Background: an optimization exercise with open tools, aiming at small area and a short achievable clock period. Do not read the settings as production practice.
Only simulation tests tie the RTL to the original design; equivalence was not proved.
Not every run is shown, and edits may drop behaviour that the tests do not exercise.
Power and IR drop assume default switching activity.

File: design/flow/design.v
`timescale 1ns/1ps
module pipeline_riscv (
  input          clk,
  input          nrst,
  input  [31:0]  inst,
  input  [31:0]  data_in,
  output [31:0]  inst_addr,
  output [31:0]  data_addr,
  output [31:0]  data_out,
  output         data_wr,
  output [31:0]  pc_IF,
  output [31:0]  pc_ID,
  output [31:0]  pc_EXE,
  output [31:0]  pc_MEM,
  output [31:0]  pc_WB
  );
  reg  [31:0] pc_r;                       
  reg  [31:0] pc_id, ir;                  
  reg  [31:0] pc_ex, opa_r, md_r;         
  reg  [15:0] imm_r;
  reg         ex_add, ex_sub, ex_slt, ex_beq, ex_bne, ex_uimm;
  reg         ex_ld, ex_sw, ex_jal, ex_rdw;
  reg  [4:0]  ex_wa;
  reg  [2:0]  fwd_a, fwd_b, fwd_s;        
  reg  [31:0] pc_mem, alu_m, md_m;        
  reg         me_ld, me_sw, me_jal, me_rdw;
  reg  [4:0]  me_wa;
  reg  [31:0] pc_wb, rd_w, fwd3;          
  reg         wb_ld, wb_rdw;
  reg  [4:0]  wb_wa;
  reg  [31:0] rf [1:31];
  wire [5:0] op  = ir[5:0];
  wire [4:0] rd  = ir[10:6];
  wire [4:0] rs1 = ir[19:15];
  wire [4:0] rs2 = ir[24:20];
  wire [6:0] fn  = ir[31:25];
  wire op0    = (op == 6'h00);
  wire f8     = (fn == 7'h08);
  wire d_jr   = op0 & f8;
  wire d_r    = op0 & ~f8;
  wire d_i    = (op == 6'h08) | (op == 6'h0A);
  wire d_ld   = (op == 6'h23);
  wire d_sw   = (op == 6'h2B);
  wire d_br   = (op == 6'h04) | (op == 6'h05);
  wire d_j    = (op == 6'h02);
  wire d_jal  = (op == 6'h03);
  wire d_jt   = d_jr | d_j | d_jal;
  wire d_wr   = op0 | d_i | d_ld | d_jal;
  wire d_rdw  = d_r | d_i | d_ld | d_jal;
  wire [4:0] rs2a = (d_jr | d_sw) ? rd : rs2;
  wire [31:0] rfa = (rs1  == 5'd0) ? 32'd0 : rf[rs1];
  wire [31:0] rfb = (rs2a == 5'd0) ? 32'd0 : rf[rs2a];
  wire [2:0] rs1hit = { rs1 == ex_wa & ex_rdw, rs1 == me_wa & me_rdw, rs1 == wb_wa & wb_rdw };
  wire [2:0] rs2hit = { rs2 == ex_wa & ex_rdw, rs2 == me_wa & me_rdw, rs2 == wb_wa & wb_rdw };
  wire [2:0] rdhit  = { rd  == ex_wa & ex_rdw, rd  == me_wa & me_rdw, rd  == wb_wa & wb_rdw };
  wire [2:0] rs1dep = (rs1 != 5'd0 && !d_jt)        ? rs1hit : 3'b000;
  wire [2:0] rs2dep = (rs2 != 5'd0 && (d_r | d_br)) ? rs2hit : 3'b000;
  wire [2:0] rddep  = (rd  != 5'd0 && ((d_jt & f8) | d_sw)) ? rdhit : 3'b000;
  wire stall = |((rs1dep | rs2dep | rddep) & {ex_ld, me_ld, wb_ld});
  wire [31:0] opa = fwd_a[2] ? alu_m : fwd_a[1] ? rd_w : fwd_a[0] ? fwd3 : opa_r;
  wire [31:0] opb = fwd_b[2] ? alu_m : fwd_b[1] ? rd_w : fwd_b[0] ? fwd3 :
                    ex_uimm ? {{16{imm_r[15]}}, imm_r} : md_r;
  wire [31:0] mdx = fwd_s[2] ? alu_m : fwd_s[1] ? rd_w : fwd_s[0] ? fwd3 : md_r;
  wire        sub  = ex_sub | ex_slt;
  wire [31:0] sum  = opa + (sub ? ~opb : opb) + {31'd0, sub};
  wire        lt   = (opa[31] ^ opb[31]) ? opa[31] : sum[31];
  wire [31:0] alu_e = (ex_add | ex_sub) ? sum : {31'd0, ex_slt & lt};
  wire        eq   = (opa == opb);
  wire        taken = (ex_beq & eq) | (ex_bne & ~eq);
  wire [31:0] bra_pc = pc_ex + 32'd4 + {{16{imm_r[15]}}, imm_r};
  wire flush1 = ~stall & (taken | d_jt);
  wire flush0 = ~stall & taken;
  wire [31:0] jr_pc = rddep[2] ? rd_w : rddep[1] ? alu_m : rddep[0] ? alu_e : rfb;
  wire [31:0] next_pc = taken ? bra_pc :
                        (d_j | d_jal) ? {{6{ir[31]}}, ir[31:6]} :
                        d_jr ? jr_pc : pc_r + 32'd4;
  wire [31:0] rdata_m = me_ld ? data_in : me_jal ? pc_mem + 32'd4 : alu_m;
  always @(posedge clk) begin
    if (!nrst)
      pc_r <= 32'd0;
    else if (!stall)
      pc_r <= next_pc;
    if (!nrst || flush1) begin
      pc_id <= 32'd0;
      ir    <= 32'd0;
    end else if (!stall) begin
      pc_id <= pc_r;
      ir    <= inst;
    end
    opa_r <= rfa;
    imm_r <= d_br ? {ir[31:25], ir[14:6]} : {ir[31:20], ir[14:11]};
    if (!nrst || flush0 || stall) begin
      pc_ex   <= 32'd0;
      md_r    <= 32'd0;
      ex_add  <= 1'b0;
      ex_sub  <= 1'b0;
      ex_slt  <= 1'b0;
      ex_beq  <= 1'b0;
      ex_bne  <= 1'b0;
      ex_uimm <= 1'b0;
      ex_ld   <= 1'b0;
      ex_sw   <= 1'b0;
      ex_jal  <= 1'b0;
      ex_rdw  <= 1'b0;
      ex_wa   <= 5'd0;
    end else begin
      pc_ex   <= pc_id;
      md_r    <= rfb;
      ex_add  <= (op == 6'h08) | d_ld | d_sw | (op0 & ((fn == 7'h20) | f8));
      ex_sub  <= d_br | (op0 & (fn == 7'h22));
      ex_slt  <= (op == 6'h0A) | (op0 & ((fn == 7'h0A) | (fn == 7'h2A)));
      ex_beq  <= (op == 6'h04);
      ex_bne  <= (op == 6'h05);
      ex_uimm <= d_i | d_ld | d_sw;
      ex_ld   <= d_ld;
      ex_sw   <= d_sw;
      ex_jal  <= d_jal;
      ex_rdw  <= d_rdw;
      ex_wa   <= d_wr ? (d_jal ? 5'd1 : rd) : 5'd0;
    end
    if (!nrst) begin
      fwd_a <= 3'b000;
      fwd_b <= 3'b000;
      fwd_s <= 3'b000;
    end else begin
      fwd_a <= rs1dep;
      fwd_b <= rs2dep;
      fwd_s <= rddep;
    end
    if (!nrst) begin
      pc_mem <= 32'd0;
      alu_m  <= 32'd0;
      md_m   <= 32'd0;
      me_ld  <= 1'b0;
      me_sw  <= 1'b0;
      me_jal <= 1'b0;
      me_rdw <= 1'b0;
      me_wa  <= 5'd0;
    end else begin
      pc_mem <= pc_ex;
      alu_m  <= alu_e;
      md_m   <= mdx;
      me_ld  <= ex_ld;
      me_sw  <= ex_sw;
      me_jal <= ex_jal;
      me_rdw <= ex_rdw;
      me_wa  <= ex_wa;
    end
    rd_w <= rdata_m;
    fwd3 <= rd_w;
    if (!nrst) begin
      pc_wb  <= 32'd0;
      wb_ld  <= 1'b0;
      wb_rdw <= 1'b0;
      wb_wa  <= 5'd0;
    end else begin
      pc_wb  <= pc_mem;
      wb_ld  <= me_ld;
      wb_rdw <= me_rdw;
      wb_wa  <= me_wa;
    end
  end
  genvar g;
  generate
    for (g = 1; g < 32; g = g + 1) begin : regs
      always @(posedge clk)
        if (!nrst || wb_wa == g)
          rf[g] <= nrst ? rd_w : 32'd0;
    end
  endgenerate
  assign inst_addr = pc_r;
  assign pc_IF     = pc_r;
  assign pc_ID     = pc_id;
  assign pc_EXE    = pc_ex;
  assign pc_MEM    = pc_mem;
  assign pc_WB     = pc_wb;
  assign data_addr = alu_m;
  assign data_out  = md_m;
  assign data_wr   = me_sw;
endmodule
File: design/flow/run.sh
#!/bin/bash
# synth_recipe.tcl (not shown) runs the flow's synth.tcl, then flattens the netlist and writes it again
# the make line also repeats each setting of config.mk as NAME=value (left out here)
make -C /OpenROAD-flow-scripts/flow DESIGN_CONFIG=/design/flow/config.mk WORK_HOME=/design/flow/orfs CLKGATE_MAP_FILE= SYNTH_SCRIPT=/design/flow/synth_recipe.tcl finish
File: design/flow/config.mk
export PLATFORM = sky130hd
export DESIGN_NAME = pipeline_riscv
export DESIGN_NICKNAME = pipeline_riscv
export VERILOG_FILES = /design/flow/design.v
export SDC_FILE = /design/flow/constraint.sdc
export NUM_CORES = 4
export LEC_CHECK = 0
export CAP_MARGIN = 20
export CORE_MARGIN = 2
export CORE_UTILIZATION = 40
export PLACE_DENSITY = 0.6
export SLEW_MARGIN = 20
File: design/flow/constraint.sdc
create_clock -name core_clock -period 7.5 [get_ports {clk}]
set_input_delay 1.5000 -clock core_clock [delete_from_list [all_inputs] [get_ports {clk}]]
set_output_delay 1.5000 -clock core_clock [all_outputs]
set_load 0.01 [all_outputs]
Run 1, port wiring:
The bar under the picture is 100 um long.
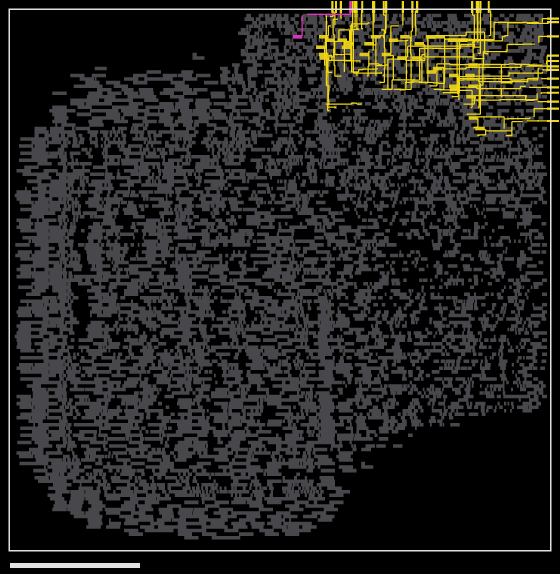
`data_wr` -> magenta  # direction output, end cells 1, buffers 1, wire 52.6 um
`pc_EXE` -> yellow  # direction output, end cells 32, buffers 32, wire 3080 um
I/O pin count: 323
I/O Buffers: 322

Run 1, wire density map:
The die is cut into 21 by 21 equal tiles; black is low, pale yellow is high, scaled to the fullest tile. Values are wire area over tile area, all layers added.
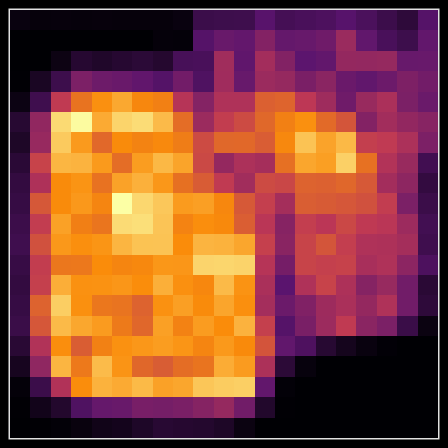
mean over tiles = 0.41
fullest tile = 0.94
emptiest ninth of the die = bottom right
nearly empty tiles = 13%
final wirelength: 375000 um
GRT Total Usage: 41.6%
Vias: 64.8k
DR WL/cell: 42.6 um

==> reports/metrics.yaml, run 1 <==
status: "finished clean"
synth_top_family_by_area: "compound AO/OA/AOI/OAI gates"
regArea_um2: 38600
clock_cell_area_share_pct: 6.58
fin_util_pct: 47.8
diodes: 19
cp-start-kind: "flip-flop"
postCtsHoldBufs: 0
path_cells: "nor4b_1 > nand4_1 > nand3_1 > nand3_1 > nor3_2 > buf_4 > a22o_1 > a2111oi_0 > buf_4 > a21oi_1 > a221oi_1 > o21ai_0 > a21o_1"
ys.warnings.count: 34
critPathMaxFanout: 9
ys_seq_area_share_pct: 56.7
synth.cell_area_um2: 68000
vias_per_cell: 7.36
regMostFlops: "rf"
hpwlAfterDp_um: 240000
ys.flop_type: "edfxtp_1"
dp_slack_ns: 1.45
antenna_found_initial: 33
largest_class: "sequential cells"
grt_pass1_vias: 59400
seq-cell-share_pct: 47.7
dp_cells: 8497
grt_pass1_wl_um: 500000
synth_fa_ha_area_share_pct: 1.77
die_w_um: 416
overflow: 0
fmax_mhz: 155
seq_cells: 1432
largest_reg_flops: 992
r2r_start: "ir[28]"
slowest_delay_ns: 1.09
rows: 151
multi_input_area_um2: 28200
synth.most_common_cell: "edfxtp_1"
nMultiInputCombCells: 4171
muxShareOfSynthArea_pct: 2.43
peakVddDrop_uv: 248
fin_nets: 6602
layout_setup_ws_ns: 1.05
yosysTopAreaCell: "edfxtp_1"
die_y_um: 416
synth_xor_area_share_pct: 2.55
Run 1, top view of the die:
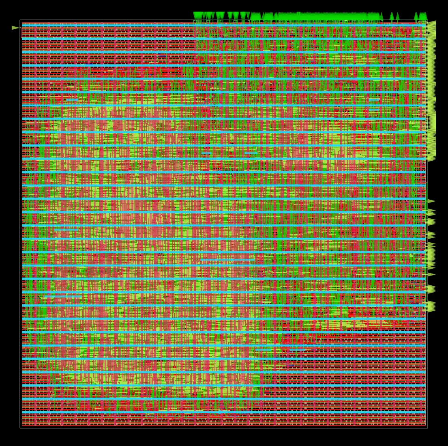
cell area after layout: 80900 um2
non-filler instance count after layout: 8807

## run 1: worst paths after layout
| path | end | slack, ns | cells after the start |
|---|---|---|---|
| setup reg to reg | pc_r[24] | 1.05 | 13 |
| setup / recovery | pc_r[24] | 1.05 | 13 |
| hold / removal | imm_r[11] | 0.41 | 0 |
| hold reg to reg | imm_r[11] | 0.41 | 0 |
## run 1: per-layer routing
metal | vias up | part of all wire (%) | track usage [%] | routed length, um
met5 | - | 0.049 | 0.333 | 184
li1 | 24600 | - | - | -
met3 | 2306 | 17 | 19.7 | 62200
met2 | 6962 | 40 | 58.4 | 149000
met1 | 30900 | 33 | 48.9 | 125000
met4 | 21 | 10 | 31.9 | 38600
## run 1: logic make-up after synthesis
kind of cell / after synthesis
buffers and inverters: 543
xor gates and xnor gates: 198
DFF: 1432
AOI/OAI and AO/OA: 1754
muxes: 156
and+or+nand+nor: 1968
adders and majority gates: 95
## run 1: report_power, final
| part | leakage, nW | switching [mW] | internal (mW) |
|---|---|---|---|
| Clock | 2.57 | 3.46 | 4.64 |
| Sequential | 13.8 | 0.391 | 8.86 |
| Combinational | 12.6 | 2.22 | 0.850 |
| Total | 29.0 | 6.07 | 14.3 |
==> inputs of run 2 (changes only) <==
--- a/design/flow/design.v
+++ b/design/flow/design.v
@@ -18,2 +18,3 @@
   reg  [31:0] pc_id, ir;                  
+  reg  [4:0]  rs2_r;                      
   reg  [31:0] pc_ex, opa_r, md_r;         
@@ -23,3 +24,5 @@
   reg  [4:0]  ex_wa;
-  reg  [2:0]  fwd_a, fwd_b, fwd_s;        
+  reg  [3:0]  sel_a;                      
+  reg  [3:0]  sel_b;                      
+  reg  [3:0]  sel_s;                      
   reg  [31:0] pc_mem, alu_m, md_m;        
@@ -49,5 +52,21 @@
   wire d_rdw  = d_r | d_i | d_ld | d_jal;
-  wire [4:0] rs2a = (d_jr | d_sw) ? rd : rs2;
-  wire [31:0] rfa = (rs1  == 5'd0) ? 32'd0 : rf[rs1];
-  wire [31:0] rfb = (rs2a == 5'd0) ? 32'd0 : rf[rs2a];
+  wire [4:0] rs2a = rs2_r;
+  wire [5:0] iop = inst[5:0];
+  wire [4:0] rs2_if = ((iop == 6'h00 && inst[31:25] == 7'h08) || iop == 6'h2B) ? inst[10:6] : inst[24:20];
+  wire [31:0] pc_if = pc_r;
+  wire [32*32-1:0] rf_flat;
+  wire [31:0] sel_ra, sel_rb, rfa, rfb;
+  assign rf_flat[31:0] = 32'd0;
+  genvar gr;
+  generate
+    for (gr = 1; gr < 32; gr = gr + 1) begin : rflat
+      assign rf_flat[gr*32 +: 32] = rf[gr];
+    end
+    for (gr = 0; gr < 32; gr = gr + 1) begin : rdec
+      assign sel_ra[gr] = (rs1 == gr);
+      assign sel_rb[gr] = (rs2a == gr);
+    end
+  endgenerate
+  rf_rdport port_a (.sel(sel_ra), .rf_flat(rf_flat), .q(rfa));
+  rf_rdport port_b (.sel(sel_rb), .rf_flat(rf_flat), .q(rfb));
   wire [2:0] rs1hit = { rs1 == ex_wa & ex_rdw, rs1 == me_wa & me_rdw, rs1 == wb_wa & wb_rdw };
@@ -59,6 +78,9 @@
   wire stall = |((rs1dep | rs2dep | rddep) & {ex_ld, me_ld, wb_ld});
-  wire [31:0] opa = fwd_a[2] ? alu_m : fwd_a[1] ? rd_w : fwd_a[0] ? fwd3 : opa_r;
-  wire [31:0] opb = fwd_b[2] ? alu_m : fwd_b[1] ? rd_w : fwd_b[0] ? fwd3 :
-                    ex_uimm ? {{16{imm_r[15]}}, imm_r} : md_r;
-  wire [31:0] mdx = fwd_s[2] ? alu_m : fwd_s[1] ? rd_w : fwd_s[0] ? fwd3 : md_r;
+  wire [31:0] opb_r = ex_uimm ? {{16{imm_r[15]}}, imm_r} : md_r;
+  wire [31:0] opa = ({32{sel_a[3]}} & alu_m) | ({32{sel_a[2]}} & rd_w) |
+                    ({32{sel_a[1]}} & fwd3)  | ({32{sel_a[0]}} & opa_r);
+  wire [31:0] opb = ({32{sel_b[3]}} & alu_m) | ({32{sel_b[2]}} & rd_w) |
+                    ({32{sel_b[1]}} & fwd3)  | ({32{sel_b[0]}} & opb_r);
+  wire [31:0] mdx = ({32{sel_s[3]}} & alu_m) | ({32{sel_s[2]}} & rd_w) |
+                    ({32{sel_s[1]}} & fwd3)  | ({32{sel_s[0]}} & md_r);
   wire        sub  = ex_sub | ex_slt;
@@ -72,6 +94,6 @@
   wire flush0 = ~stall & taken;
-  wire [31:0] jr_pc = rddep[2] ? rd_w : rddep[1] ? alu_m : rddep[0] ? alu_e : rfb;
-  wire [31:0] next_pc = taken ? bra_pc :
-                        (d_j | d_jal) ? {{6{ir[31]}}, ir[31:6]} :
-                        d_jr ? jr_pc : pc_r + 32'd4;
+  wire jr_alu = d_jr & ~rddep[2] & ~rddep[1] & rddep[0];
+  wire [31:0] pc_early = (d_j | d_jal) ? {{6{ir[31]}}, ir[31:6]} :
+                         d_jr ? (rddep[2] ? rd_w : rddep[1] ? alu_m : rfb) : pc_if + 32'd4;
+  wire [31:0] next_pc = taken ? bra_pc : jr_alu ? alu_e : pc_early;
   wire [31:0] rdata_m = me_ld ? data_in : me_jal ? pc_mem + 32'd4 : alu_m;
@@ -85,5 +107,7 @@
       ir    <= 32'd0;
+      rs2_r <= 5'd0;
     end else if (!stall) begin
-      pc_id <= pc_r;
+      pc_id <= pc_if;
       ir    <= inst;
+      rs2_r <= rs2_if;
     end
@@ -121,9 +145,9 @@
     if (!nrst) begin
-      fwd_a <= 3'b000;
-      fwd_b <= 3'b000;
-      fwd_s <= 3'b000;
-    end else begin
-      fwd_a <= rs1dep;
-      fwd_b <= rs2dep;
-      fwd_s <= rddep;
+      sel_a <= 4'b0001;
+      sel_b <= 4'b0001;
+      sel_s <= 4'b0001;
+    end else begin
+      sel_a <= {rs1dep[2], ~rs1dep[2] & rs1dep[1], ~rs1dep[2] & ~rs1dep[1] & rs1dep[0], ~|rs1dep};
+      sel_b <= {rs2dep[2], ~rs2dep[2] & rs2dep[1], ~rs2dep[2] & ~rs2dep[1] & rs2dep[0], ~|rs2dep};
+      sel_s <= {rddep[2],  ~rddep[2]  & rddep[1],  ~rddep[2]  & ~rddep[1]  & rddep[0],  ~|rddep};
     end
@@ -170,4 +194,4 @@
   endgenerate
-  assign inst_addr = pc_r;
-  assign pc_IF     = pc_r;
+  assign inst_addr = pc_if;
+  assign pc_IF     = pc_if;
   assign pc_ID     = pc_id;
@@ -180 +204,29 @@
 endmodule
+module rf_rdport (
+  input  [31:0]      sel,
+  input  [32*32-1:0] rf_flat,
+  output [31:0]      q
+  );
+  wire [31:0] n [0:10];
+  genvar j, b;
+  generate
+    for (j = 0; j < 11; j = j + 1) begin : grp
+      for (b = 0; b < 32; b = b + 1) begin : bt
+        if (j < 10) begin : g3
+          rf_aoi222 u (.a1(sel[3*j+1]), .a2(rf_flat[(3*j+1)*32+b]),
+                       .b1(sel[3*j+2]), .b2(rf_flat[(3*j+2)*32+b]),
+                       .c1(sel[3*j+3]), .c2(rf_flat[(3*j+3)*32+b]), .y(n[j][b]));
+        end else begin : g1
+          assign n[j][b] = ~(sel[31] & rf_flat[31*32+b]);
+        end
+      end
+    end
+  endgenerate
+  assign q = ~(n[0] & n[1] & n[2] & n[3] & n[4] & n[5] & n[6] & n[7] & n[8] & n[9] & n[10]);
+endmodule
+module rf_aoi222 (
+  input  a1, a2, b1, b2, c1, c2,
+  output y
+  );
+  assign y = ~((a1 & a2) | (b1 & b2) | (c1 & c2));
+endmodule
--- a/design/flow/config.mk
+++ b/design/flow/config.mk
@@ -9,4 +9,9 @@
 export CORE_MARGIN = 2
-export CORE_UTILIZATION = 40
-export PLACE_DENSITY = 0.6
+export CORE_UTILIZATION = 65
+export CTS_BUF_LIST = sky130_fd_sc_hd__clkbuf_16
+export CTS_CLUSTER_DIAMETER = 80
+export CTS_CLUSTER_SIZE = 20
+export PLACE_DENSITY = 0.75
+export SETUP_SLACK_MARGIN = 4
 export SLEW_MARGIN = 20
+export SYNTH_HIERARCHICAL = 1
Run 2, signal wires on met3:
Cells faint in the background.
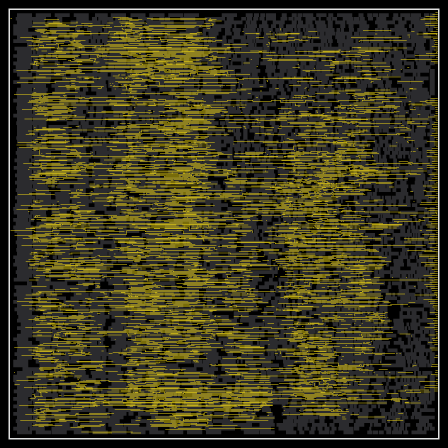
share of all routed wire = 17%
main direction = horizontal
wire length on this layer = 41.8 mm

Run 2, metal 2:
The bar under the picture is 100 um long.
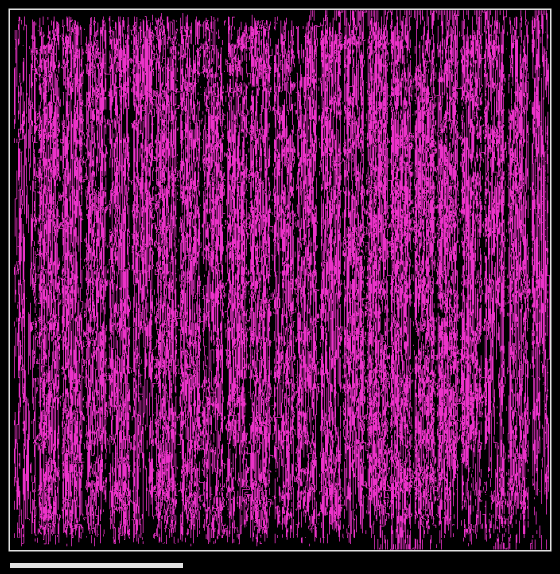
longest straight run = 198 um
wire length on this layer = 107 mm
nets with wire on the layer = 4842
main direction = vertical
share of all routed wire = 43%
met2 usage: 72.2%
Vias: 52.9k
final wirelength: 249000 um

==> run 2 against run 1 <==
Effect of this change:
- still clean on timing, DRC and antenna
- utilization is 29 points higher
- sequential power down 0.5%
- clock skew down 0.024 ns
- critical endpoint is now rs2_r[0]
- highest routed layer unchanged
==> reports/metrics.yaml, run 2 <==
dp_slack_ns: 2.73  # was 1.45 ns
drt-initial-drc-count: 14300  # was 15.3k
gr-usage-met3_pct: 16.6  # was 19.7%
overflow: 0  # unchanged
peakVddDrop_uv: 252  # was 248 uV
sequentialPowerShare_pct: 57.0  # was 45.3%
layout_setup_ws_ns: 3.60  # was 1.05 ns
hold-path-cell-count: 0  # unchanged
pin_count: 323  # unchanged
syn_avg_cell_area_um2: 13.2  # was 11.1 um2
regToRegSetupSlack_ns: 3.60  # was 1.05 ns
status: "finished clean"  # unchanged
p_clk_share_pct: 29.1  # was 39.7%
crit_buf_inv: 5  # was 2
path_cells: "bufbuf_16 > a222oi_1 > o21ai_1 > buf_4 > buf_4 > xor2_2 > nor4_4 > nand4_1 > nor2_4 > mux2i_4 > buf_12 > a21oi_4 > nand2b_4 > buf_12 > a211oi_2"  # was nor4b_1 > nand4_1 > nand3_1 > nand3_1 > nor3_2 > buf_4 > a22o_1 > a2111oi_0 > buf_4 > a21oi_1 > a221oi_1 > o21ai_0 > a21o_1
dp_cells: 6175  # was 8497
grt_max_degree: 84  # was 85
antenna_found_initial: 10  # was 33
ys.warnings.count: 9  # was 34
fmax_mhz: 256  # was 155 MHz
fin_cells: 6494  # was 8807
r2r.worst_path.cells: 15  # was 13
gr-usage-met1_pct: 58.4  # was 48.9%
switching_share_pct: 27.4  # was 29.7%
vias_per_cell: 8.15  # was 7.36
regArea_um2: 38800  # was 38600 um2
synth.cell_area_um2: 61800  # was 68000 um2
grt_pass1_vias: 48900  # was 59.4k
timing.rr.end: "rs2_r[0]"  # was pc_r[24]
r2r_start: "sel_b[3]"  # was ir[28]
design_area_um2: 73000  # was 80900 um2
hpwlAfterDp_um: 153000  # was 240000 um
regMostFlops: "rf"  # unchanged
grt_usage_pct: 48.0  # was 41.6%
hold_end: "imm_r[15]"  # was imm_r[11]
postCtsHoldBufs: 0  # unchanged
maxUsedRoutingLayer: "met5"  # unchanged
grt_pass1_wl_um: 339000  # was 500000 um
cp.depth: 15  # was 13
wl_met1_um: 76600  # was 125000 um
io_buffers: 322  # unchanged
fin_util_pct: 77.1  # was 47.8%
largest_reg_flops: 992  # unchanged
pwr-share-comb_pct: 13.9  # was 15.0%
crit_path_end: "rs2_r[0]"  # was pc_r[24]
fin_nets: 5352  # was 6602
p_sw_mw: 4.42  # was 6.07 mW
top_usage_layer: "met2"  # unchanged
cp-start-kind: "flip-flop"  # unchanged
p_int_mw: 11.7  # was 14.3 mW
firstDrtPassIters: 13  # was 14
multi_input_area_um2: 23800  # was 28200 um2
slowest_delay_ns: 0.40  # was 1.09 ns
fin_worst_skew_ns: 0.0386  # was 0.0624 ns
critPathMaxFanout: 6  # was 9
dr_wl_met3_um: 41800  # was 62200 um
Run 2, top view of the die:
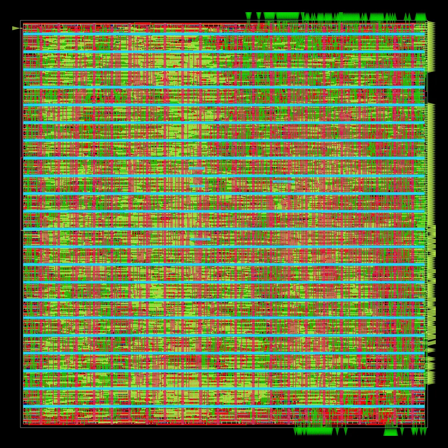
Die Area: 97600 um2
# rows: 113
Die Ht: 312 um
die width: 312 um

## run 2: changes by cell type in the layout (fill, tap and decap cells not counted), moves of 66 or more
cell,change
a21oi_1,-222
a21oi_2,+76
a221oi_1,-157
a222oi_1,+627
a22o_1,-175
a22oi_1,-177
and3_1,-102
clkbuf_16,-66
nand2_1,-98
nand3_1,-372
nor2_1,-136
o21ai_0,-82
## run 2: final cells by class
class / count / area share, %
diodes: 9 / 0.0309
multi-input cells: 3009 / 32.6
clock buffers: 83 / 2.85
clock inverters: 31 / 0.405
repair buffers: 629 / 8.55
well taps: 1265 / 2.17
flip-flops and latches: 1440 / 53.2
inverters: 28 / 0.144
## run 2: power groups by stage
stage / combinational [mW] / sequential, mW / clock [mW]
after floorplan: 0.951 / 9.21 / 0
after global placement: 1.69 / 9.32 / 0
after detailed placement: 1.69 / 9.35 / 0
after CTS: 1.91 / 9.16 / 4.68
after global routing: 2.27 / 9.21 / 4.94
final: 2.24 / 9.20 / 4.71
## run 2: repair_timing
action	CTS	global route
setup endpoints to repair	213	328
buffers inserted	101	64
pin swaps	99	91
resized for setup	197	216
cloned	9	19
==> run 3: a larger rewrite; changed files in full <==
removed: design/flow/run.sh
==> design/flow/design.v <==
`timescale 1ns/1ps
module pipeline_riscv (
  input          clk,
  input          nrst,
  input  [31:0]  inst,
  input  [31:0]  data_in,
  output [31:0]  inst_addr,
  output [31:0]  data_addr,
  output [31:0]  data_out,
  output         data_wr,
  output [31:0]  pc_IF,
  output [31:0]  pc_ID,
  output [31:0]  pc_EXE,
  output [31:0]  pc_MEM,
  output [31:0]  pc_WB
  );
  reg  [31:0] pc_r;                       
  reg  [31:0] pc_id, ir;                  
  reg  [4:0]  rs2_r;                      
  reg  [31:0] pc_ex, opa_r, opb_r, md_r;  
  reg  [15:0] imm_r;                      
  reg         ex_add, ex_sub, ex_slt, ex_beq, ex_bne;
  reg         ex_ld, ex_sw, ex_jal, ex_rdw;
  reg  [4:0]  ex_wa;
  reg         fa_r, fb_r, fs_r;           
  reg  [31:0] pc_mem, alu_m, md_m;        
  reg         me_ld, me_sw, me_jal, me_rdw;
  reg  [4:0]  me_wa;
  reg  [31:0] pc_wb, rd_w;                
  reg         wb_ld, wb_rdw;
  reg  [4:0]  wb_wa;
  reg  [31:0] rf [1:31];
  wire [5:0] op  = ir[5:0];
  wire [4:0] rd  = ir[10:6];
  wire [4:0] rs1 = ir[19:15];
  wire [4:0] rs2 = ir[24:20];
  wire [6:0] fn  = ir[31:25];
  wire op0    = (op == 6'h00);
  wire f8     = (fn == 7'h08);
  wire d_jr   = op0 & f8;
  wire d_r    = op0 & ~f8;
  wire d_i    = (op == 6'h08) | (op == 6'h0A);
  wire d_ld   = (op == 6'h23);
  wire d_sw   = (op == 6'h2B);
  wire d_br   = (op == 6'h04) | (op == 6'h05);
  wire d_j    = (op == 6'h02);
  wire d_jal  = (op == 6'h03);
  wire d_jt   = d_jr | d_j | d_jal;
  wire d_wr   = op0 | d_i | d_ld | d_jal;
  wire d_rdw  = d_r | d_i | d_ld | d_jal;
  wire d_uimm = d_i | d_ld | d_sw;
  wire [5:0] iop = inst[5:0];
  wire [4:0] rs2_if = ((iop == 6'h00 && inst[31:25] == 7'h08) || iop == 6'h2B) ? inst[10:6] : inst[24:20];
  wire [32*32-1:0] rf_flat;
  wire [31:0] sel_ra, sel_rb, rfa, rfb;
  assign rf_flat[31:0] = 32'd0;
  genvar gr;
  generate
    for (gr = 1; gr < 32; gr = gr + 1) begin : rflat
      assign rf_flat[gr*32 +: 32] = rf[gr];
    end
    for (gr = 0; gr < 32; gr = gr + 1) begin : rdec
      assign sel_ra[gr] = (rs1 == gr);
      assign sel_rb[gr] = (rs2_r == gr);
    end
  endgenerate
  rf_rdport port_a (.sel(sel_ra), .rf_flat(rf_flat), .q(rfa));
  rf_rdport port_b (.sel(sel_rb), .rf_flat(rf_flat), .q(rfb));
  wire [2:0] rs1hit = { rs1 == ex_wa & ex_rdw, rs1 == me_wa & me_rdw, rs1 == wb_wa & wb_rdw };
  wire [2:0] rs2hit = { rs2 == ex_wa & ex_rdw, rs2 == me_wa & me_rdw, rs2 == wb_wa & wb_rdw };
  wire [2:0] rdhit  = { rd  == ex_wa & ex_rdw, rd  == me_wa & me_rdw, rd  == wb_wa & wb_rdw };
  wire [2:0] rs1dep = (rs1 != 5'd0 && !d_jt)        ? rs1hit : 3'b000;
  wire [2:0] rs2dep = (rs2 != 5'd0 && (d_r | d_br)) ? rs2hit : 3'b000;
  wire [2:0] rddep  = (rd  != 5'd0 && ((d_jt & f8) | d_sw)) ? rdhit : 3'b000;
  wire stall = |((rs1dep | rs2dep | rddep) & {ex_ld, me_ld, wb_ld});
  wire [31:0] rdata_m = me_ld ? data_in : me_jal ? pc_mem + 32'd4 : alu_m;
  wire [31:0] opa_id = rs1dep[1] ? rdata_m : rs1dep[0] ? rd_w : rfa;
  wire        d_sub  = d_br | (op0 & (fn == 7'h22));
  wire        d_slt  = (op == 6'h0A) | (op0 & ((fn == 7'h0A) | (fn == 7'h2A)));
  wire [31:0] opb_id = (d_uimm ? {{16{ir[31]}}, ir[31:20], ir[14:11]} :
                        rs2dep[1] ? rdata_m : rs2dep[0] ? rd_w : rfb) ^ {32{d_sub | d_slt}};
  wire [31:0] md_id  = rddep[1] ? rdata_m : rddep[0] ? rd_w : rfb;
  wire        sub = ex_sub | ex_slt;
  wire [31:0] opa = fa_r ? alu_m : opa_r;
  wire [31:0] bx  = fb_r ? alu_m ^ {32{sub}} : opb_r;    
  wire [31:0] mdx = fs_r ? alu_m : md_r;
  wire [31:0] ag, at, ax, carry, sum;
  alu_gt   u_gt   (.a(opa), .b(bx), .g(ag), .t(at));
  alu_xor  u_xa   (.a(opa), .b(bx), .y(ax));
  alu_pfx  u_pfx  (.g(ag), .t(at), .cin(sub), .c(carry));
  alu_xor  u_xs   (.a(ax), .b({carry[30:0], sub}), .y(sum));
  wire        lt   = (opa[31] ^ ~bx[31]) ? opa[31] : sum[31];    
  wire [31:0] alu_e = (ex_add | ex_sub) ? sum : {31'd0, ex_slt & lt};
  wire        eq   = &ax;                                     
  wire        taken = (ex_beq & eq) | (ex_bne & ~eq);
  wire [31:0] bra_pc = pc_ex + 32'd4 + {{16{imm_r[15]}}, imm_r};
  wire flush1 = ~stall & (taken | d_jt);
  wire flush0 = ~stall & taken;
  wire jr_alu = d_jr & ~rddep[2] & ~rddep[1] & rddep[0];
  wire [31:0] pc_early = (d_j | d_jal) ? {{6{ir[31]}}, ir[31:6]} :
                         d_jr ? (rddep[2] ? rd_w : rddep[1] ? alu_m : rfb) : pc_r + 32'd4;
  wire        pc_go   = nrst & ~stall & ~taken;
  wire [31:0] pc_rest = !nrst ? 32'd0 : stall ? pc_r : taken ? bra_pc : jr_alu ? 32'd0 : pc_early;
  wire [31:0] pc_d    = pc_rest | ({32{pc_go & jr_alu & (ex_add | ex_sub)}} & sum) |
                        {31'd0, pc_go & jr_alu & ex_slt & lt};
  wire [31:0] alu_d   = ({32{nrst & (ex_add | ex_sub)}} & sum) | {31'd0, nrst & ex_slt & lt};
  always @(posedge clk) begin
    pc_r <= pc_d;
    if (!nrst || flush1) begin
      pc_id <= 32'd0;
      ir    <= 32'd0;
      rs2_r <= 5'd0;
    end else if (!stall) begin
      pc_id <= pc_r;
      ir    <= inst;
      rs2_r <= rs2_if;
    end
    opa_r <= opa_id;
    opb_r <= opb_id;
    imm_r <= {ir[31:25], ir[14:6]};
    if (!nrst)
      md_r <= 32'd0;
    else if (rddep[1] || rddep[0] || !(flush0 || stall))
      md_r <= md_id;
    else
      md_r <= 32'd0;
    if (!nrst || flush0 || stall) begin
      pc_ex   <= 32'd0;
      ex_add  <= 1'b0;
      ex_sub  <= 1'b0;
      ex_slt  <= 1'b0;
      ex_beq  <= 1'b0;
      ex_bne  <= 1'b0;
      ex_ld   <= 1'b0;
      ex_sw   <= 1'b0;
      ex_jal  <= 1'b0;
      ex_rdw  <= 1'b0;
      ex_wa   <= 5'd0;
    end else begin
      pc_ex   <= pc_id;
      ex_add  <= (op == 6'h08) | d_ld | d_sw | (op0 & ((fn == 7'h20) | f8));
      ex_sub  <= d_br | (op0 & (fn == 7'h22));
      ex_slt  <= (op == 6'h0A) | (op0 & ((fn == 7'h0A) | (fn == 7'h2A)));
      ex_beq  <= (op == 6'h04);
      ex_bne  <= (op == 6'h05);
      ex_ld   <= d_ld;
      ex_sw   <= d_sw;
      ex_jal  <= d_jal;
      ex_rdw  <= d_rdw;
      ex_wa   <= d_wr ? (d_jal ? 5'd1 : rd) : 5'd0;
    end
    if (!nrst) begin
      fa_r <= 1'b0;
      fb_r <= 1'b0;
      fs_r <= 1'b0;
    end else begin
      fa_r <= rs1dep[2];
      fb_r <= rs2dep[2];
      fs_r <= rddep[2];
    end
    if (!nrst) begin
      pc_mem <= 32'd0;
      md_m   <= 32'd0;
      me_ld  <= 1'b0;
      me_sw  <= 1'b0;
      me_jal <= 1'b0;
      me_rdw <= 1'b0;
      me_wa  <= 5'd0;
    end else begin
      pc_mem <= pc_ex;
      md_m   <= mdx;
      me_ld  <= ex_ld;
      me_sw  <= ex_sw;
      me_jal <= ex_jal;
      me_rdw <= ex_rdw;
      me_wa  <= ex_wa;
    end
    alu_m <= alu_d;
    rd_w <= rdata_m;
    if (!nrst) begin
      pc_wb  <= 32'd0;
      wb_ld  <= 1'b0;
      wb_rdw <= 1'b0;
      wb_wa  <= 5'd0;
    end else begin
      pc_wb  <= pc_mem;
      wb_ld  <= me_ld;
      wb_rdw <= me_rdw;
      wb_wa  <= me_wa;
    end
  end
  genvar g;
  generate
    for (g = 1; g < 32; g = g + 1) begin : regs
      always @(posedge clk)
        if (!nrst || wb_wa == g)
          rf[g] <= nrst ? rd_w : 32'd0;
    end
  endgenerate
  assign inst_addr = pc_r;
  assign pc_IF     = pc_r;
  assign pc_ID     = pc_id;
  assign pc_EXE    = pc_ex;
  assign pc_MEM    = pc_mem;
  assign pc_WB     = pc_wb;
  assign data_addr = alu_m;
  assign data_out  = md_m;
  assign data_wr   = me_sw;
endmodule
module rf_rdport (
  input  [31:0]      sel,
  input  [32*32-1:0] rf_flat,
  output [31:0]      q
  );
  wire [31:0] n [0:10];
  genvar j, b;
  generate
    for (j = 0; j < 11; j = j + 1) begin : grp
      for (b = 0; b < 32; b = b + 1) begin : bt
        if (j < 10) begin : g3
          rf_aoi222 u (.a1(sel[3*j+1]), .a2(rf_flat[(3*j+1)*32+b]),
                       .b1(sel[3*j+2]), .b2(rf_flat[(3*j+2)*32+b]),
                       .c1(sel[3*j+3]), .c2(rf_flat[(3*j+3)*32+b]), .y(n[j][b]));
        end else begin : g1
          assign n[j][b] = ~(sel[31] & rf_flat[31*32+b]);
        end
      end
    end
  endgenerate
  assign q = ~(n[0] & n[1] & n[2] & n[3] & n[4] & n[5] & n[6] & n[7] & n[8] & n[9] & n[10]);
endmodule
module rf_aoi222 (
  input  a1, a2, b1, b2, c1, c2,
  output y
  );
  assign y = ~((a1 & a2) | (b1 & b2) | (c1 & c2));
endmodule
module alu_gt (
  input  [31:0] a, b,
  output [31:0] g, t
  );
  assign g = a & b;
  assign t = a | b;
endmodule
module alu_xor (
  input  [31:0] a, b,
  output [31:0] y
  );
  assign y = a ^ b;
endmodule
module alu_pfx (
  input  [31:0] g, t,
  input         cin,
  output [31:0] c
  );
  reg [31:0] gg, tt, gn, tn;
  integer i, l;
  always @(*) begin
    gg = g;
    gg[0] = g[0] | (t[0] & cin);
    tt = t;
    for (l = 1; l < 32; l = l * 2) begin
      for (i = 0; i < 32; i = i + 1)
        if (i >= l) begin
          gn[i] = gg[i] | (tt[i] & gg[i-l]);
          tn[i] = tt[i] & tt[i-l];
        end else begin
          gn[i] = gg[i];
          tn[i] = tt[i];
        end
      gg = gn;
      tt = tn;
    end
  end
  assign c = gg;
endmodule
==> design/flow/flow/run.sh <==
#!/bin/bash
# The standard layout (standard.sh, unchanged synthesis and steps) with two
# changes: the port buffers are buf_1 cells instead of the default delay
# buffers, and clock tree synthesis inserts no dummy loads.
set -euo pipefail
export BUFFER_PORTS_ARGS="-buffer_cell sky130_fd_sc_hd__buf_1"
export CTS_ARGS="-sink_clustering_enable -repair_clock_nets -sink_clustering_size 20 -sink_clustering_max_diameter 80 -buf_list sky130_fd_sc_hd__clkbuf_16 -dont_use_dummy_load"
bash standard.sh > standard.log 2>&1
==> design/flow/standard.sh <==
#!/bin/bash
# synth_recipe.tcl (not shown) runs the flow's synth.tcl, then flattens the netlist and writes it again
# the make line also repeats each setting of config.mk as NAME=value (left out here)
make -C /OpenROAD-flow-scripts/flow DESIGN_CONFIG=/design/flow/config.mk WORK_HOME=/design/flow/orfs CLKGATE_MAP_FILE= SYNTH_SCRIPT=/design/flow/synth_recipe.tcl "${@:-finish}"
==> design/flow/config.mk <==
export PLATFORM = sky130hd
export DESIGN_NAME = pipeline_riscv
export DESIGN_NICKNAME = pipeline_riscv
export VERILOG_FILES = /design/flow/design.v
export SDC_FILE = /design/flow/constraint.sdc
export NUM_CORES = 4
export LEC_CHECK = 0
export CAP_MARGIN = 20
export CORE_MARGIN = 2
export CORE_UTILIZATION = 72
export CTS_BUF_LIST = sky130_fd_sc_hd__clkbuf_16
export CTS_CLUSTER_DIAMETER = 80
export CTS_CLUSTER_SIZE = 20
export PLACE_DENSITY = 0.82
export SETUP_SLACK_MARGIN = 4
export SLEW_MARGIN = 20
export SYNTH_HIERARCHICAL = 1
Run 3, signal wires on met3:
Cells faint in the background.
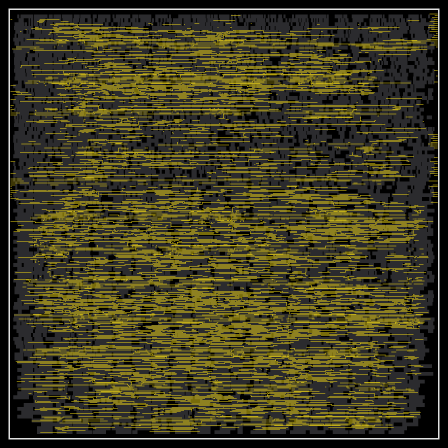
share of all routed wire = 18%
nets with wire on the layer = 1286
longest straight run = 152 um
wire length on this layer = 42.3 mm
main direction = horizontal
met3 GRT Util: 16.9%
final wirelength: 232000 um

Run 3, top view of the die:
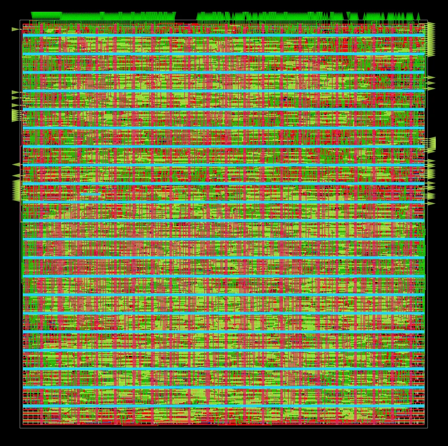
die width: 300 um
Die Area: 89700 um2
cell area after layout: 71600 um2
Die Ht: 300 um

==> run 3 against run 2 <==
Effect of this change:
- still clean on timing, DRC and antenna
- clock power fell by 6.6%
- clock-buffer cell count shrank 1
- synthesized cell count up 2.5%
- utilization increased by 5.6 points
- largest power group unchanged
- via count is 0.15% lower
==> reports/metrics.yaml, run 3 <==
cts_root_buf: "clkbuf_16"  # unchanged
synth.cell_area_um2: 62900  # was 61800 um2
critPathSlowestCell: "nor4_4"  # was dfxtp_4
fin_cells: 6424  # was 6494
antenna_found_initial: 5  # was 10
fp.coreArea_um2: 86600  # was 94600 um2
drv_cap: 0  # unchanged
regMostFlops: "rf"  # unchanged
rsz0062_at_grt: "true"  # unchanged
grt_max_degree: 93  # was 84
syn_avg_cell_area_um2: 13.1  # was 13.2 um2
crit_type: "reg2reg"  # unchanged
ctsHtreeMaxLevel: 3  # unchanged
clk_pin_slew_ns: 0.09  # about the same
path_cells: "nor2_4 > buf_12 > buf_16 > buf_12 > xnor2_1 > mux2_4 > xor2_2 > nand4_1 > nor4_4 > nand2_2 > mux2_4 > buf_12 > buf_12 > buf_6 > nor2_4 > a32oi_2 > a21oi_1 > a21o_1"  # was bufbuf_16 > a222oi_1 > o21ai_1 > buf_4 > buf_4 > xor2_2 > nor4_4 > nand4_1 > nor2_4 > mux2i_4 > buf_12 > a21oi_4 > nand2b_4 > buf_12 > a211oi_2
setup_viol: 0  # unchanged
fill_cells: 4702  # was 5829
peakVddDrop_uv: 271  # was 252 uV
grt_pass1_wl_um: 323000  # was 339000 um
worst-slew-pin-transition_ns: 1.14  # was 1.22 ns
crit_top_cell: "buf_12"
cts_setup_buffers: 85  # was 101
ys.warnings.count: 10  # was 9
critPathCaptureType: "flip-flop"  # unchanged
final_cell_mix: "edfxtp_1 (992), a222oi_1 (640), dfxtp_1 (419)"  # was edfxtp_1 (992), a222oi_1 (677), dfxtp_1 (419)
cts_sinks: 1430  # was 1440
firstDrtPassIters: 15  # was 13
slowest_delay_ns: 0.47  # was 0.40 ns
crit_buf_inv: 6  # was 5
vias_per_cell: 8.23  # was 8.15
hold_viol: 0  # unchanged
p_sw_mw: 4.27  # was 4.42 mW
p_leak_nw: 26.8  # was 26.1 nW
worstSkewPairLatency_ns: 0.69  # was 0.73 ns
fin_util_pct: 82.7  # was 77.1%
fmax_mhz: 251  # was 256 MHz
power_leader: "registers"  # unchanged
pin_count: 323  # unchanged
gr-usage-met1_pct: 65.5  # was 58.4%
postCtsHoldBufs: 0  # unchanged
power.density_nw_per_um2: 222  # was 221 nW/um2
min_path_type: "reg2reg"  # unchanged
numCtsBuffers: 82  # was 83
grt_pass1_vias: 49500  # was 48.9k
critPathMaxFanout: 6  # unchanged
largest_reg_flops: 992  # unchanged
drtAntennaViolNets: 0  # unchanged
overflow: 0  # unchanged
slew_headroom_pct: 23.1  # was 18.8%
fin_nets: 5394  # was 5352
clock_tree.buffer_depth: 3  # unchanged
critical_path_arrival_ns: 4.60  # was 4.52 ns
multi_input_area_um2: 25100  # was 23800 um2
initial_core_util_pct: 72.6  # was 65.4%
fin_crit_sh_pct: 53.1  # was 52.0%
slew_violations: 0  # unchanged
hpwlAfterDp_um: 138000  # was 153000 um
layout_commonest_cell: "edfxtp_1"  # unchanged
status: "finished clean"  # unchanged
comb_power_mw: 2.33  # was 2.24 mW
place_congestion: 1.00  # was 1.04
switching_share_pct: 26.8  # was 27.4%
rows: 108  # was 113
powerClk_mw: 4.40  # was 4.71 mW
finalCriticalPeriod_ns: 3.98  # was 3.90 ns
route.detailed.drc: 0  # unchanged
crit_family: "simple AND/OR/NAND/NOR gates"  # unchanged
synth_cells: 4812  # was 4693
drive_gt1_share_pct: 16.6  # was 16.0%
io_buffers: 322  # unchanged
post_drt_wl_per_cell_um: 36.1  # was 38.4 um
cp-start-kind: "flip-flop"  # unchanged
dp_cells: 6194  # was 6175
tritoncts: "built"  # unchanged
drt-initial-drc-count: 14600  # was 14.3k
seq_power_mw: 9.20  # about the same
p_int_mw: 11.7  # about the same
fin_worst_skew_ns: 0.0619  # was 0.0386 ns
grt_usage_pct: 49.3  # was 48.0%
p_clk_share_pct: 27.6  # was 29.1%
pwr-share-comb_pct: 14.6  # was 13.9%
sequentialPowerShare_pct: 57.8  # was 57.0%
cp.required_ns: 8.11  # was 8.12 ns
regArea_um2: 38600  # was 38800 um2
top_usage_layer: "met2"  # unchanged
area_growth_pct: 13.9  # was 18.0%
setup_tns_ns: 0  # unchanged
cts-resized-gates: 310  # was 197
placed_area_um2: 66000  # was 67000 um2
Run 3, metal 2:
The bar under the picture is 100 um long.
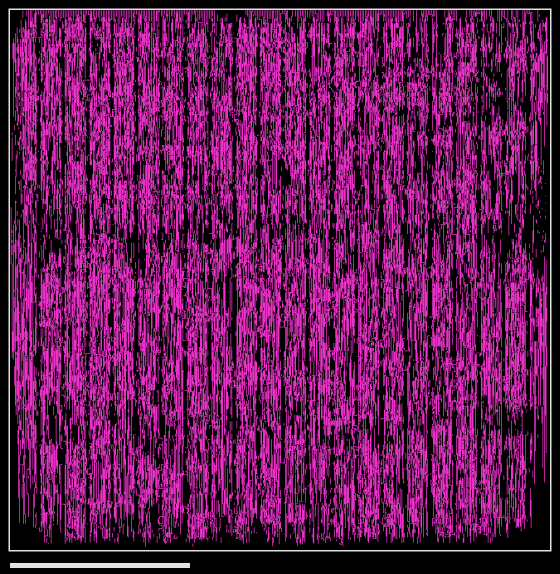
share of all routed wire = 42%
wire length on this layer = 96.1 mm
nets with wire on the layer = 4880
met2 usage: 69.9%
Vias: 52.9k

run 3: worst paths after layout:
| check | start | to | slack [ns] | cells after the start |
|---|---|---|---|---|
| worst max-delay path | ex_sub | pc_r[12] | 3.52 | 18 |
| worst min-delay path | ir[25] | imm_r[9] | 0.42 | 0 |
| worst max register to register | ex_sub | pc_r[12] | 3.52 | 18 |
| worst min register to register | ir[25] | imm_r[9] | 0.42 | 0 |
run 3: per-layer routing:
metal / part of all wire (%) / routed length (um)
met5: 0.0052 / 12
met4: 8.5 / 19600
met3: 18 / 42300
met2: 42 / 96100
met1: 32 / 73600
run 3: stage by stage:
step	hold slack, ns	setup slack [ns]	total power, mW
5_1_grt	0.438	3.49	16.2
3_3_place_gp	0.390	2.65	11.1
4_1_cts	0.411	3.74	15.6
3_5_place_dp	0.396	2.55	11.2
6_report	0.424	3.52	15.9
2_1_floorplan	0.326	3.63	10.4
run 3: layout make-up:
class	instances	share of cell area, %
sequential	1430	53.9
inverter	38	0.199
antenna	7	0.0245
clock buffer	82	2.86
tap	1155	2.02
multi-input combinational	3118	35.0
timing repair buffer	594	6.01
==> inputs of run 4 (changes only) <==
--- a/design/flow/design.v
+++ b/design/flow/design.v
@@ -24,3 +24,3 @@
   reg  [4:0]  ex_wa;
-  reg         fa_r, fb_r, fs_r;           
+  reg         ex_inv;                     
   reg  [31:0] pc_mem, alu_m, md_m;        
@@ -76,12 +76,11 @@
   wire [31:0] rdata_m = me_ld ? data_in : me_jal ? pc_mem + 32'd4 : alu_m;
-  wire [31:0] opa_id = rs1dep[1] ? rdata_m : rs1dep[0] ? rd_w : rfa;
   wire        d_sub  = d_br | (op0 & (fn == 7'h22));
   wire        d_slt  = (op == 6'h0A) | (op0 & ((fn == 7'h0A) | (fn == 7'h2A)));
-  wire [31:0] opb_id = (d_uimm ? {{16{ir[31]}}, ir[31:20], ir[14:11]} :
-                        rs2dep[1] ? rdata_m : rs2dep[0] ? rd_w : rfb) ^ {32{d_sub | d_slt}};
-  wire [31:0] md_id  = rddep[1] ? rdata_m : rddep[0] ? rd_w : rfb;
-  wire        sub = ex_sub | ex_slt;
-  wire [31:0] opa = fa_r ? alu_m : opa_r;
-  wire [31:0] bx  = fb_r ? alu_m ^ {32{sub}} : opb_r;    
-  wire [31:0] mdx = fs_r ? alu_m : md_r;
+  wire [31:0] opa_id = rs1dep[2] ? alu_e : rs1dep[1] ? rdata_m : rs1dep[0] ? rd_w : rfa;
+  wire [31:0] opb_id = d_uimm ? {{16{ir[31]}}, ir[31:20], ir[14:11]} :
+                       rs2dep[2] ? alu_e : rs2dep[1] ? rdata_m : rs2dep[0] ? rd_w : rfb;
+  wire        sub = ex_inv;
+  wire [31:0] opa = opa_r;
+  wire [31:0] bx  = opb_r ^ {32{sub}};                  
+  wire [31:0] mdx = md_r;
   wire [31:0] ag, at, ax, carry, sum;
@@ -91,5 +90,5 @@
   alu_xor  u_xs   (.a(ax), .b({carry[30:0], sub}), .y(sum));
-  wire        lt   = (opa[31] ^ ~bx[31]) ? opa[31] : sum[31];    
-  wire [31:0] alu_e = (ex_add | ex_sub) ? sum : {31'd0, ex_slt & lt};
-  wire        eq   = &ax;                                     
+  wire        lt   = (opa[31] ^ opb_r[31]) ? opa[31] : sum[31];
+  wire [31:0] alu_e = ({32{ex_add | ex_sub}} & sum) | {31'd0, ex_slt & lt};
+  wire        eq   = (opa_r == opb_r);
   wire        taken = (ex_beq & eq) | (ex_bne & ~eq);
@@ -98,2 +97,5 @@
   wire flush0 = ~stall & taken;
+  wire        md_kill = flush0 | stall;
+  wire [31:0] md_id  = rddep[2] ? alu_e : rddep[1] ? rdata_m : rddep[0] ? rd_w :
+                       md_kill ? 32'd0 : rfb;
   wire jr_alu = d_jr & ~rddep[2] & ~rddep[1] & rddep[0];
@@ -122,6 +124,4 @@
       md_r <= 32'd0;
-    else if (rddep[1] || rddep[0] || !(flush0 || stall))
+    else
       md_r <= md_id;
-    else
-      md_r <= 32'd0;
     if (!nrst || flush0 || stall) begin
@@ -131,2 +131,3 @@
       ex_slt  <= 1'b0;
+      ex_inv  <= 1'b0;
       ex_beq  <= 1'b0;
@@ -142,3 +143,4 @@
       ex_sub  <= d_br | (op0 & (fn == 7'h22));
-      ex_slt  <= (op == 6'h0A) | (op0 & ((fn == 7'h0A) | (fn == 7'h2A)));
+      ex_slt  <= d_slt;
+      ex_inv  <= d_sub | d_slt;
       ex_beq  <= (op == 6'h04);
@@ -150,11 +152,2 @@
       ex_wa   <= d_wr ? (d_jal ? 5'd1 : rd) : 5'd0;
-    end
-    if (!nrst) begin
-      fa_r <= 1'b0;
-      fb_r <= 1'b0;
-      fs_r <= 1'b0;
-    end else begin
-      fa_r <= rs1dep[2];
-      fb_r <= rs2dep[2];
-      fs_r <= rddep[2];
     end
==> run 4 against run 3 <==
Effect of this change:
- the flow now stops in 5_1_grt
- synthesized area shrank 1.0%
- synthesized cell count increased by 1.2%
==> reports/metrics.yaml, run 4 <==
overflow: 18
status: "aborted with a tool error"  # was finished clean
rows: 107  # was 108
antenna_found_initial: 31
place_congestion: 1.07  # was 1.00
initial_core_util_pct: 72.9  # was 72.6%
worst_endpoint: "pc_r[15]$_DFF_P_/D"
syn_avg_cell_area_um2: 12.8  # was 13.1 um2
io_buffers: 322  # unchanged
ys.warnings.count: 10  # unchanged
pin_count: 323  # unchanged
lastStage: "5_1_grt"
grt_usage_pct: 79.8
die_y_um: 298  # was 300 um
die_w_um: 298  # was 300 um
cts_sinks: 1428  # was 1430
dp_cells: 6236  # was 6194
numCtsBuffers: 83  # was 82
grt_max_degree: 94
postCtsHoldBufs: 0  # unchanged
clock_tree.buffer_depth: 3  # unchanged
synth_cells: 4871  # was 4812
ctsHtreeMaxLevel: 3  # unchanged
error_message: "[ERROR GRT-0232] Routing congestion too high. Check the congestion heatmap in the GUI."
synth.cell_area_um2: 62300  # was 62900 um2
worstEpCategory: "register data pin"
cts_root_buf: "clkbuf_16"  # unchanged
hpwlAfterDp_um: 163000  # was 138000 um
[run 4: timing repair]
item / 4_1_cts
pin swaps: 63
resized for setup: 200
setup buffers: 52
endpoints found under the setup margin: 249
gates cloned: 11
[run 4: routing by layer]
metal	overflow	GRT usage (%)
met1	1	81.7
met2	8	92.8
met3	3	66.5
met4	6	77.8
met5	0	41.6
[run 4: how the worst max path moves through the flow]
| stage | from | endpoint | slack (ns) | cells past startpoint |
|---|---|---|---|---|
| after CTS | ex_inv | pc_r[0] | 3.90 | 19 |
| after detailed placement | ir[31] | rs2_r[1] | 2.71 | 11 |
| after global placement | ir[31] | rs2_r[2] | 2.82 | 11 |
| after floorplan | wb_wa[2] | rf[21][0] | 3.62 | 3 |
[run 4: power groups by stage]
stage	registers [mW]	logic (mW)	clock network [mW]
global placement	9.39	1.99	0
floorplan	9.27	1.20	0
detailed placement	9.44	2.02	0
CTS	9.28	2.20	4.41
[run 4: through the flow]
stage / cell area [um2] / setup slack (ns)
after floorplan: 62300 / 3.62
after global placement: 65400 / 2.82
after detailed placement: 65400 / 2.71
after CTS: 69000 / 3.90
==> inputs of run 5 (changes only) <==
==> design/flow/run.sh (new file) <==
#!/bin/bash
# synth_recipe.tcl (not shown) runs the flow's synth.tcl, then flattens the netlist and writes it again
# the make line also repeats each setting of config.mk as NAME=value (left out here)
make -C /OpenROAD-flow-scripts/flow DESIGN_CONFIG=/design/flow/config.mk WORK_HOME=/design/flow/orfs CLKGATE_MAP_FILE= SYNTH_SCRIPT=/design/flow/synth_recipe.tcl finish
removed: design/flow/flow/run.sh
removed: design/flow/standard.sh
==> run 5 against run 4 <==
Effect of this change:
- the run again fails in 5_1_grt
- synthesized cell count unchanged
- synthesized area unchanged
==> reports/metrics.yaml, run 5 <==
status: "aborted with a tool error"  # unchanged
lastStage: "5_1_grt"  # unchanged
error_message: "[ERROR GRT-0232] Routing congestion too high. Check the congestion heatmap in the GUI."  # unchanged
die_w_um: 298  # unchanged
clock_tree.buffer_depth: 3  # unchanged
synth_cells: 4871  # unchanged
postCtsHoldBufs: 0  # unchanged
grt_usage_pct: 77.2
hpwlAfterDp_um: 167000  # was 163000 um
io_buffers: 322  # unchanged
syn_avg_cell_area_um2: 12.8  # unchanged
pin_count: 323  # unchanged
initial_core_util_pct: 72.9  # unchanged
die_y_um: 298  # unchanged
place_congestion: 1.06  # was 1.07
ys.warnings.count: 10  # unchanged
cts_root_buf: "clkbuf_16"  # unchanged
cts_sinks: 1428  # unchanged
overflow: 7
grt_max_degree: 69
numCtsBuffers: 82  # was 83
synth.cell_area_um2: 62300  # unchanged
ctsHtreeMaxLevel: 3  # unchanged
rows: 107  # unchanged
run 5: power groups by stage:
stage / Combinational, mW / Clock, mW / Sequential, mW
4_1_cts: 2.32 / 4.60 / 9.30
2_1_floorplan: 1.20 / 0 / 9.27
3_3_place_gp: 2.08 / 0 / 9.40
3_5_place_dp: 2.11 / 0 / 9.45
run 5: metrics by stage:
stage	cells	worst slack (ns)	area (um2)	util [%]	power [mW]
floorplan	4871	3.62	62300	-	10.5
global placement	6231	2.72	67300	78.8	11.5
detailed placement	6233	2.57	67400	78.9	11.6
CTS	6416	3.88	71400	83.6	16.2
run 5: layer usage:
layer  GRT overflow  global-route usage, %
met4              6                   73.8
met1              0                   79.3
met5              0                   38.7
met2              1                   90.8
met3              0                   63.8
run 5: worst max-delay path by stage:
stage	start	endpoint	slack, ns	cells after the start
4_1_cts	ex_inv	pc_r[0]	3.88	19
3_3_place_gp	ir[27]	pc_id[20]	2.72	11
3_5_place_dp	ir[28]	pc_id[20]	2.57	11
2_1_floorplan	wb_wa[2]	rf[21][0]	3.62	3
run 5: timing repair:
action,in CTS
pin swaps,97
cloned,7
setup buffers,69
gates resized for setup,241
setup endpoints to repair,468
## Run 6: files that changed since run 5, shown whole
removed: design/flow/run.sh
==> design/flow/design.v <==
`timescale 1ns/1ps
module pipeline_riscv (
  input          clk,
  input          nrst,
  input  [31:0]  inst,
  input  [31:0]  data_in,
  output [31:0]  inst_addr,
  output [31:0]  data_addr,
  output [31:0]  data_out,
  output         data_wr,
  output [31:0]  pc_IF,
  output [31:0]  pc_ID,
  output [31:0]  pc_EXE,
  output [31:0]  pc_MEM,
  output [31:0]  pc_WB
  );
  reg  [31:0] pc_r;                       
  reg  [31:0] pc_id, ir;                  
  reg  [4:0]  rs2_r;                      
  reg  [18:0] pd;                         
  reg  [31:0] pc_ex, opa_r, opb_r, md_r;  
  reg  [15:0] imm_r;                      
  reg         ex_add, ex_sub, ex_slt, ex_beq, ex_bne;
  reg         ex_ld, ex_sw, ex_jal, ex_rdw;
  reg  [4:0]  ex_wa;
  reg         ex_inv;                     
  reg  [31:0] pc_mem, alu_m, md_m;        
  reg         me_ld, me_sw, me_jal, me_rdw;
  reg  [4:0]  me_wa;
  reg  [31:0] pc_wb, rd_w;                
  reg         wb_ld, wb_rdw;
  reg  [4:0]  wb_wa;
  reg  [31:0] rf [1:31];
  wire [5:0] op  = ir[5:0];
  wire [4:0] rd  = ir[10:6];
  wire [4:0] rs1 = ir[19:15];
  wire [4:0] rs2 = ir[24:20];
  wire [6:0] fn  = ir[31:25];
  wire [5:0] iop   = inst[5:0];
  wire [6:0] ifn   = inst[31:25];
  wire       i_op0 = (iop == 6'h00);
  wire       i_f8  = (ifn == 7'h08);
  wire       i_jr  = i_op0 & i_f8;
  wire       i_r   = i_op0 & ~i_f8;
  wire       i_i   = (iop == 6'h08) | (iop == 6'h0A);
  wire       i_ld  = (iop == 6'h23);
  wire       i_sw  = (iop == 6'h2B);
  wire       i_br  = (iop == 6'h04) | (iop == 6'h05);
  wire       i_j   = (iop == 6'h02);
  wire       i_jal = (iop == 6'h03);
  wire       i_jt  = i_jr | i_j | i_jal;
  wire [18:0] pd_if = {
    (inst[19:15] != 5'd0) & ~i_jt,                           
    (inst[24:20] != 5'd0) & (i_r | i_br),                    
    (inst[10:6]  != 5'd0) & ((i_jt & i_f8) | i_sw),          
    i_jt,                                                    
    i_jr,                                                    
    i_j | i_jal,                                             
    i_i | i_ld | i_sw,                                       
    i_ld,                                                    
    i_sw,                                                    
    i_jal,                                                   
    i_br,                                                    
    (iop == 6'h08) | i_ld | i_sw | (i_op0 & ((ifn == 7'h20) | i_f8)),  
    i_br | (i_op0 & (ifn == 7'h22)),                         
    (iop == 6'h0A) | (i_op0 & ((ifn == 7'h0A) | (ifn == 7'h2A))),      
    (iop == 6'h04),                                          
    (iop == 6'h05),                                          
    i_r | i_i | i_ld | i_jal,                                
    i_op0 | i_i | i_ld | i_jal                               
    , 1'b0 };
  wire p_rs1chk = pd[18];
  wire p_rs2chk = pd[17];
  wire p_rdchk  = pd[16];
  wire d_jt     = pd[15];
  wire d_jr     = pd[14];
  wire d_jj     = pd[13];
  wire d_uimm   = pd[12];
  wire d_ld     = pd[11];
  wire d_sw     = pd[10];
  wire d_jal    = pd[9];
  wire d_br     = pd[8];
  wire d_add    = pd[7];
  wire d_sub    = pd[6];
  wire d_slt    = pd[5];
  wire d_beq    = pd[4];
  wire d_bne    = pd[3];
  wire d_rdw    = pd[2];
  wire d_wr     = pd[1];
  wire [4:0] rs2_if = (i_jr | i_sw) ? inst[10:6] : inst[24:20];
  wire [32*32-1:0] rf_flat;
  wire [31:0] sel_ra, sel_rb, rfa, rfb;
  assign rf_flat[31:0] = 32'd0;
  genvar gr;
  generate
    for (gr = 1; gr < 32; gr = gr + 1) begin : rflat
      assign rf_flat[gr*32 +: 32] = rf[gr];
    end
    for (gr = 0; gr < 32; gr = gr + 1) begin : rdec
      assign sel_ra[gr] = (rs1 == gr);
      assign sel_rb[gr] = (rs2_r == gr);
    end
  endgenerate
  rf_rdport port_a (.sel(sel_ra), .rf_flat(rf_flat), .q(rfa));
  rf_rdport port_b (.sel(sel_rb), .rf_flat(rf_flat), .q(rfb));
  wire [2:0] rs1hit = { rs1 == ex_wa & ex_rdw, rs1 == me_wa & me_rdw, rs1 == wb_wa & wb_rdw };
  wire [2:0] rs2hit = { rs2 == ex_wa & ex_rdw, rs2 == me_wa & me_rdw, rs2 == wb_wa & wb_rdw };
  wire [2:0] rdhit  = { rd  == ex_wa & ex_rdw, rd  == me_wa & me_rdw, rd  == wb_wa & wb_rdw };
  wire [2:0] rs1dep = {3{p_rs1chk}} & rs1hit;
  wire [2:0] rs2dep = {3{p_rs2chk}} & rs2hit;
  wire [2:0] rddep  = {3{p_rdchk}}  & rdhit;
  wire stall = |((rs1dep | rs2dep | rddep) & {ex_ld, me_ld, wb_ld});
  wire [31:0] rdata_m = me_ld ? data_in : me_jal ? pc_mem + 32'd4 : alu_m;
  wire        sub = ex_inv;
  wire [31:0] opa = opa_r;
  wire [31:0] bx  = opb_r ^ {32{sub}};                  
  wire [31:0] mdx = md_r;
  wire [31:0] ag, at, ax, carry, sum;
  alu_gt   u_gt   (.a(opa), .b(bx), .g(ag), .t(at));
  alu_xor  u_xa   (.a(opa), .b(bx), .y(ax));
  alu_pfx  u_pfx  (.g(ag), .t(at), .cin(sub), .c(carry));
  alu_xor  u_xs   (.a(ax), .b({carry[30:0], sub}), .y(sum));
  wire        lt   = (opa[31] ^ opb_r[31]) ? opa[31] : sum[31];
  wire        alu_as = ex_add | ex_sub;
  wire [31:0] slt_e = {31'd0, ex_slt & lt};                
  wire [31:0] alu_e = ({32{alu_as}} & sum) | slt_e;
  wire        eq   = (opa_r == opb_r);
  wire        taken = (ex_beq & eq) | (ex_bne & ~eq);
  wire [31:0] bra_pc = pc_ex + 32'd4 + {{16{imm_r[15]}}, imm_r};
  wire flush1 = ~stall & (taken | d_jt);
  wire flush0 = ~stall & taken;
  wire [31:0] opa_e  = rs1dep[2] ? slt_e : rs1dep[1] ? rdata_m : rs1dep[0] ? rd_w : rfa;
  wire [31:0] opb_e  = d_uimm ? {{16{ir[31]}}, ir[31:20], ir[14:11]} :
                       rs2dep[2] ? slt_e : rs2dep[1] ? rdata_m : rs2dep[0] ? rd_w : rfb;
  wire [31:0] opa_d, opb_d;
  late_ao u_la (.a(sum), .s(rs1dep[2] & alu_as), .e(opa_e), .y(opa_d));
  late_ao u_lb (.a(sum), .s(~d_uimm & rs2dep[2] & alu_as), .e(opb_e), .y(opb_d));
  wire        md_kill = flush0 | stall;
  wire [31:0] md_e   = !nrst ? 32'd0 : rddep[2] ? slt_e : rddep[1] ? rdata_m : rddep[0] ? rd_w :
                       md_kill ? 32'd0 : rfb;
  wire [31:0] md_d;
  late_ao u_lm (.a(sum), .s(nrst & rddep[2] & alu_as), .e(md_e), .y(md_d));
  wire jr_alu = d_jr & ~rddep[2] & ~rddep[1] & rddep[0];
  wire [31:0] pc_early = d_jj ? {{6{ir[31]}}, ir[31:6]} :
                         d_jr ? (rddep[2] ? rd_w : rddep[1] ? alu_m : rfb) : pc_r + 32'd4;
  wire        pc_go   = nrst & ~stall & ~taken;
  wire [31:0] pc_rest = !nrst ? 32'd0 : stall ? pc_r : taken ? bra_pc : jr_alu ? 32'd0 : pc_early;
  wire [31:0] pc_d, alu_d;
  late_ao u_lp (.a(sum), .s(pc_go & jr_alu & alu_as),
                .e(pc_rest | {31'd0, pc_go & jr_alu & ex_slt & lt}), .y(pc_d));
  late_ao u_lu (.a(sum), .s(nrst & alu_as), .e({31'd0, nrst & ex_slt & lt}), .y(alu_d));
  always @(posedge clk) begin
    pc_r <= pc_d;
    if (!nrst || flush1) begin
      pc_id <= 32'd0;
      ir    <= 32'd0;
      rs2_r <= 5'd0;
      pd    <= 19'd0;
    end else if (!stall) begin
      pc_id <= pc_r;
      ir    <= inst;
      rs2_r <= rs2_if;
      pd    <= pd_if;
    end
    opa_r <= opa_d;
    opb_r <= opb_d;
    imm_r <= {ir[31:25], ir[14:6]};
    md_r  <= md_d;
    if (!nrst || flush0 || stall) begin
      pc_ex   <= 32'd0;
      ex_add  <= 1'b0;
      ex_sub  <= 1'b0;
      ex_slt  <= 1'b0;
      ex_inv  <= 1'b0;
      ex_beq  <= 1'b0;
      ex_bne  <= 1'b0;
      ex_ld   <= 1'b0;
      ex_sw   <= 1'b0;
      ex_jal  <= 1'b0;
      ex_rdw  <= 1'b0;
      ex_wa   <= 5'd0;
    end else begin
      pc_ex   <= pc_id;
      ex_add  <= d_add;
      ex_sub  <= d_sub;
      ex_slt  <= d_slt;
      ex_inv  <= d_sub | d_slt;
      ex_beq  <= d_beq;
      ex_bne  <= d_bne;
      ex_ld   <= d_ld;
      ex_sw   <= d_sw;
      ex_jal  <= d_jal;
      ex_rdw  <= d_rdw;
      ex_wa   <= d_wr ? (d_jal ? 5'd1 : rd) : 5'd0;
    end
    if (!nrst) begin
      pc_mem <= 32'd0;
      md_m   <= 32'd0;
      me_ld  <= 1'b0;
      me_sw  <= 1'b0;
      me_jal <= 1'b0;
      me_rdw <= 1'b0;
      me_wa  <= 5'd0;
    end else begin
      pc_mem <= pc_ex;
      md_m   <= mdx;
      me_ld  <= ex_ld;
      me_sw  <= ex_sw;
      me_jal <= ex_jal;
      me_rdw <= ex_rdw;
      me_wa  <= ex_wa;
    end
    alu_m <= alu_d;
    rd_w <= rdata_m;
    if (!nrst) begin
      pc_wb  <= 32'd0;
      wb_ld  <= 1'b0;
      wb_rdw <= 1'b0;
      wb_wa  <= 5'd0;
    end else begin
      pc_wb  <= pc_mem;
      wb_ld  <= me_ld;
      wb_rdw <= me_rdw;
      wb_wa  <= me_wa;
    end
  end
  genvar g;
  generate
    for (g = 1; g < 32; g = g + 1) begin : regs
      always @(posedge clk)
        if (!nrst || wb_wa == g)
          rf[g] <= nrst ? rd_w : 32'd0;
    end
  endgenerate
  assign inst_addr = pc_r;
  assign pc_IF     = pc_r;
  assign pc_ID     = pc_id;
  assign pc_EXE    = pc_ex;
  assign pc_MEM    = pc_mem;
  assign pc_WB     = pc_wb;
  assign data_addr = alu_m;
  assign data_out  = md_m;
  assign data_wr   = me_sw;
endmodule
module rf_rdport (
  input  [31:0]      sel,
  input  [32*32-1:0] rf_flat,
  output [31:0]      q
  );
  wire [31:0] n [0:10];
  genvar j, b;
  generate
    for (j = 0; j < 11; j = j + 1) begin : grp
      for (b = 0; b < 32; b = b + 1) begin : bt
        if (j < 10) begin : g3
          rf_aoi222 u (.a1(sel[3*j+1]), .a2(rf_flat[(3*j+1)*32+b]),
                       .b1(sel[3*j+2]), .b2(rf_flat[(3*j+2)*32+b]),
                       .c1(sel[3*j+3]), .c2(rf_flat[(3*j+3)*32+b]), .y(n[j][b]));
        end else begin : g1
          assign n[j][b] = ~(sel[31] & rf_flat[31*32+b]);
        end
      end
    end
  endgenerate
  assign q = ~(n[0] & n[1] & n[2] & n[3] & n[4] & n[5] & n[6] & n[7] & n[8] & n[9] & n[10]);
endmodule
module rf_aoi222 (
  input  a1, a2, b1, b2, c1, c2,
  output y
  );
  assign y = ~((a1 & a2) | (b1 & b2) | (c1 & c2));
endmodule
module alu_gt (
  input  [31:0] a, b,
  output [31:0] g, t
  );
  assign g = a & b;
  assign t = a | b;
endmodule
module alu_xor (
  input  [31:0] a, b,
  output [31:0] y
  );
  assign y = a ^ b;
endmodule
module alu_pfx (
  input  [31:0] g, t,
  input         cin,
  output [31:0] c
  );
  reg [31:0] gg, tt, gn, tn;
  integer i, l;
  always @(*) begin
    gg = g;
    gg[0] = g[0] | (t[0] & cin);
    tt = t;
    for (l = 1; l < 32; l = l * 2) begin
      for (i = 0; i < 32; i = i + 1)
        if (i >= l) begin
          gn[i] = gg[i] | (tt[i] & gg[i-l]);
          tn[i] = tt[i] & tt[i-l];
        end else begin
          gn[i] = gg[i];
          tn[i] = tt[i];
        end
      gg = gn;
      tt = tn;
    end
  end
  assign c = gg;
endmodule
module late_ao (
  input  [31:0] a,
  input         s,
  input  [31:0] e,
  output [31:0] y
  );
  assign y = ({32{s}} & a) | e;
endmodule
==> design/flow/flow/run.sh <==
#!/bin/bash
# The standard layout (standard.sh, unchanged synthesis and steps) with two
# changes: the port buffers are buf_1 cells instead of the default delay
# buffers, and clock tree synthesis inserts no dummy loads.
set -euo pipefail
export BUFFER_PORTS_ARGS="-buffer_cell sky130_fd_sc_hd__buf_1"
export CTS_ARGS="-sink_clustering_enable -repair_clock_nets -sink_clustering_size 20 -sink_clustering_max_diameter 80 -buf_list sky130_fd_sc_hd__clkbuf_16 -dont_use_dummy_load"
bash standard.sh > standard.log 2>&1
==> design/flow/standard.sh <==
#!/bin/bash
# synth_recipe.tcl (not shown) runs the flow's synth.tcl, then flattens the netlist and writes it again
# the make line also repeats each setting of config.mk as NAME=value (left out here)
make -C /OpenROAD-flow-scripts/flow DESIGN_CONFIG=/design/flow/config.mk WORK_HOME=/design/flow/orfs CLKGATE_MAP_FILE= SYNTH_SCRIPT=/design/flow/synth_recipe.tcl "${@:-finish}"
==> design/flow/config.mk <==
export PLATFORM = sky130hd
export DESIGN_NAME = pipeline_riscv
export DESIGN_NICKNAME = pipeline_riscv
export VERILOG_FILES = /design/flow/design.v
export SDC_FILE = /design/flow/constraint.sdc
export NUM_CORES = 4
export LEC_CHECK = 0
export CAP_MARGIN = 20
export CORE_MARGIN = 2
export CORE_UTILIZATION = 62
export CTS_BUF_LIST = sky130_fd_sc_hd__clkbuf_16
export CTS_CLUSTER_DIAMETER = 80
export CTS_CLUSTER_SIZE = 20
export PLACE_DENSITY = 0.72
export SETUP_SLACK_MARGIN = 4
export SLEW_MARGIN = 20
export SYNTH_HIERARCHICAL = 1
Run 6, wire density map:
The die is cut into 32 by 32 equal tiles; black is low, pale yellow is high, scaled to the fullest tile. Values are wire area over tile area, all layers added.
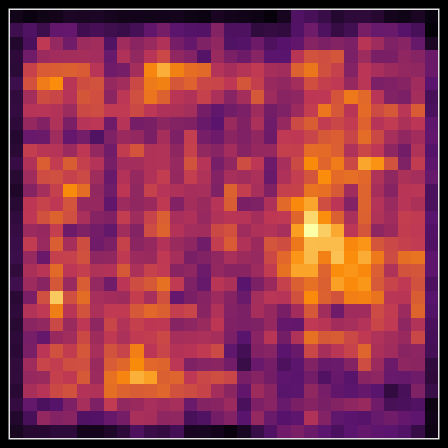
fullest tile = 1.0
mean over tiles = 0.42
densest ninth of the die = right middle
nearly empty tiles = 0.20%
tiles over half the peak = 32%
DR WL/cell: 35.8 um
final wirelength: 241000 um
Vias: 51.6k
GRT Total Usage: 44.9%

Run 6, top view of the die:
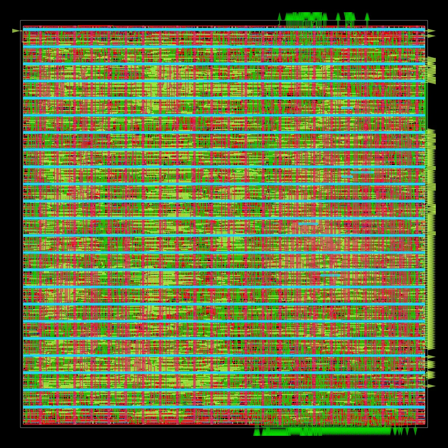
die width: 323 um
Die Area: 104000 um2
# rows: 116
Final Util: 70.7%

==> run 6 against run 5 <==
Effect of this change:
- synthesized area rose by 1.2%
- now clean on timing, DRC and antenna
- synthesized cell count rose by 0.94%
==> reports/metrics.yaml, run 6 <==
multi_input_area_share_pct: 34.2
clkbuf_count: 83
setup_tns_ns: 0
cts_sinks: 1439  # was 1428
route.detailed.drc: 0
cts_root_buf: "clkbuf_16"  # unchanged
clock_cell_area_share_pct: 2.93
grtUsageMet2_pct: 71.2
p_total_mw: 16.1
grt_pass1_wl_um: 336000
vias_per_cell: 7.66
postCtsHoldBufs: 0  # unchanged
diodes: 0
critPathMaxFanout: 5
initial_core_util_pct: 62.7  # was 72.9%
dp_cells: 6531  # was 6233
fin_worst_skew_ns: 0.0659
drtAntennaViolNets: 0
place_congestion: 1.11  # was 1.06
num-nonclk-inverters: 29
wl_met2_um: 109000
ctsHtreeMaxLevel: 3  # unchanged
area_growth_pct: 12.7
nMultiInputCombCells: 3235
tritoncts: "built"
fin_cells: 6731
critPathCaptureType: "flip-flop"
overflow: 0
seq_cells: 1439
fin_nets: 5506
synth.cell_area_um2: 63000  # was 62300 um2
finalCriticalPeriod_ns: 3.87
fill_cells: 7235
ys.warnings.count: 10  # unchanged
placed_area_um2: 66500  # was 67400 um2
multi_input_area_um2: 24200
design_area_um2: 71000
antenna_found_initial: 8
critical_path_arrival_ns: 4.45
top_usage_layer: "met2"
gr-usage-met1_pct: 55.4
synth_cells: 4917  # was 4871
drive_gt1_share_pct: 12.3
cp-start-kind: "flip-flop"
dr_wl_met3_um: 33800
crit_type: "reg2reg"
num-nonclk-buffers: 588
largest_reg_flops: 992
largest_class: "sequential cells"
final_cell_mix: "edfxtp_1 (992), a222oi_1 (648), dfxtp_1 (419)"
power.density_nw_per_um2: 227
layout_setup_ws_ns: 3.63
tap_cells: 1357
io_buffers: 322  # unchanged
slew_headroom_pct: 14.1
grt_max_degree: 97
seq-cell-share_pct: 54.7
dp_slack_ns: 3.04  # was 2.57 ns
regMostFlops: "rf"
rsz0062_at_grt: "true"
peakVddDrop_uv: 247
p_leak_nw: 27.2
firstDrtPassIters: 15
min_path_type: "reg2reg"
hold_viol: 0
worstSkewPairLatency_ns: 0.71
syn_avg_cell_area_um2: 12.8  # about the same
gr-usage-met3_pct: 12.1
clock_tree.buffer_depth: 3  # unchanged
hpwlAfterDp_um: 159000  # was 167000 um
status: "finished clean"  # was aborted with a tool error
numCtsBuffers: 83  # was 82
wl_met1_um: 79100
slew_violations: 0
cp.required_ns: 8.08
bufAreaShareNonClock_pct: 5.71
worst-slew-pin-transition_ns: 1.28
setup_viol: 0
grt_pass1_vias: 47400
regArea_um2: 38800
drt-initial-drc-count: 11800
layout_commonest_cell: "edfxtp_1"
fin_crit_sh_pct: 51.6
fmax_mhz: 258
Run 6, signal wires on met3:
Cells faint in the background.
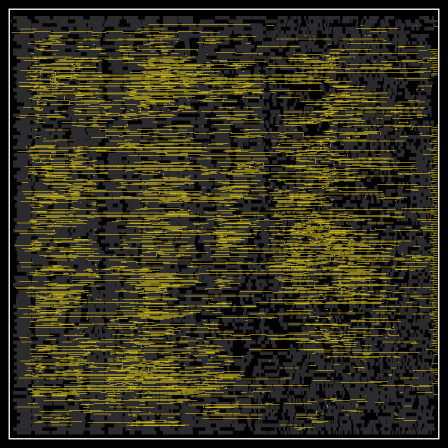
longest straight run = 153 um
nets with wire on the layer = 1287
main direction = horizontal
wire length on this layer = 33.8 mm
share of all routed wire = 14%

## run 6: worst max-delay path, cell delays in order (launching register included)
cell,delay [ns]
dfxtp_4,0.37
buf_6,0.12
nand3b_1,0.10
buf_6,0.14
nor2_4,0.06
buf_12,0.15
buf_4,0.16
a222oi_1,0.57
nand4_1,0.25
a2111o_1,0.50
mux2i_1,0.19
o211ai_1,0.37
o211ai_1,0.25
a21oi_1,0.10
a211oi_1,0.18
nor2_1,0.07
a21o_1,0.15
## run 6: what timing repair did
item                                    CTS  global route
hold endpoints to repair                  0             0
cloned                                   15             5
endpoints found under the setup margin  222           144
setup buffers                            52            42
resized for setup                       171           116
pin swaps                                97           158
## run 6: path summary, 6_finish.rpt
| check | from | to | slack, ns | cells after the start |
|---|---|---|---|---|
| worst min-delay path | ir[12] | imm_r[6] | 0.42 | 0 |
| worst min register to register | ir[12] | imm_r[6] | 0.42 | 0 |
| worst max register to register | rs2_r[4] | pc_r[23] | 3.63 | 16 |
| worst max-delay path | rs2_r[4] | pc_r[23] | 3.63 | 16 |
## run 6: power breakdown
group          switching (mW)  internal [mW]  total (mW)
clock                    2.51           1.97        4.47
sequential              0.385           9.00        9.38
combinational            1.59          0.684        2.27
==> inputs of run 7 (changes only) <==
--- a/design/flow/config.mk
+++ b/design/flow/config.mk
@@ -9,3 +9,3 @@
 export CORE_MARGIN = 2
-export CORE_UTILIZATION = 62
+export CORE_UTILIZATION = 57
 export CTS_BUF_LIST = sky130_fd_sc_hd__clkbuf_16
@@ -13,3 +13,3 @@
 export CTS_CLUSTER_SIZE = 20
-export PLACE_DENSITY = 0.72
+export PLACE_DENSITY = 0.68
 export SETUP_SLACK_MARGIN = 4
Run 7, signal wires on met3:
Cells faint in the background.
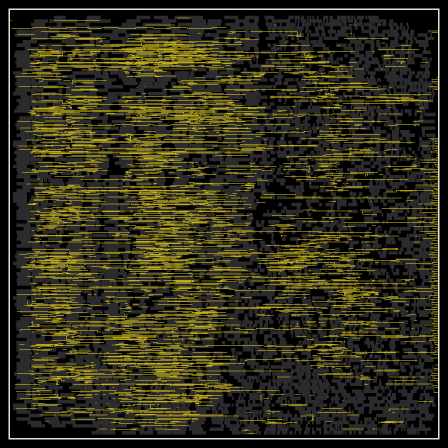
main direction = horizontal
share of all routed wire = 14%
final wirelength: 250000 um
Vias: 51.4k

Run 7, metal 2:
The bar under the picture is 100 um long.
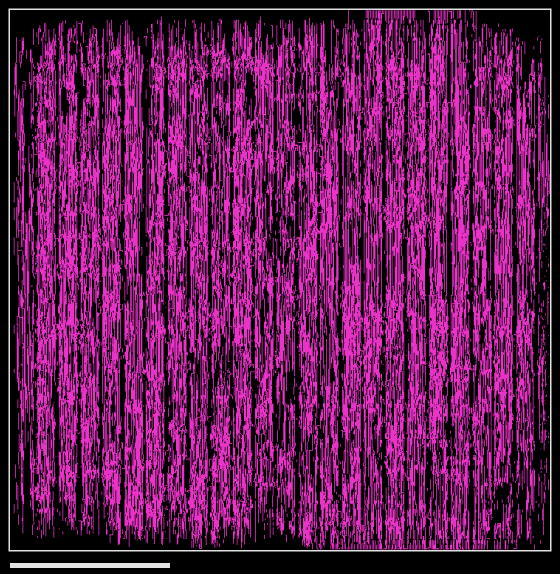
share of all routed wire = 44%
nets with wire on the layer = 4873
met2 usage: 66.0%

==> run 7 against run 6 <==
Effect of this change:
- synthesized cell count is the same
- utilization is 5.1 points lower
- critical path depth is 2 lower
- hold slack improved by 0.016 ns
- global-route usage down 2.3 points
- still clean on timing, DRC and antenna
- worst setup slack lost 0.13 ns
- sequential share of layout area shrank 0.50 points
- largest power group unchanged
- sequential power hardly changed
- register-to-register slack worse by 0.13 ns
- routed wire length increased by 3.7%
- cell count up 2.1%
==> reports/metrics.yaml, run 7 <==
status: "finished clean"  # unchanged
top_usage_layer: "met2"  # unchanged
min_path_type: "reg2reg"  # unchanged
diodes: 4  # was 0
crit_start: "rs2_r[0]"  # was rs2_r[4]
fin_worst_skew_ns: 0.105  # was 0.0659 ns
path_cells: "nand2b_4 > nor2_4 > buf_12 > buf_6 > a222oi_1 > nand4_1 > a2111o_1 > mux2i_1 > o211ai_1 > o21ai_1 > o21ai_1 > a22oi_1 > a21oi_1 > a21o_1"  # was buf_6 > nand3b_1 > buf_6 > nor2_4 > buf_12 > buf_4 > a222oi_1 > nand4_1 > a2111o_1 > mux2i_1 > o211ai_1 > o211ai_1 > a21oi_1 > a211oi_1 > nor2_1 > a21o_1
ys.warnings.count: 10  # unchanged
tritoncts: "built"  # unchanged
crit_path_end: "pc_r[18]"  # was pc_r[23]
nMultiInputCombCells: 3233  # was 3235
fmax_mhz: 250  # was 258 MHz
die_y_um: 336  # was 323 um
pin_count: 323  # unchanged
ctsHtreeMaxLevel: 3  # unchanged
slowest_delay_ns: 0.62  # was 0.57 ns
drt-initial-drc-count: 12600  # was 11.8k
wl_met1_um: 85400  # was 79100 um
hold_viol: 0  # unchanged
synth.cell_area_um2: 63000  # unchanged
overflow: 0  # unchanged
critPathSlowestCell: "a2111o_1"  # was a222oi_1
drive_gt1_share_pct: 13.4  # was 12.3%
clock_tree.buffer_depth: 3  # unchanged
hold-path-cell-count: 1  # was 0
slew_violations: 0  # unchanged
gr-usage-met1_pct: 53.8  # was 55.4%
synth_cells: 4917  # unchanged
vias_per_cell: 7.49  # was 7.66
dr_wl_met3_um: 34100  # was 33800 um
gr-usage-met3_pct: 11.4  # was 12.1%
critPathMaxFanout: 6  # was 5
timing.rr.end: "pc_r[18]"  # was pc_r[23]
num-nonclk-inverters: 29  # unchanged
hpwlAfterDp_um: 160000  # was 159000 um
design_area_um2: 71600  # was 71000 um2
bufAreaShareNonClock_pct: 5.93  # was 5.71%
multi_input_area_um2: 24500  # was 24200 um2
drtAntennaViolNets: 0  # unchanged
crit_top_cell: "o21ai_1"
fp.coreArea_um2: 109000  # was 100000 um2
p_leak_nw: 27.3  # was 27.2 nW
clk_pin_slew_ns: 0.09  # about the same
cts_root_buf: "clkbuf_16"  # unchanged
largest_reg_flops: 992  # unchanged
regToRegSetupSlack_ns: 3.50  # was 3.63 ns
fin_nets: 5524  # was 5506
maxUsedRoutingLayer: "met5"  # unchanged
grt_pass1_vias: 47700  # was 47.4k
initial_core_util_pct: 57.6  # was 62.7%
hold_ws_ns: 0.438  # was 0.422 ns
r2r_start: "rs2_r[0]"  # was rs2_r[4]
crit_type: "reg2reg"  # unchanged
peakVddDrop_uv: 245  # was 247 uV
syn_avg_cell_area_um2: 12.8  # unchanged
route.detailed.drc: 0  # unchanged
grt_pass1_wl_um: 345000  # was 336000 um
cp-start-kind: "flip-flop"  # unchanged
final_cell_mix: "edfxtp_1 (992), a222oi_1 (648), dfxtp_1 (418)"  # was edfxtp_1 (992), a222oi_1 (648), dfxtp_1 (419)
rows: 121  # was 116
grt_max_degree: 112  # was 97
multi_input_area_share_pct: 34.2  # about the same
hold_end: "md_m[27]"  # was imm_r[6]
slew_headroom_pct: 17.2  # was 14.1%
seq_cells: 1439  # unchanged
critical_path_arrival_ns: 4.57  # was 4.45 ns
setup_viol: 0  # unchanged
critPathCaptureType: "flip-flop"  # unchanged
fin_crit_sh_pct: 53.3  # was 51.6%
place_congestion: 1.05  # was 1.11
fill_cells: 8291  # was 7235
tap_cells: 1476  # was 1357
cp.required_ns: 8.07  # was 8.08 ns
r2r.worst_path.cells: 14  # was 16
worstSkewPairLatency_ns: 0.74  # was 0.71 ns
clkbuf_count: 85  # was 83
power.density_nw_per_um2: 228  # was 227 nW/um2
antenna_found_initial: 10  # was 8
die_area_um2: 113000  # was 104000 um2
placed_area_um2: 66500  # about the same
regArea_um2: 38800  # about the same
area_growth_pct: 13.7  # was 12.7%
num-nonclk-buffers: 606  # was 588
cts_sinks: 1439  # unchanged
wl_met2_um: 111000  # was 109000 um
postCtsHoldBufs: 0  # unchanged
numCtsBuffers: 85  # was 83
layout_commonest_cell: "edfxtp_1"  # unchanged
Run 7, wire density map:
The die is cut into 34 by 34 equal tiles; black is low, pale yellow is high, scaled to the fullest tile. Values are wire area over tile area, all layers added.
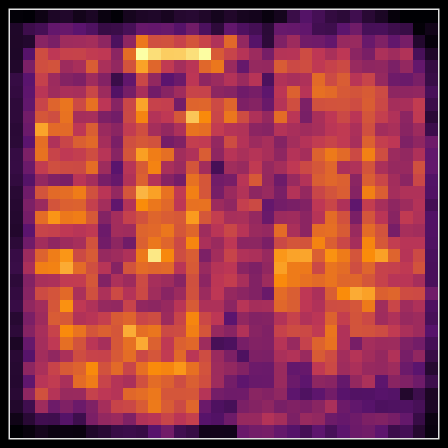
nearly empty tiles = 0.90%
tiles over half the peak = 37%
mean over tiles = 0.40
GRT Total Usage: 42.6%
DR WL/cell: 36.4 um

run 7: cell count changes in the layout (fill, tap and decap cells not counted), moves of 6 or more:
cell / change
buf_4: +6
buf_12: +9
and2_2: +14
and2_1: -14
buf_6: +10
o21ai_2: +10
o21ai_1: -12
run 7: per-stage QoR:
| stage | util (%) | total power, mW | std cells | setup slack (ns) |
|---|---|---|---|---|
| 3_3_place_gp | 60.8 | 11.5 | 6634 | 2.95 |
| 6_report | 65.5 | 16.3 | 6872 | 3.50 |
| 2_1_floorplan | - | 10.5 | 4947 | 3.67 |
| 4_1_cts | 64.4 | 16.1 | 6797 | 3.83 |
| 3_5_place_dp | 60.9 | 11.5 | 6634 | 2.89 |
| 5_1_grt | 65.5 | 16.7 | 6868 | 3.39 |
run 7: repair_timing:
action,CTS,global route
pin swaps,93,140
cloned,11,5
setup buffers,67,65
setup endpoints to repair,254,140
resized for setup,229,127
run 7: worst max-delay path: cells and delay by family, from the launching register on:
family          cells  cell delay, ns
simple gates        3            0.68
flops               1            0.44
buf+inv             2            0.27
compound gates      8            2.27
mux                 1            0.17
run 7: power breakdown:
group	internal (mW)	switching, mW
Clock	2.01	2.56
Sequential	9.00	0.369
Combinational	0.766	1.65
==> inputs of run 8 (changes only) <==
--- a/design/flow/config.mk
+++ b/design/flow/config.mk
@@ -9,3 +9,3 @@
 export CORE_MARGIN = 2
-export CORE_UTILIZATION = 57
+export CORE_UTILIZATION = 66
 export CTS_BUF_LIST = sky130_fd_sc_hd__clkbuf_16
@@ -13,3 +13,3 @@
 export CTS_CLUSTER_SIZE = 20
-export PLACE_DENSITY = 0.68
+export PLACE_DENSITY = 0.76
 export SETUP_SLACK_MARGIN = 4
Run 8, metal 2:
The bar under the picture is 100 um long.
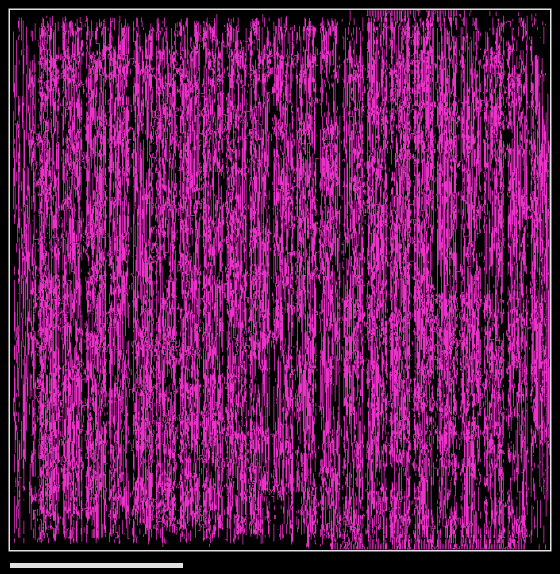
share of all routed wire = 44%
wire length on this layer = 104 mm
Vias: 52.0k
met2 usage: 72.3%

Run 8, signal wires on met3:
Cells faint in the background.
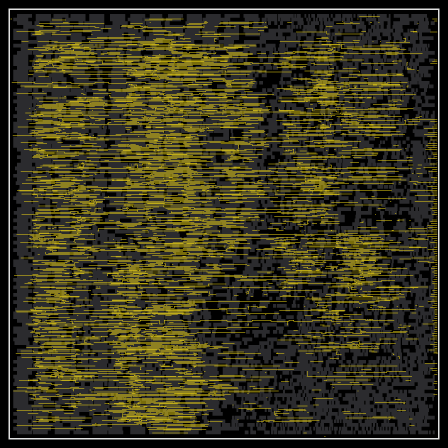
share of all routed wire = 16%
nets with wire on the layer = 1290

==> run 8 against run 7 <==
Effect of this change:
- clock-buffer cell count is 2 lower
- clock skew is 0.016 ns lower
- non-clock buffer count is 88 lower
- first-iteration DRC count is 8.4% higher
- sequential power hardly changed
- synthesized area stayed put
- critical path depth is 1 lower
- routed wire length is 5.1% lower
- clock power is 2% lower
- synthesized cell count stayed put
- flip-flop and latch count stayed put
- largest power group unchanged
- highest routed layer unchanged
==> reports/metrics.yaml, run 8 <==
status: "finished clean"  # unchanged
grt_pass1_vias: 47900  # was 47.7k
grt_max_degree: 147  # was 112
hold_ws_ns: 0.407  # was 0.438 ns
firstDrtPassIters: 12  # unchanged
powerClk_mw: 4.48  # was 4.57 mW
grt_usage_pct: 47.0  # was 42.6%
fin_worst_skew_ns: 0.0888  # was 0.105 ns
crit_buf_inv: 1  # was 2
fin_nets: 5436  # was 5524
drt-initial-drc-count: 13700  # was 12.6k
initial_core_util_pct: 66.5  # was 57.6%
maxUsedRoutingLayer: "met5"  # unchanged
gr-usage-met1_pct: 60.0  # was 53.8%
area_growth_pct: 10.6  # was 13.7%
power.density_nw_per_um2: 230  # was 228 nW/um2
drive_gt1_share_pct: 11.0  # was 13.4%
fin_util_pct: 73.6  # was 65.5%
p_clk_share_pct: 27.9  # about the same
critPathMaxFanout: 27  # was 6
dr_wl_met3_um: 38600  # was 34100 um
critPathSlowestCell: "o211ai_1"  # was a2111o_1
switching_share_pct: 27.7  # was 28.0%
hpwlAfterDp_um: 154000  # was 160000 um
place_congestion: 1.04  # was 1.05
design_area_um2: 69700  # was 71600 um2
p_sw_mw: 4.45  # was 4.57 mW
cp.required_ns: 8.11  # was 8.07 ns
layout_setup_ws_ns: 3.53  # was 3.50 ns
p_leak_nw: 26.6  # was 27.3 nW
drtAntennaViolNets: 0  # unchanged
layout_commonest_cell: "edfxtp_1"  # unchanged
fin_crit_sh_pct: 52.9  # was 53.3%
placed_area_um2: 66300  # was 66500 um2
wl_met1_um: 76700  # was 85400 um
fmax_mhz: 252  # was 250 MHz
top_usage_layer: "met2"  # unchanged
cts_root_buf: "clkbuf_16"  # unchanged
numCtsBuffers: 83  # was 85
crit_top_cell: "o211ai_1"  # was o21ai_1
ctsHtreeMaxLevel: 3  # unchanged
power_leader: "registers"  # unchanged
die_w_um: 313  # was 336 um
regMostFlops: "rf"  # unchanged
cts_sinks: 1439  # unchanged
critical_path_arrival_ns: 4.58  # was 4.57 ns
crit_type: "reg2reg"  # unchanged
Run 8, wire density map:
The die is cut into 31 by 31 equal tiles; black is low, pale yellow is high, scaled to the fullest tile. Values are wire area over tile area, all layers added.
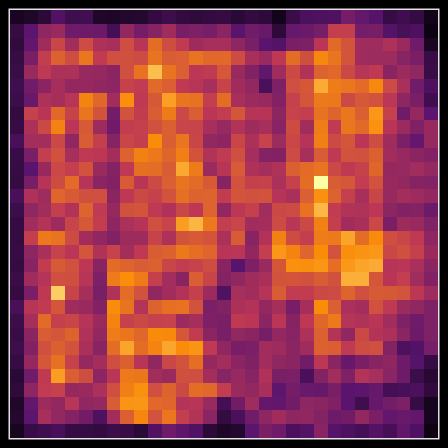
mean over tiles = 0.45
fullest tile = 0.98
emptiest ninth of the die = bottom right
tiles over half the peak = 43%
final wirelength: 237000 um
DR WL/cell: 36.1 um

-- run 8: area by class of cell --
cell class / instances / area (um2)
Sequential cell: 1439 / 38800
Fill cell: 6468 / 25000
Multi-Input combinational cell: 3235 / 24100
Timing Repair Buffer: 518 / 3030
Clock buffer: 83 / 2080
Tap cell: 1265 / 1580
Inverter: 29 / 109
Antenna cell: 3 / 7.51
-- run 8: worst reg2reg max path: cells and delay by family (launching register included) --
kind,cells,cell delay (ns)
simple gates,4,1.09
flops,1,0.43
compound gates,7,1.95
mux,1,0.10
buf+inv,1,0.32
-- run 8: repair_timing --
item                       4_1_cts  5_1_grt
gates cloned                     4        0
setup endpoints to repair      263      123
buffers inserted                38       19
pin swaps                       53       76
resized for setup              120       87
-- run 8: path summary, 6_finish.rpt --
| check | cells past startpoint | slack (ns) | startpoint | endpoint |
|---|---|---|---|---|
| worst min-delay path | 1 | 0.41 | md_r[29] | md_m[29] |
| worst max register to register | 13 | 3.53 | rs2_r[4] | pc_r[23] |
| worst min register to register | 1 | 0.41 | md_r[29] | md_m[29] |
| worst max-delay path | 13 | 3.53 | rs2_r[4] | pc_r[23] |
==> inputs of run 9 (changes only) <==
--- a/design/flow/config.mk
+++ b/design/flow/config.mk
@@ -9,3 +9,3 @@
 export CORE_MARGIN = 2
-export CORE_UTILIZATION = 66
+export CORE_UTILIZATION = 69
 export CTS_BUF_LIST = sky130_fd_sc_hd__clkbuf_16
@@ -13,3 +13,3 @@
 export CTS_CLUSTER_SIZE = 20
-export PLACE_DENSITY = 0.76
+export PLACE_DENSITY = 0.79
 export SETUP_SLACK_MARGIN = 4
Run 9, port wiring:
The bar under the picture is 100 um long.
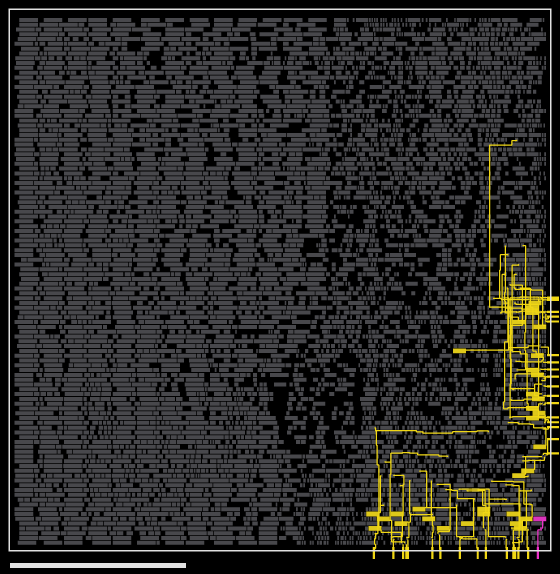
`pc_EXE` -> yellow  # direction output, end cells 32, buffers 32, wire 2280 um
`data_wr` -> magenta  # direction output, end cells 1, buffers 1, wire 21.0 um

Run 9, wire density map:
The die is cut into 31 by 31 equal tiles; black is low, pale yellow is high, scaled to the fullest tile. Values are wire area over tile area, all layers added.
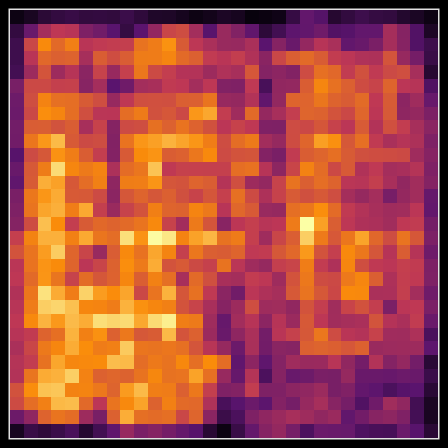
mean over tiles = 0.53
emptiest ninth of the die = bottom right
tiles over half the peak = 56%
fullest tile = 1.0

==> run 9 against run 8 <==
Effect of this change:
- routed wire length rose by 7.7%
- utilization is 5.2 points higher
- sequential share of layout area is 1.1 points lower
- hold slack gained 0.033 ns
- critical endpoint is now pc_r[17]
- highest routed layer unchanged
==> reports/metrics.yaml, run 9 <==
status: "finished clean"  # unchanged
hold_start: "ex_jal"  # was md_r[29]
fin_crit_sh_pct: 55.7  # was 52.9%
fill_cells: 5392  # was 6468
multi_input_area_um2: 24400  # was 24100 um2
place_congestion: 1.07  # was 1.04
p_leak_nw: 27.3  # was 26.6 nW
min_path_type: "reg2reg"  # unchanged
worst-slew-pin-transition_ns: 1.30  # was 1.27 ns
io_buffers: 322  # unchanged
maxUsedRoutingLayer: "met5"  # unchanged
die_w_um: 306  # was 313 um
crit_type: "reg2reg"  # unchanged
totalWireLength_um: 256000  # was 237000 um
switching_share_pct: 28.4  # was 27.7%
largest_reg_flops: 992  # unchanged
clk_pin_slew_ns: 0.08  # was 0.09 ns
wl_met2_um: 107000  # was 104000 um
r2r.worst_path.cells: 15  # was 13
fp.coreArea_um2: 90300  # was 94700 um2
sequentialPowerShare_pct: 57.9  # was 58.4%
synth_cells: 4917  # unchanged
grtUsageMet2_pct: 77.2  # was 72.3%
numCtsBuffers: 82  # was 83
p_total_mw: 16.3  # was 16.0 mW
ctsHtreeMaxLevel: 3  # unchanged
route.detailed.drc: 0  # unchanged
top_usage_layer: "met2"  # unchanged
critPathMaxFanout: 16  # was 27
critPathCaptureType: "flip-flop"  # unchanged
antenna_found_initial: 15  # was 10
cts_setup_buffers: 60  # was 38
crit_top_cell: "a21oi_1"  # was o211ai_1
rows: 110  # was 113
regToRegSetupSlack_ns: 3.32  # was 3.53 ns
overflow: 0  # unchanged
vias_per_cell: 8.24  # was 7.91
fin_nets: 5521  # was 5436
cts_sinks: 1439  # unchanged
seq_power_mw: 9.41  # was 9.38 mW
slew_violations: 0  # unchanged
firstDrtPassIters: 22  # was 12
dp_cells: 6335  # was 6423
synth.cell_area_um2: 63000  # unchanged
timing.rr.end: "pc_r[17]"  # was pc_r[23]
design_area_um2: 71100  # was 69700 um2
hold-path-cell-count: 1  # unchanged
gr-usage-met3_pct: 21.0  # was 14.5%
setup_viol: 0  # unchanged
drtAntennaViolNets: 0  # unchanged
post_drt_wl_per_cell_um: 38.9  # was 36.1 um
hold_end: "me_jal"  # was md_m[29]
hold_viol: 0  # unchanged
initial_core_util_pct: 69.8  # was 66.5%
crit_buf_inv: 3  # was 1
grt_pass1_wl_um: 350000  # was 335000 um
cts_root_buf: "clkbuf_16"  # unchanged
slew_headroom_pct: 13.0  # was 15.2%
Run 9, top view of the die:
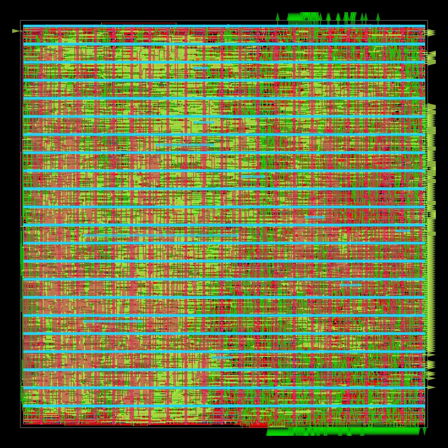
Die Area: 93700 um2
non-filler instance count after layout: 6572

==> run 9: worst max-delay path by stage <==
| stage | start | endpoint | slack (ns) | depth (start not counted) |
|---|---|---|---|---|
| 5_1_grt | rs2_r[3] | pc_r[18] | 3.44 | 15 |
| 3_5_place_dp | ex_inv | md_r[0] | 2.74 | 16 |
| 3_3_place_gp | ex_inv | md_r[0] | 2.81 | 16 |
| 6_report | rs2_r[3] | pc_r[17] | 3.32 | 15 |
| 2_1_floorplan | nrst | rf[21][0] | 3.67 | 4 |
| 4_1_cts | rs2_r[2] | pc_r[12] | 3.87 | 16 |
==> run 9: area by class of cell <==
cell class,instances,area share (%)
flip-flops and latches,1439,54.5
multi-input cells,3234,34.3
repair buffers,605,6.02
clock buffers,82,2.89
well taps,1176,2.07
inverters,29,0.153
diodes,7,0.0246
==> run 9: worst reg2reg max path, cell delays in order (launching register included) <==
cell       delay (ns)
dfxtp_4          0.44
buf_4            0.22
nand2_4          0.11
buf_4            0.16
nor2_4           0.31
bufbuf_16        0.44
a222oi_1         0.12
nand4_1          0.32
a2111o_1         0.32
mux2i_1          0.12
o211ai_1         0.80
o211ai_1         0.19
a21oi_1          0.24
a21oi_1          0.06
a21oi_1          0.17
a21o_1           0.10
==> inputs of run 10 (changes only) <==
--- a/design/flow/design.v
+++ b/design/flow/design.v
@@ -17,2 +17,3 @@
   reg  [31:0] pc_r;                       
+  reg         pc_md;                      
   reg  [31:0] pc_id, ir;                  
@@ -33,2 +34,3 @@
   reg  [31:0] rf [1:31];
+  wire [31:0] pc_if = pc_md ? md_r : pc_r;
   wire [5:0] op  = ir[5:0];
@@ -143,6 +145,7 @@
   wire jr_alu = d_jr & ~rddep[2] & ~rddep[1] & rddep[0];
+  wire jr_rf  = d_jr & ~rddep[2] & ~rddep[1] & ~rddep[0];
   wire [31:0] pc_early = d_jj ? {{6{ir[31]}}, ir[31:6]} :
-                         d_jr ? (rddep[2] ? rd_w : rddep[1] ? alu_m : rfb) : pc_r + 32'd4;
+                         d_jr ? (rddep[2] ? rd_w : alu_m) : pc_if + 32'd4;
   wire        pc_go   = nrst & ~stall & ~taken;
-  wire [31:0] pc_rest = !nrst ? 32'd0 : stall ? pc_r : taken ? bra_pc : jr_alu ? 32'd0 : pc_early;
+  wire [31:0] pc_rest = !nrst ? 32'd0 : stall ? pc_if : taken ? bra_pc : jr_alu ? 32'd0 : pc_early;
   wire [31:0] pc_d, alu_d;
@@ -152,3 +155,4 @@
   always @(posedge clk) begin
-    pc_r <= pc_d;
+    pc_r  <= pc_d;
+    pc_md <= pc_go & jr_rf;
     if (!nrst || flush1) begin
@@ -159,3 +163,3 @@
     end else if (!stall) begin
-      pc_id <= pc_r;
+      pc_id <= pc_if;
       ir    <= inst;
@@ -234,4 +238,4 @@
   endgenerate
-  assign inst_addr = pc_r;
-  assign pc_IF     = pc_r;
+  assign inst_addr = pc_if;
+  assign pc_IF     = pc_if;
   assign pc_ID     = pc_id;
--- a/design/flow/config.mk
+++ b/design/flow/config.mk
@@ -9,3 +9,3 @@
 export CORE_MARGIN = 2
-export CORE_UTILIZATION = 69
+export CORE_UTILIZATION = 64
 export CTS_BUF_LIST = sky130_fd_sc_hd__clkbuf_16
@@ -13,3 +13,3 @@
 export CTS_CLUSTER_SIZE = 20
-export PLACE_DENSITY = 0.79
+export PLACE_DENSITY = 0.74
 export SETUP_SLACK_MARGIN = 4
Run 10, port wiring:
The bar under the picture is 100 um long.
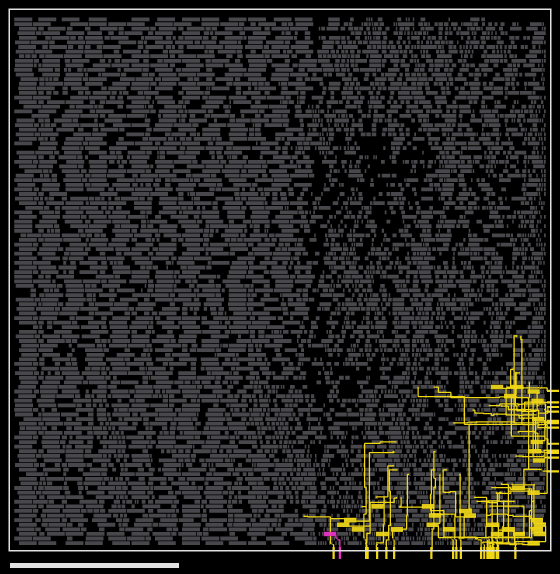
`data_wr` -> magenta  # direction output, end cells 1, buffers 1, wire 8.70 um
`pc_EXE` -> yellow  # direction output, end cells 32, buffers 32, wire 2430 um

Run 10, wire density map:
The die is cut into 32 by 32 equal tiles; black is low, pale yellow is high, scaled to the fullest tile. Values are wire area over tile area, all layers added.
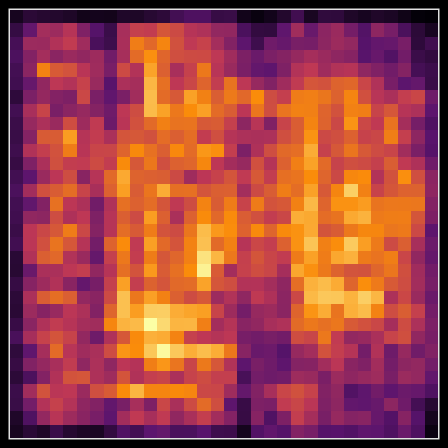
mean over tiles = 0.49
nearly empty tiles = 0.20%
fullest tile = 1.0
tiles over half the peak = 50%
final wirelength: 263000 um
DR WL/cell: 39.5 um
GRT Total Usage: 49.9%

==> run 10 against run 9 <==
Effect of this change:
- still clean
- clock power is essentially flat
- worst setup slack gained 0.55 ns
- final area grew 0.55%
- clock skew grew 0.017 ns
- critical path type unchanged
- highest routed layer unchanged
==> reports/metrics.yaml, run 10 <==
overflow: 0  # unchanged
rows: 115  # was 110
power_leader: "registers"  # unchanged
slew_headroom_pct: 3.19  # was 13.0%
grt_max_degree: 111  # was 106
crit_start: "ir[18]"  # was rs2_r[3]
synth_cells: 4937  # was 4917
fin_crit_sh_pct: 48.3  # was 55.7%
p_clk_share_pct: 27.8  # was 27.7%
pwr-share-comb_pct: 14.2  # was 14.5%
crit_buf_inv: 1  # was 3
slew_violations: 0  # unchanged
ys.warnings.count: 10  # unchanged
peakVddDrop_uv: 251  # was 226 uV
wl_met1_um: 81700  # was 75900 um
bufAreaShareNonClock_pct: 4.90  # was 6.02%
min_path_type: "reg2reg"  # unchanged
rsz0062_at_grt: "true"  # unchanged
finalCriticalPeriod_ns: 3.62  # was 4.18 ns
p_leak_nw: 27.5  # was 27.3 nW
place_congestion: 1.07  # about the same
powerClk_mw: 4.50  # about the same
die_area_um2: 102000  # was 93700 um2
status: "finished clean"  # unchanged
cp.required_ns: 8.15  # was 8.11 ns
vias_per_cell: 8.09  # was 8.24
fill_cells: 6771  # was 5392
regMostFlops: "rf"  # unchanged
setup_tns_ns: 0  # unchanged
power.density_nw_per_um2: 227  # was 229 nW/um2
comb_power_mw: 2.30  # was 2.35 mW
clock_tree.buffer_depth: 3  # unchanged
clk_pin_slew_ns: 0.09  # was 0.08 ns
multi_input_area_um2: 25200  # was 24400 um2
fmax_mhz: 276  # was 239 MHz
seq_power_mw: 9.42  # was 9.41 mW
slowest_delay_ns: 0.75  # was 0.80 ns
worstSkewPairLatency_ns: 0.74  # about the same
cts_sinks: 1440  # was 1439
io_buffers: 322  # unchanged
switching_share_pct: 28.1  # was 28.4%
die_w_um: 320  # was 306 um
grtUsageMet2_pct: 73.4  # was 77.2%
fp.coreArea_um2: 98600  # was 90300 um2
hold_viol: 0  # unchanged
grt_pass1_wl_um: 363000  # was 350000 um
clock_cell_area_share_pct: 2.94  # was 2.89%
p_int_mw: 11.7  # about the same
p_sw_mw: 4.55  # was 4.61 mW
diodes: 12  # was 7
path_cells: "or3b_4 > nor2_2 > buf_4 > a222oi_1 > nand4_1 > a2111o_1 > mux2i_1 > a211oi_1 > a21o_1"  # was buf_4 > nand2_4 > buf_4 > nor2_4 > bufbuf_16 > a222oi_1 > nand4_1 > a2111o_1 > mux2i_1 > o211ai_1 > o211ai_1 > a21oi_1 > a21oi_1 > a21oi_1 > a21o_1
initial_core_util_pct: 64.7  # was 69.8%
drv_cap: 0  # unchanged
num-nonclk-buffers: 552  # was 605
regArea_um2: 38800  # about the same
grt_pass1_vias: 49300  # was 49.9k
syn_avg_cell_area_um2: 12.9  # was 12.8 um2
tap_cells: 1287  # was 1176
fin_util_pct: 72.6  # was 78.8%
critPathSlowestCell: "a211oi_1"  # was o211ai_1
top_usage_layer: "met2"  # unchanged
final_cell_mix: "edfxtp_1 (992), a222oi_1 (641), dfxtp_1 (425)"  # was edfxtp_1 (992), a222oi_1 (648), dfxtp_1 (422)
pin_count: 323  # unchanged
ctsHtreeMaxLevel: 3  # unchanged
critPathMaxFanout: 26  # was 16
synth.cell_area_um2: 63800  # was 63000 um2
die_y_um: 320  # was 306 um
hpwlAfterDp_um: 166000  # was 154000 um
worst-slew-pin-transition_ns: 1.45  # was 1.30 ns
route.detailed.drc: 0  # unchanged
maxUsedRoutingLayer: "met5"  # unchanged
critPathCaptureType: "flip-flop"  # unchanged
clkbuf_count: 84  # was 82
postCtsHoldBufs: 0  # unchanged
fin_nets: 5497  # was 5521
hold_start: "ir[31]"  # was ex_jal
numCtsBuffers: 84  # was 82
setup_viol: 0  # unchanged
multi_input_area_share_pct: 35.2  # was 34.3%
fin_worst_skew_ns: 0.0981  # was 0.0811 ns
tritoncts: "built"  # unchanged
dr_wl_met3_um: 45100  # was 44600 um
layout_commonest_cell: "edfxtp_1"  # unchanged
largest_reg_flops: 992  # unchanged
drtAntennaViolNets: 0  # unchanged
r2r_start: "ir[18]"  # was rs2_r[3]
seq_cells: 1440  # was 1439
cts_root_buf: "clkbuf_16"  # unchanged
area_growth_pct: 12.1  # was 12.9%
Run 10, signal wires on met3:
Cells faint in the background.
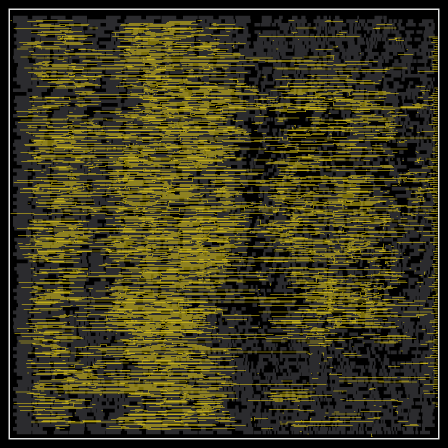
longest straight run = 144 um
nets with wire on the layer = 1330
main direction = horizontal
share of all routed wire = 17%
wire length on this layer = 45.1 mm
Vias: 53.9k
met3 GRT Util: 20.4%

[run 10: cell types whose count changed in the layout (fill, tap and decap cells not counted), moves of 35 or more]
cell      previous run  this run
mux2i_1            105        70
and3_1              62        13
a211oi_1            41        76
and2_1             128       190
mux2_2               1        37
inv_1               29        65
o21ai_0            164       111
nand2_1            382       261
nor2_1             139       213
[run 10: final timing paths]
kind	to	slack [ns]	cells past startpoint
setup / recovery	opa_r[19]	3.88	9
hold / removal	imm_r[15]	0.44	0
setup reg to reg	opa_r[19]	3.88	9
hold reg to reg	imm_r[15]	0.44	0
[run 10: metrics by stage]
stage / instance area [um2] / hold slack, ns / total power [mW] / instances / worst slack (ns)
after floorplan: 63900 / 0.326 / 10.5 / 4967 / 3.64
after global placement: 67000 / 0.420 / 11.5 / 6466 / 3.03
after detailed placement: 67000 / 0.427 / 11.5 / 6468 / 2.93
after CTS: 70100 / 0.439 / 15.9 / 6592 / 3.94
after global routing: 71500 / 0.452 / 16.4 / 6654 / 3.86
final: 71500 / 0.444 / 16.2 / 6664 / 3.88
[run 10: what timing repair did]
action / in CTS / in global routing
endpoints found under the setup margin: 326 / 258
cloned: 6 / 5
resized for setup: 138 / 206
setup buffers: 34 / 53
pin swaps: 17 / 46

[separate check: timing with driven ports]
In the flow no input, the clock included, has a driving cell. The finished layouts below were timed again as built, in two steps. Step 1: set_driving_cell puts a clkbuf_16 on clk and a buf_2 on each other input, an assumption about the parent block. Step 2 times the ports against the registers' clock, not the clock port: input delays grow and output delays shrink by t, the midpoint of the rising clock arrivals with the driver on. Three values: ideal, step 1, step 2; two values: the first two.
run | shift t [ns] | setup WS [ns] | clock arrival spread, ns
run 1 | 0.906 | 1.046 / 1.046 / 1.046 | 0.070 / 0.069
run 2 | 0.784 | 3.600 / 3.600 / 3.357 | 0.041 / 0.041
run 3 | 0.739 | 3.518 / 3.518 / 3.269 | 0.066 / 0.066
run 6 | 0.750 | 3.628 / 3.628 / 3.469 | 0.082 / 0.082
run 7 | 0.769 | 3.500 / 3.500 / 3.396 | 0.105 / 0.106
run 8 | 0.776 | 3.533 / 3.533 / 3.409 | 0.091 / 0.091
run 9 | 0.774 | 3.321 / 3.321 / 3.321 | 0.082 / 0.082
run 10 | 0.767 | 3.876 / 3.839 / 3.341 | 0.098 / 0.098
After both steps setup and hold are still met in every run listed. The setup slack of run 10, which loses most, moves by -0.037 ns with the drivers and by -0.535 ns with both steps.
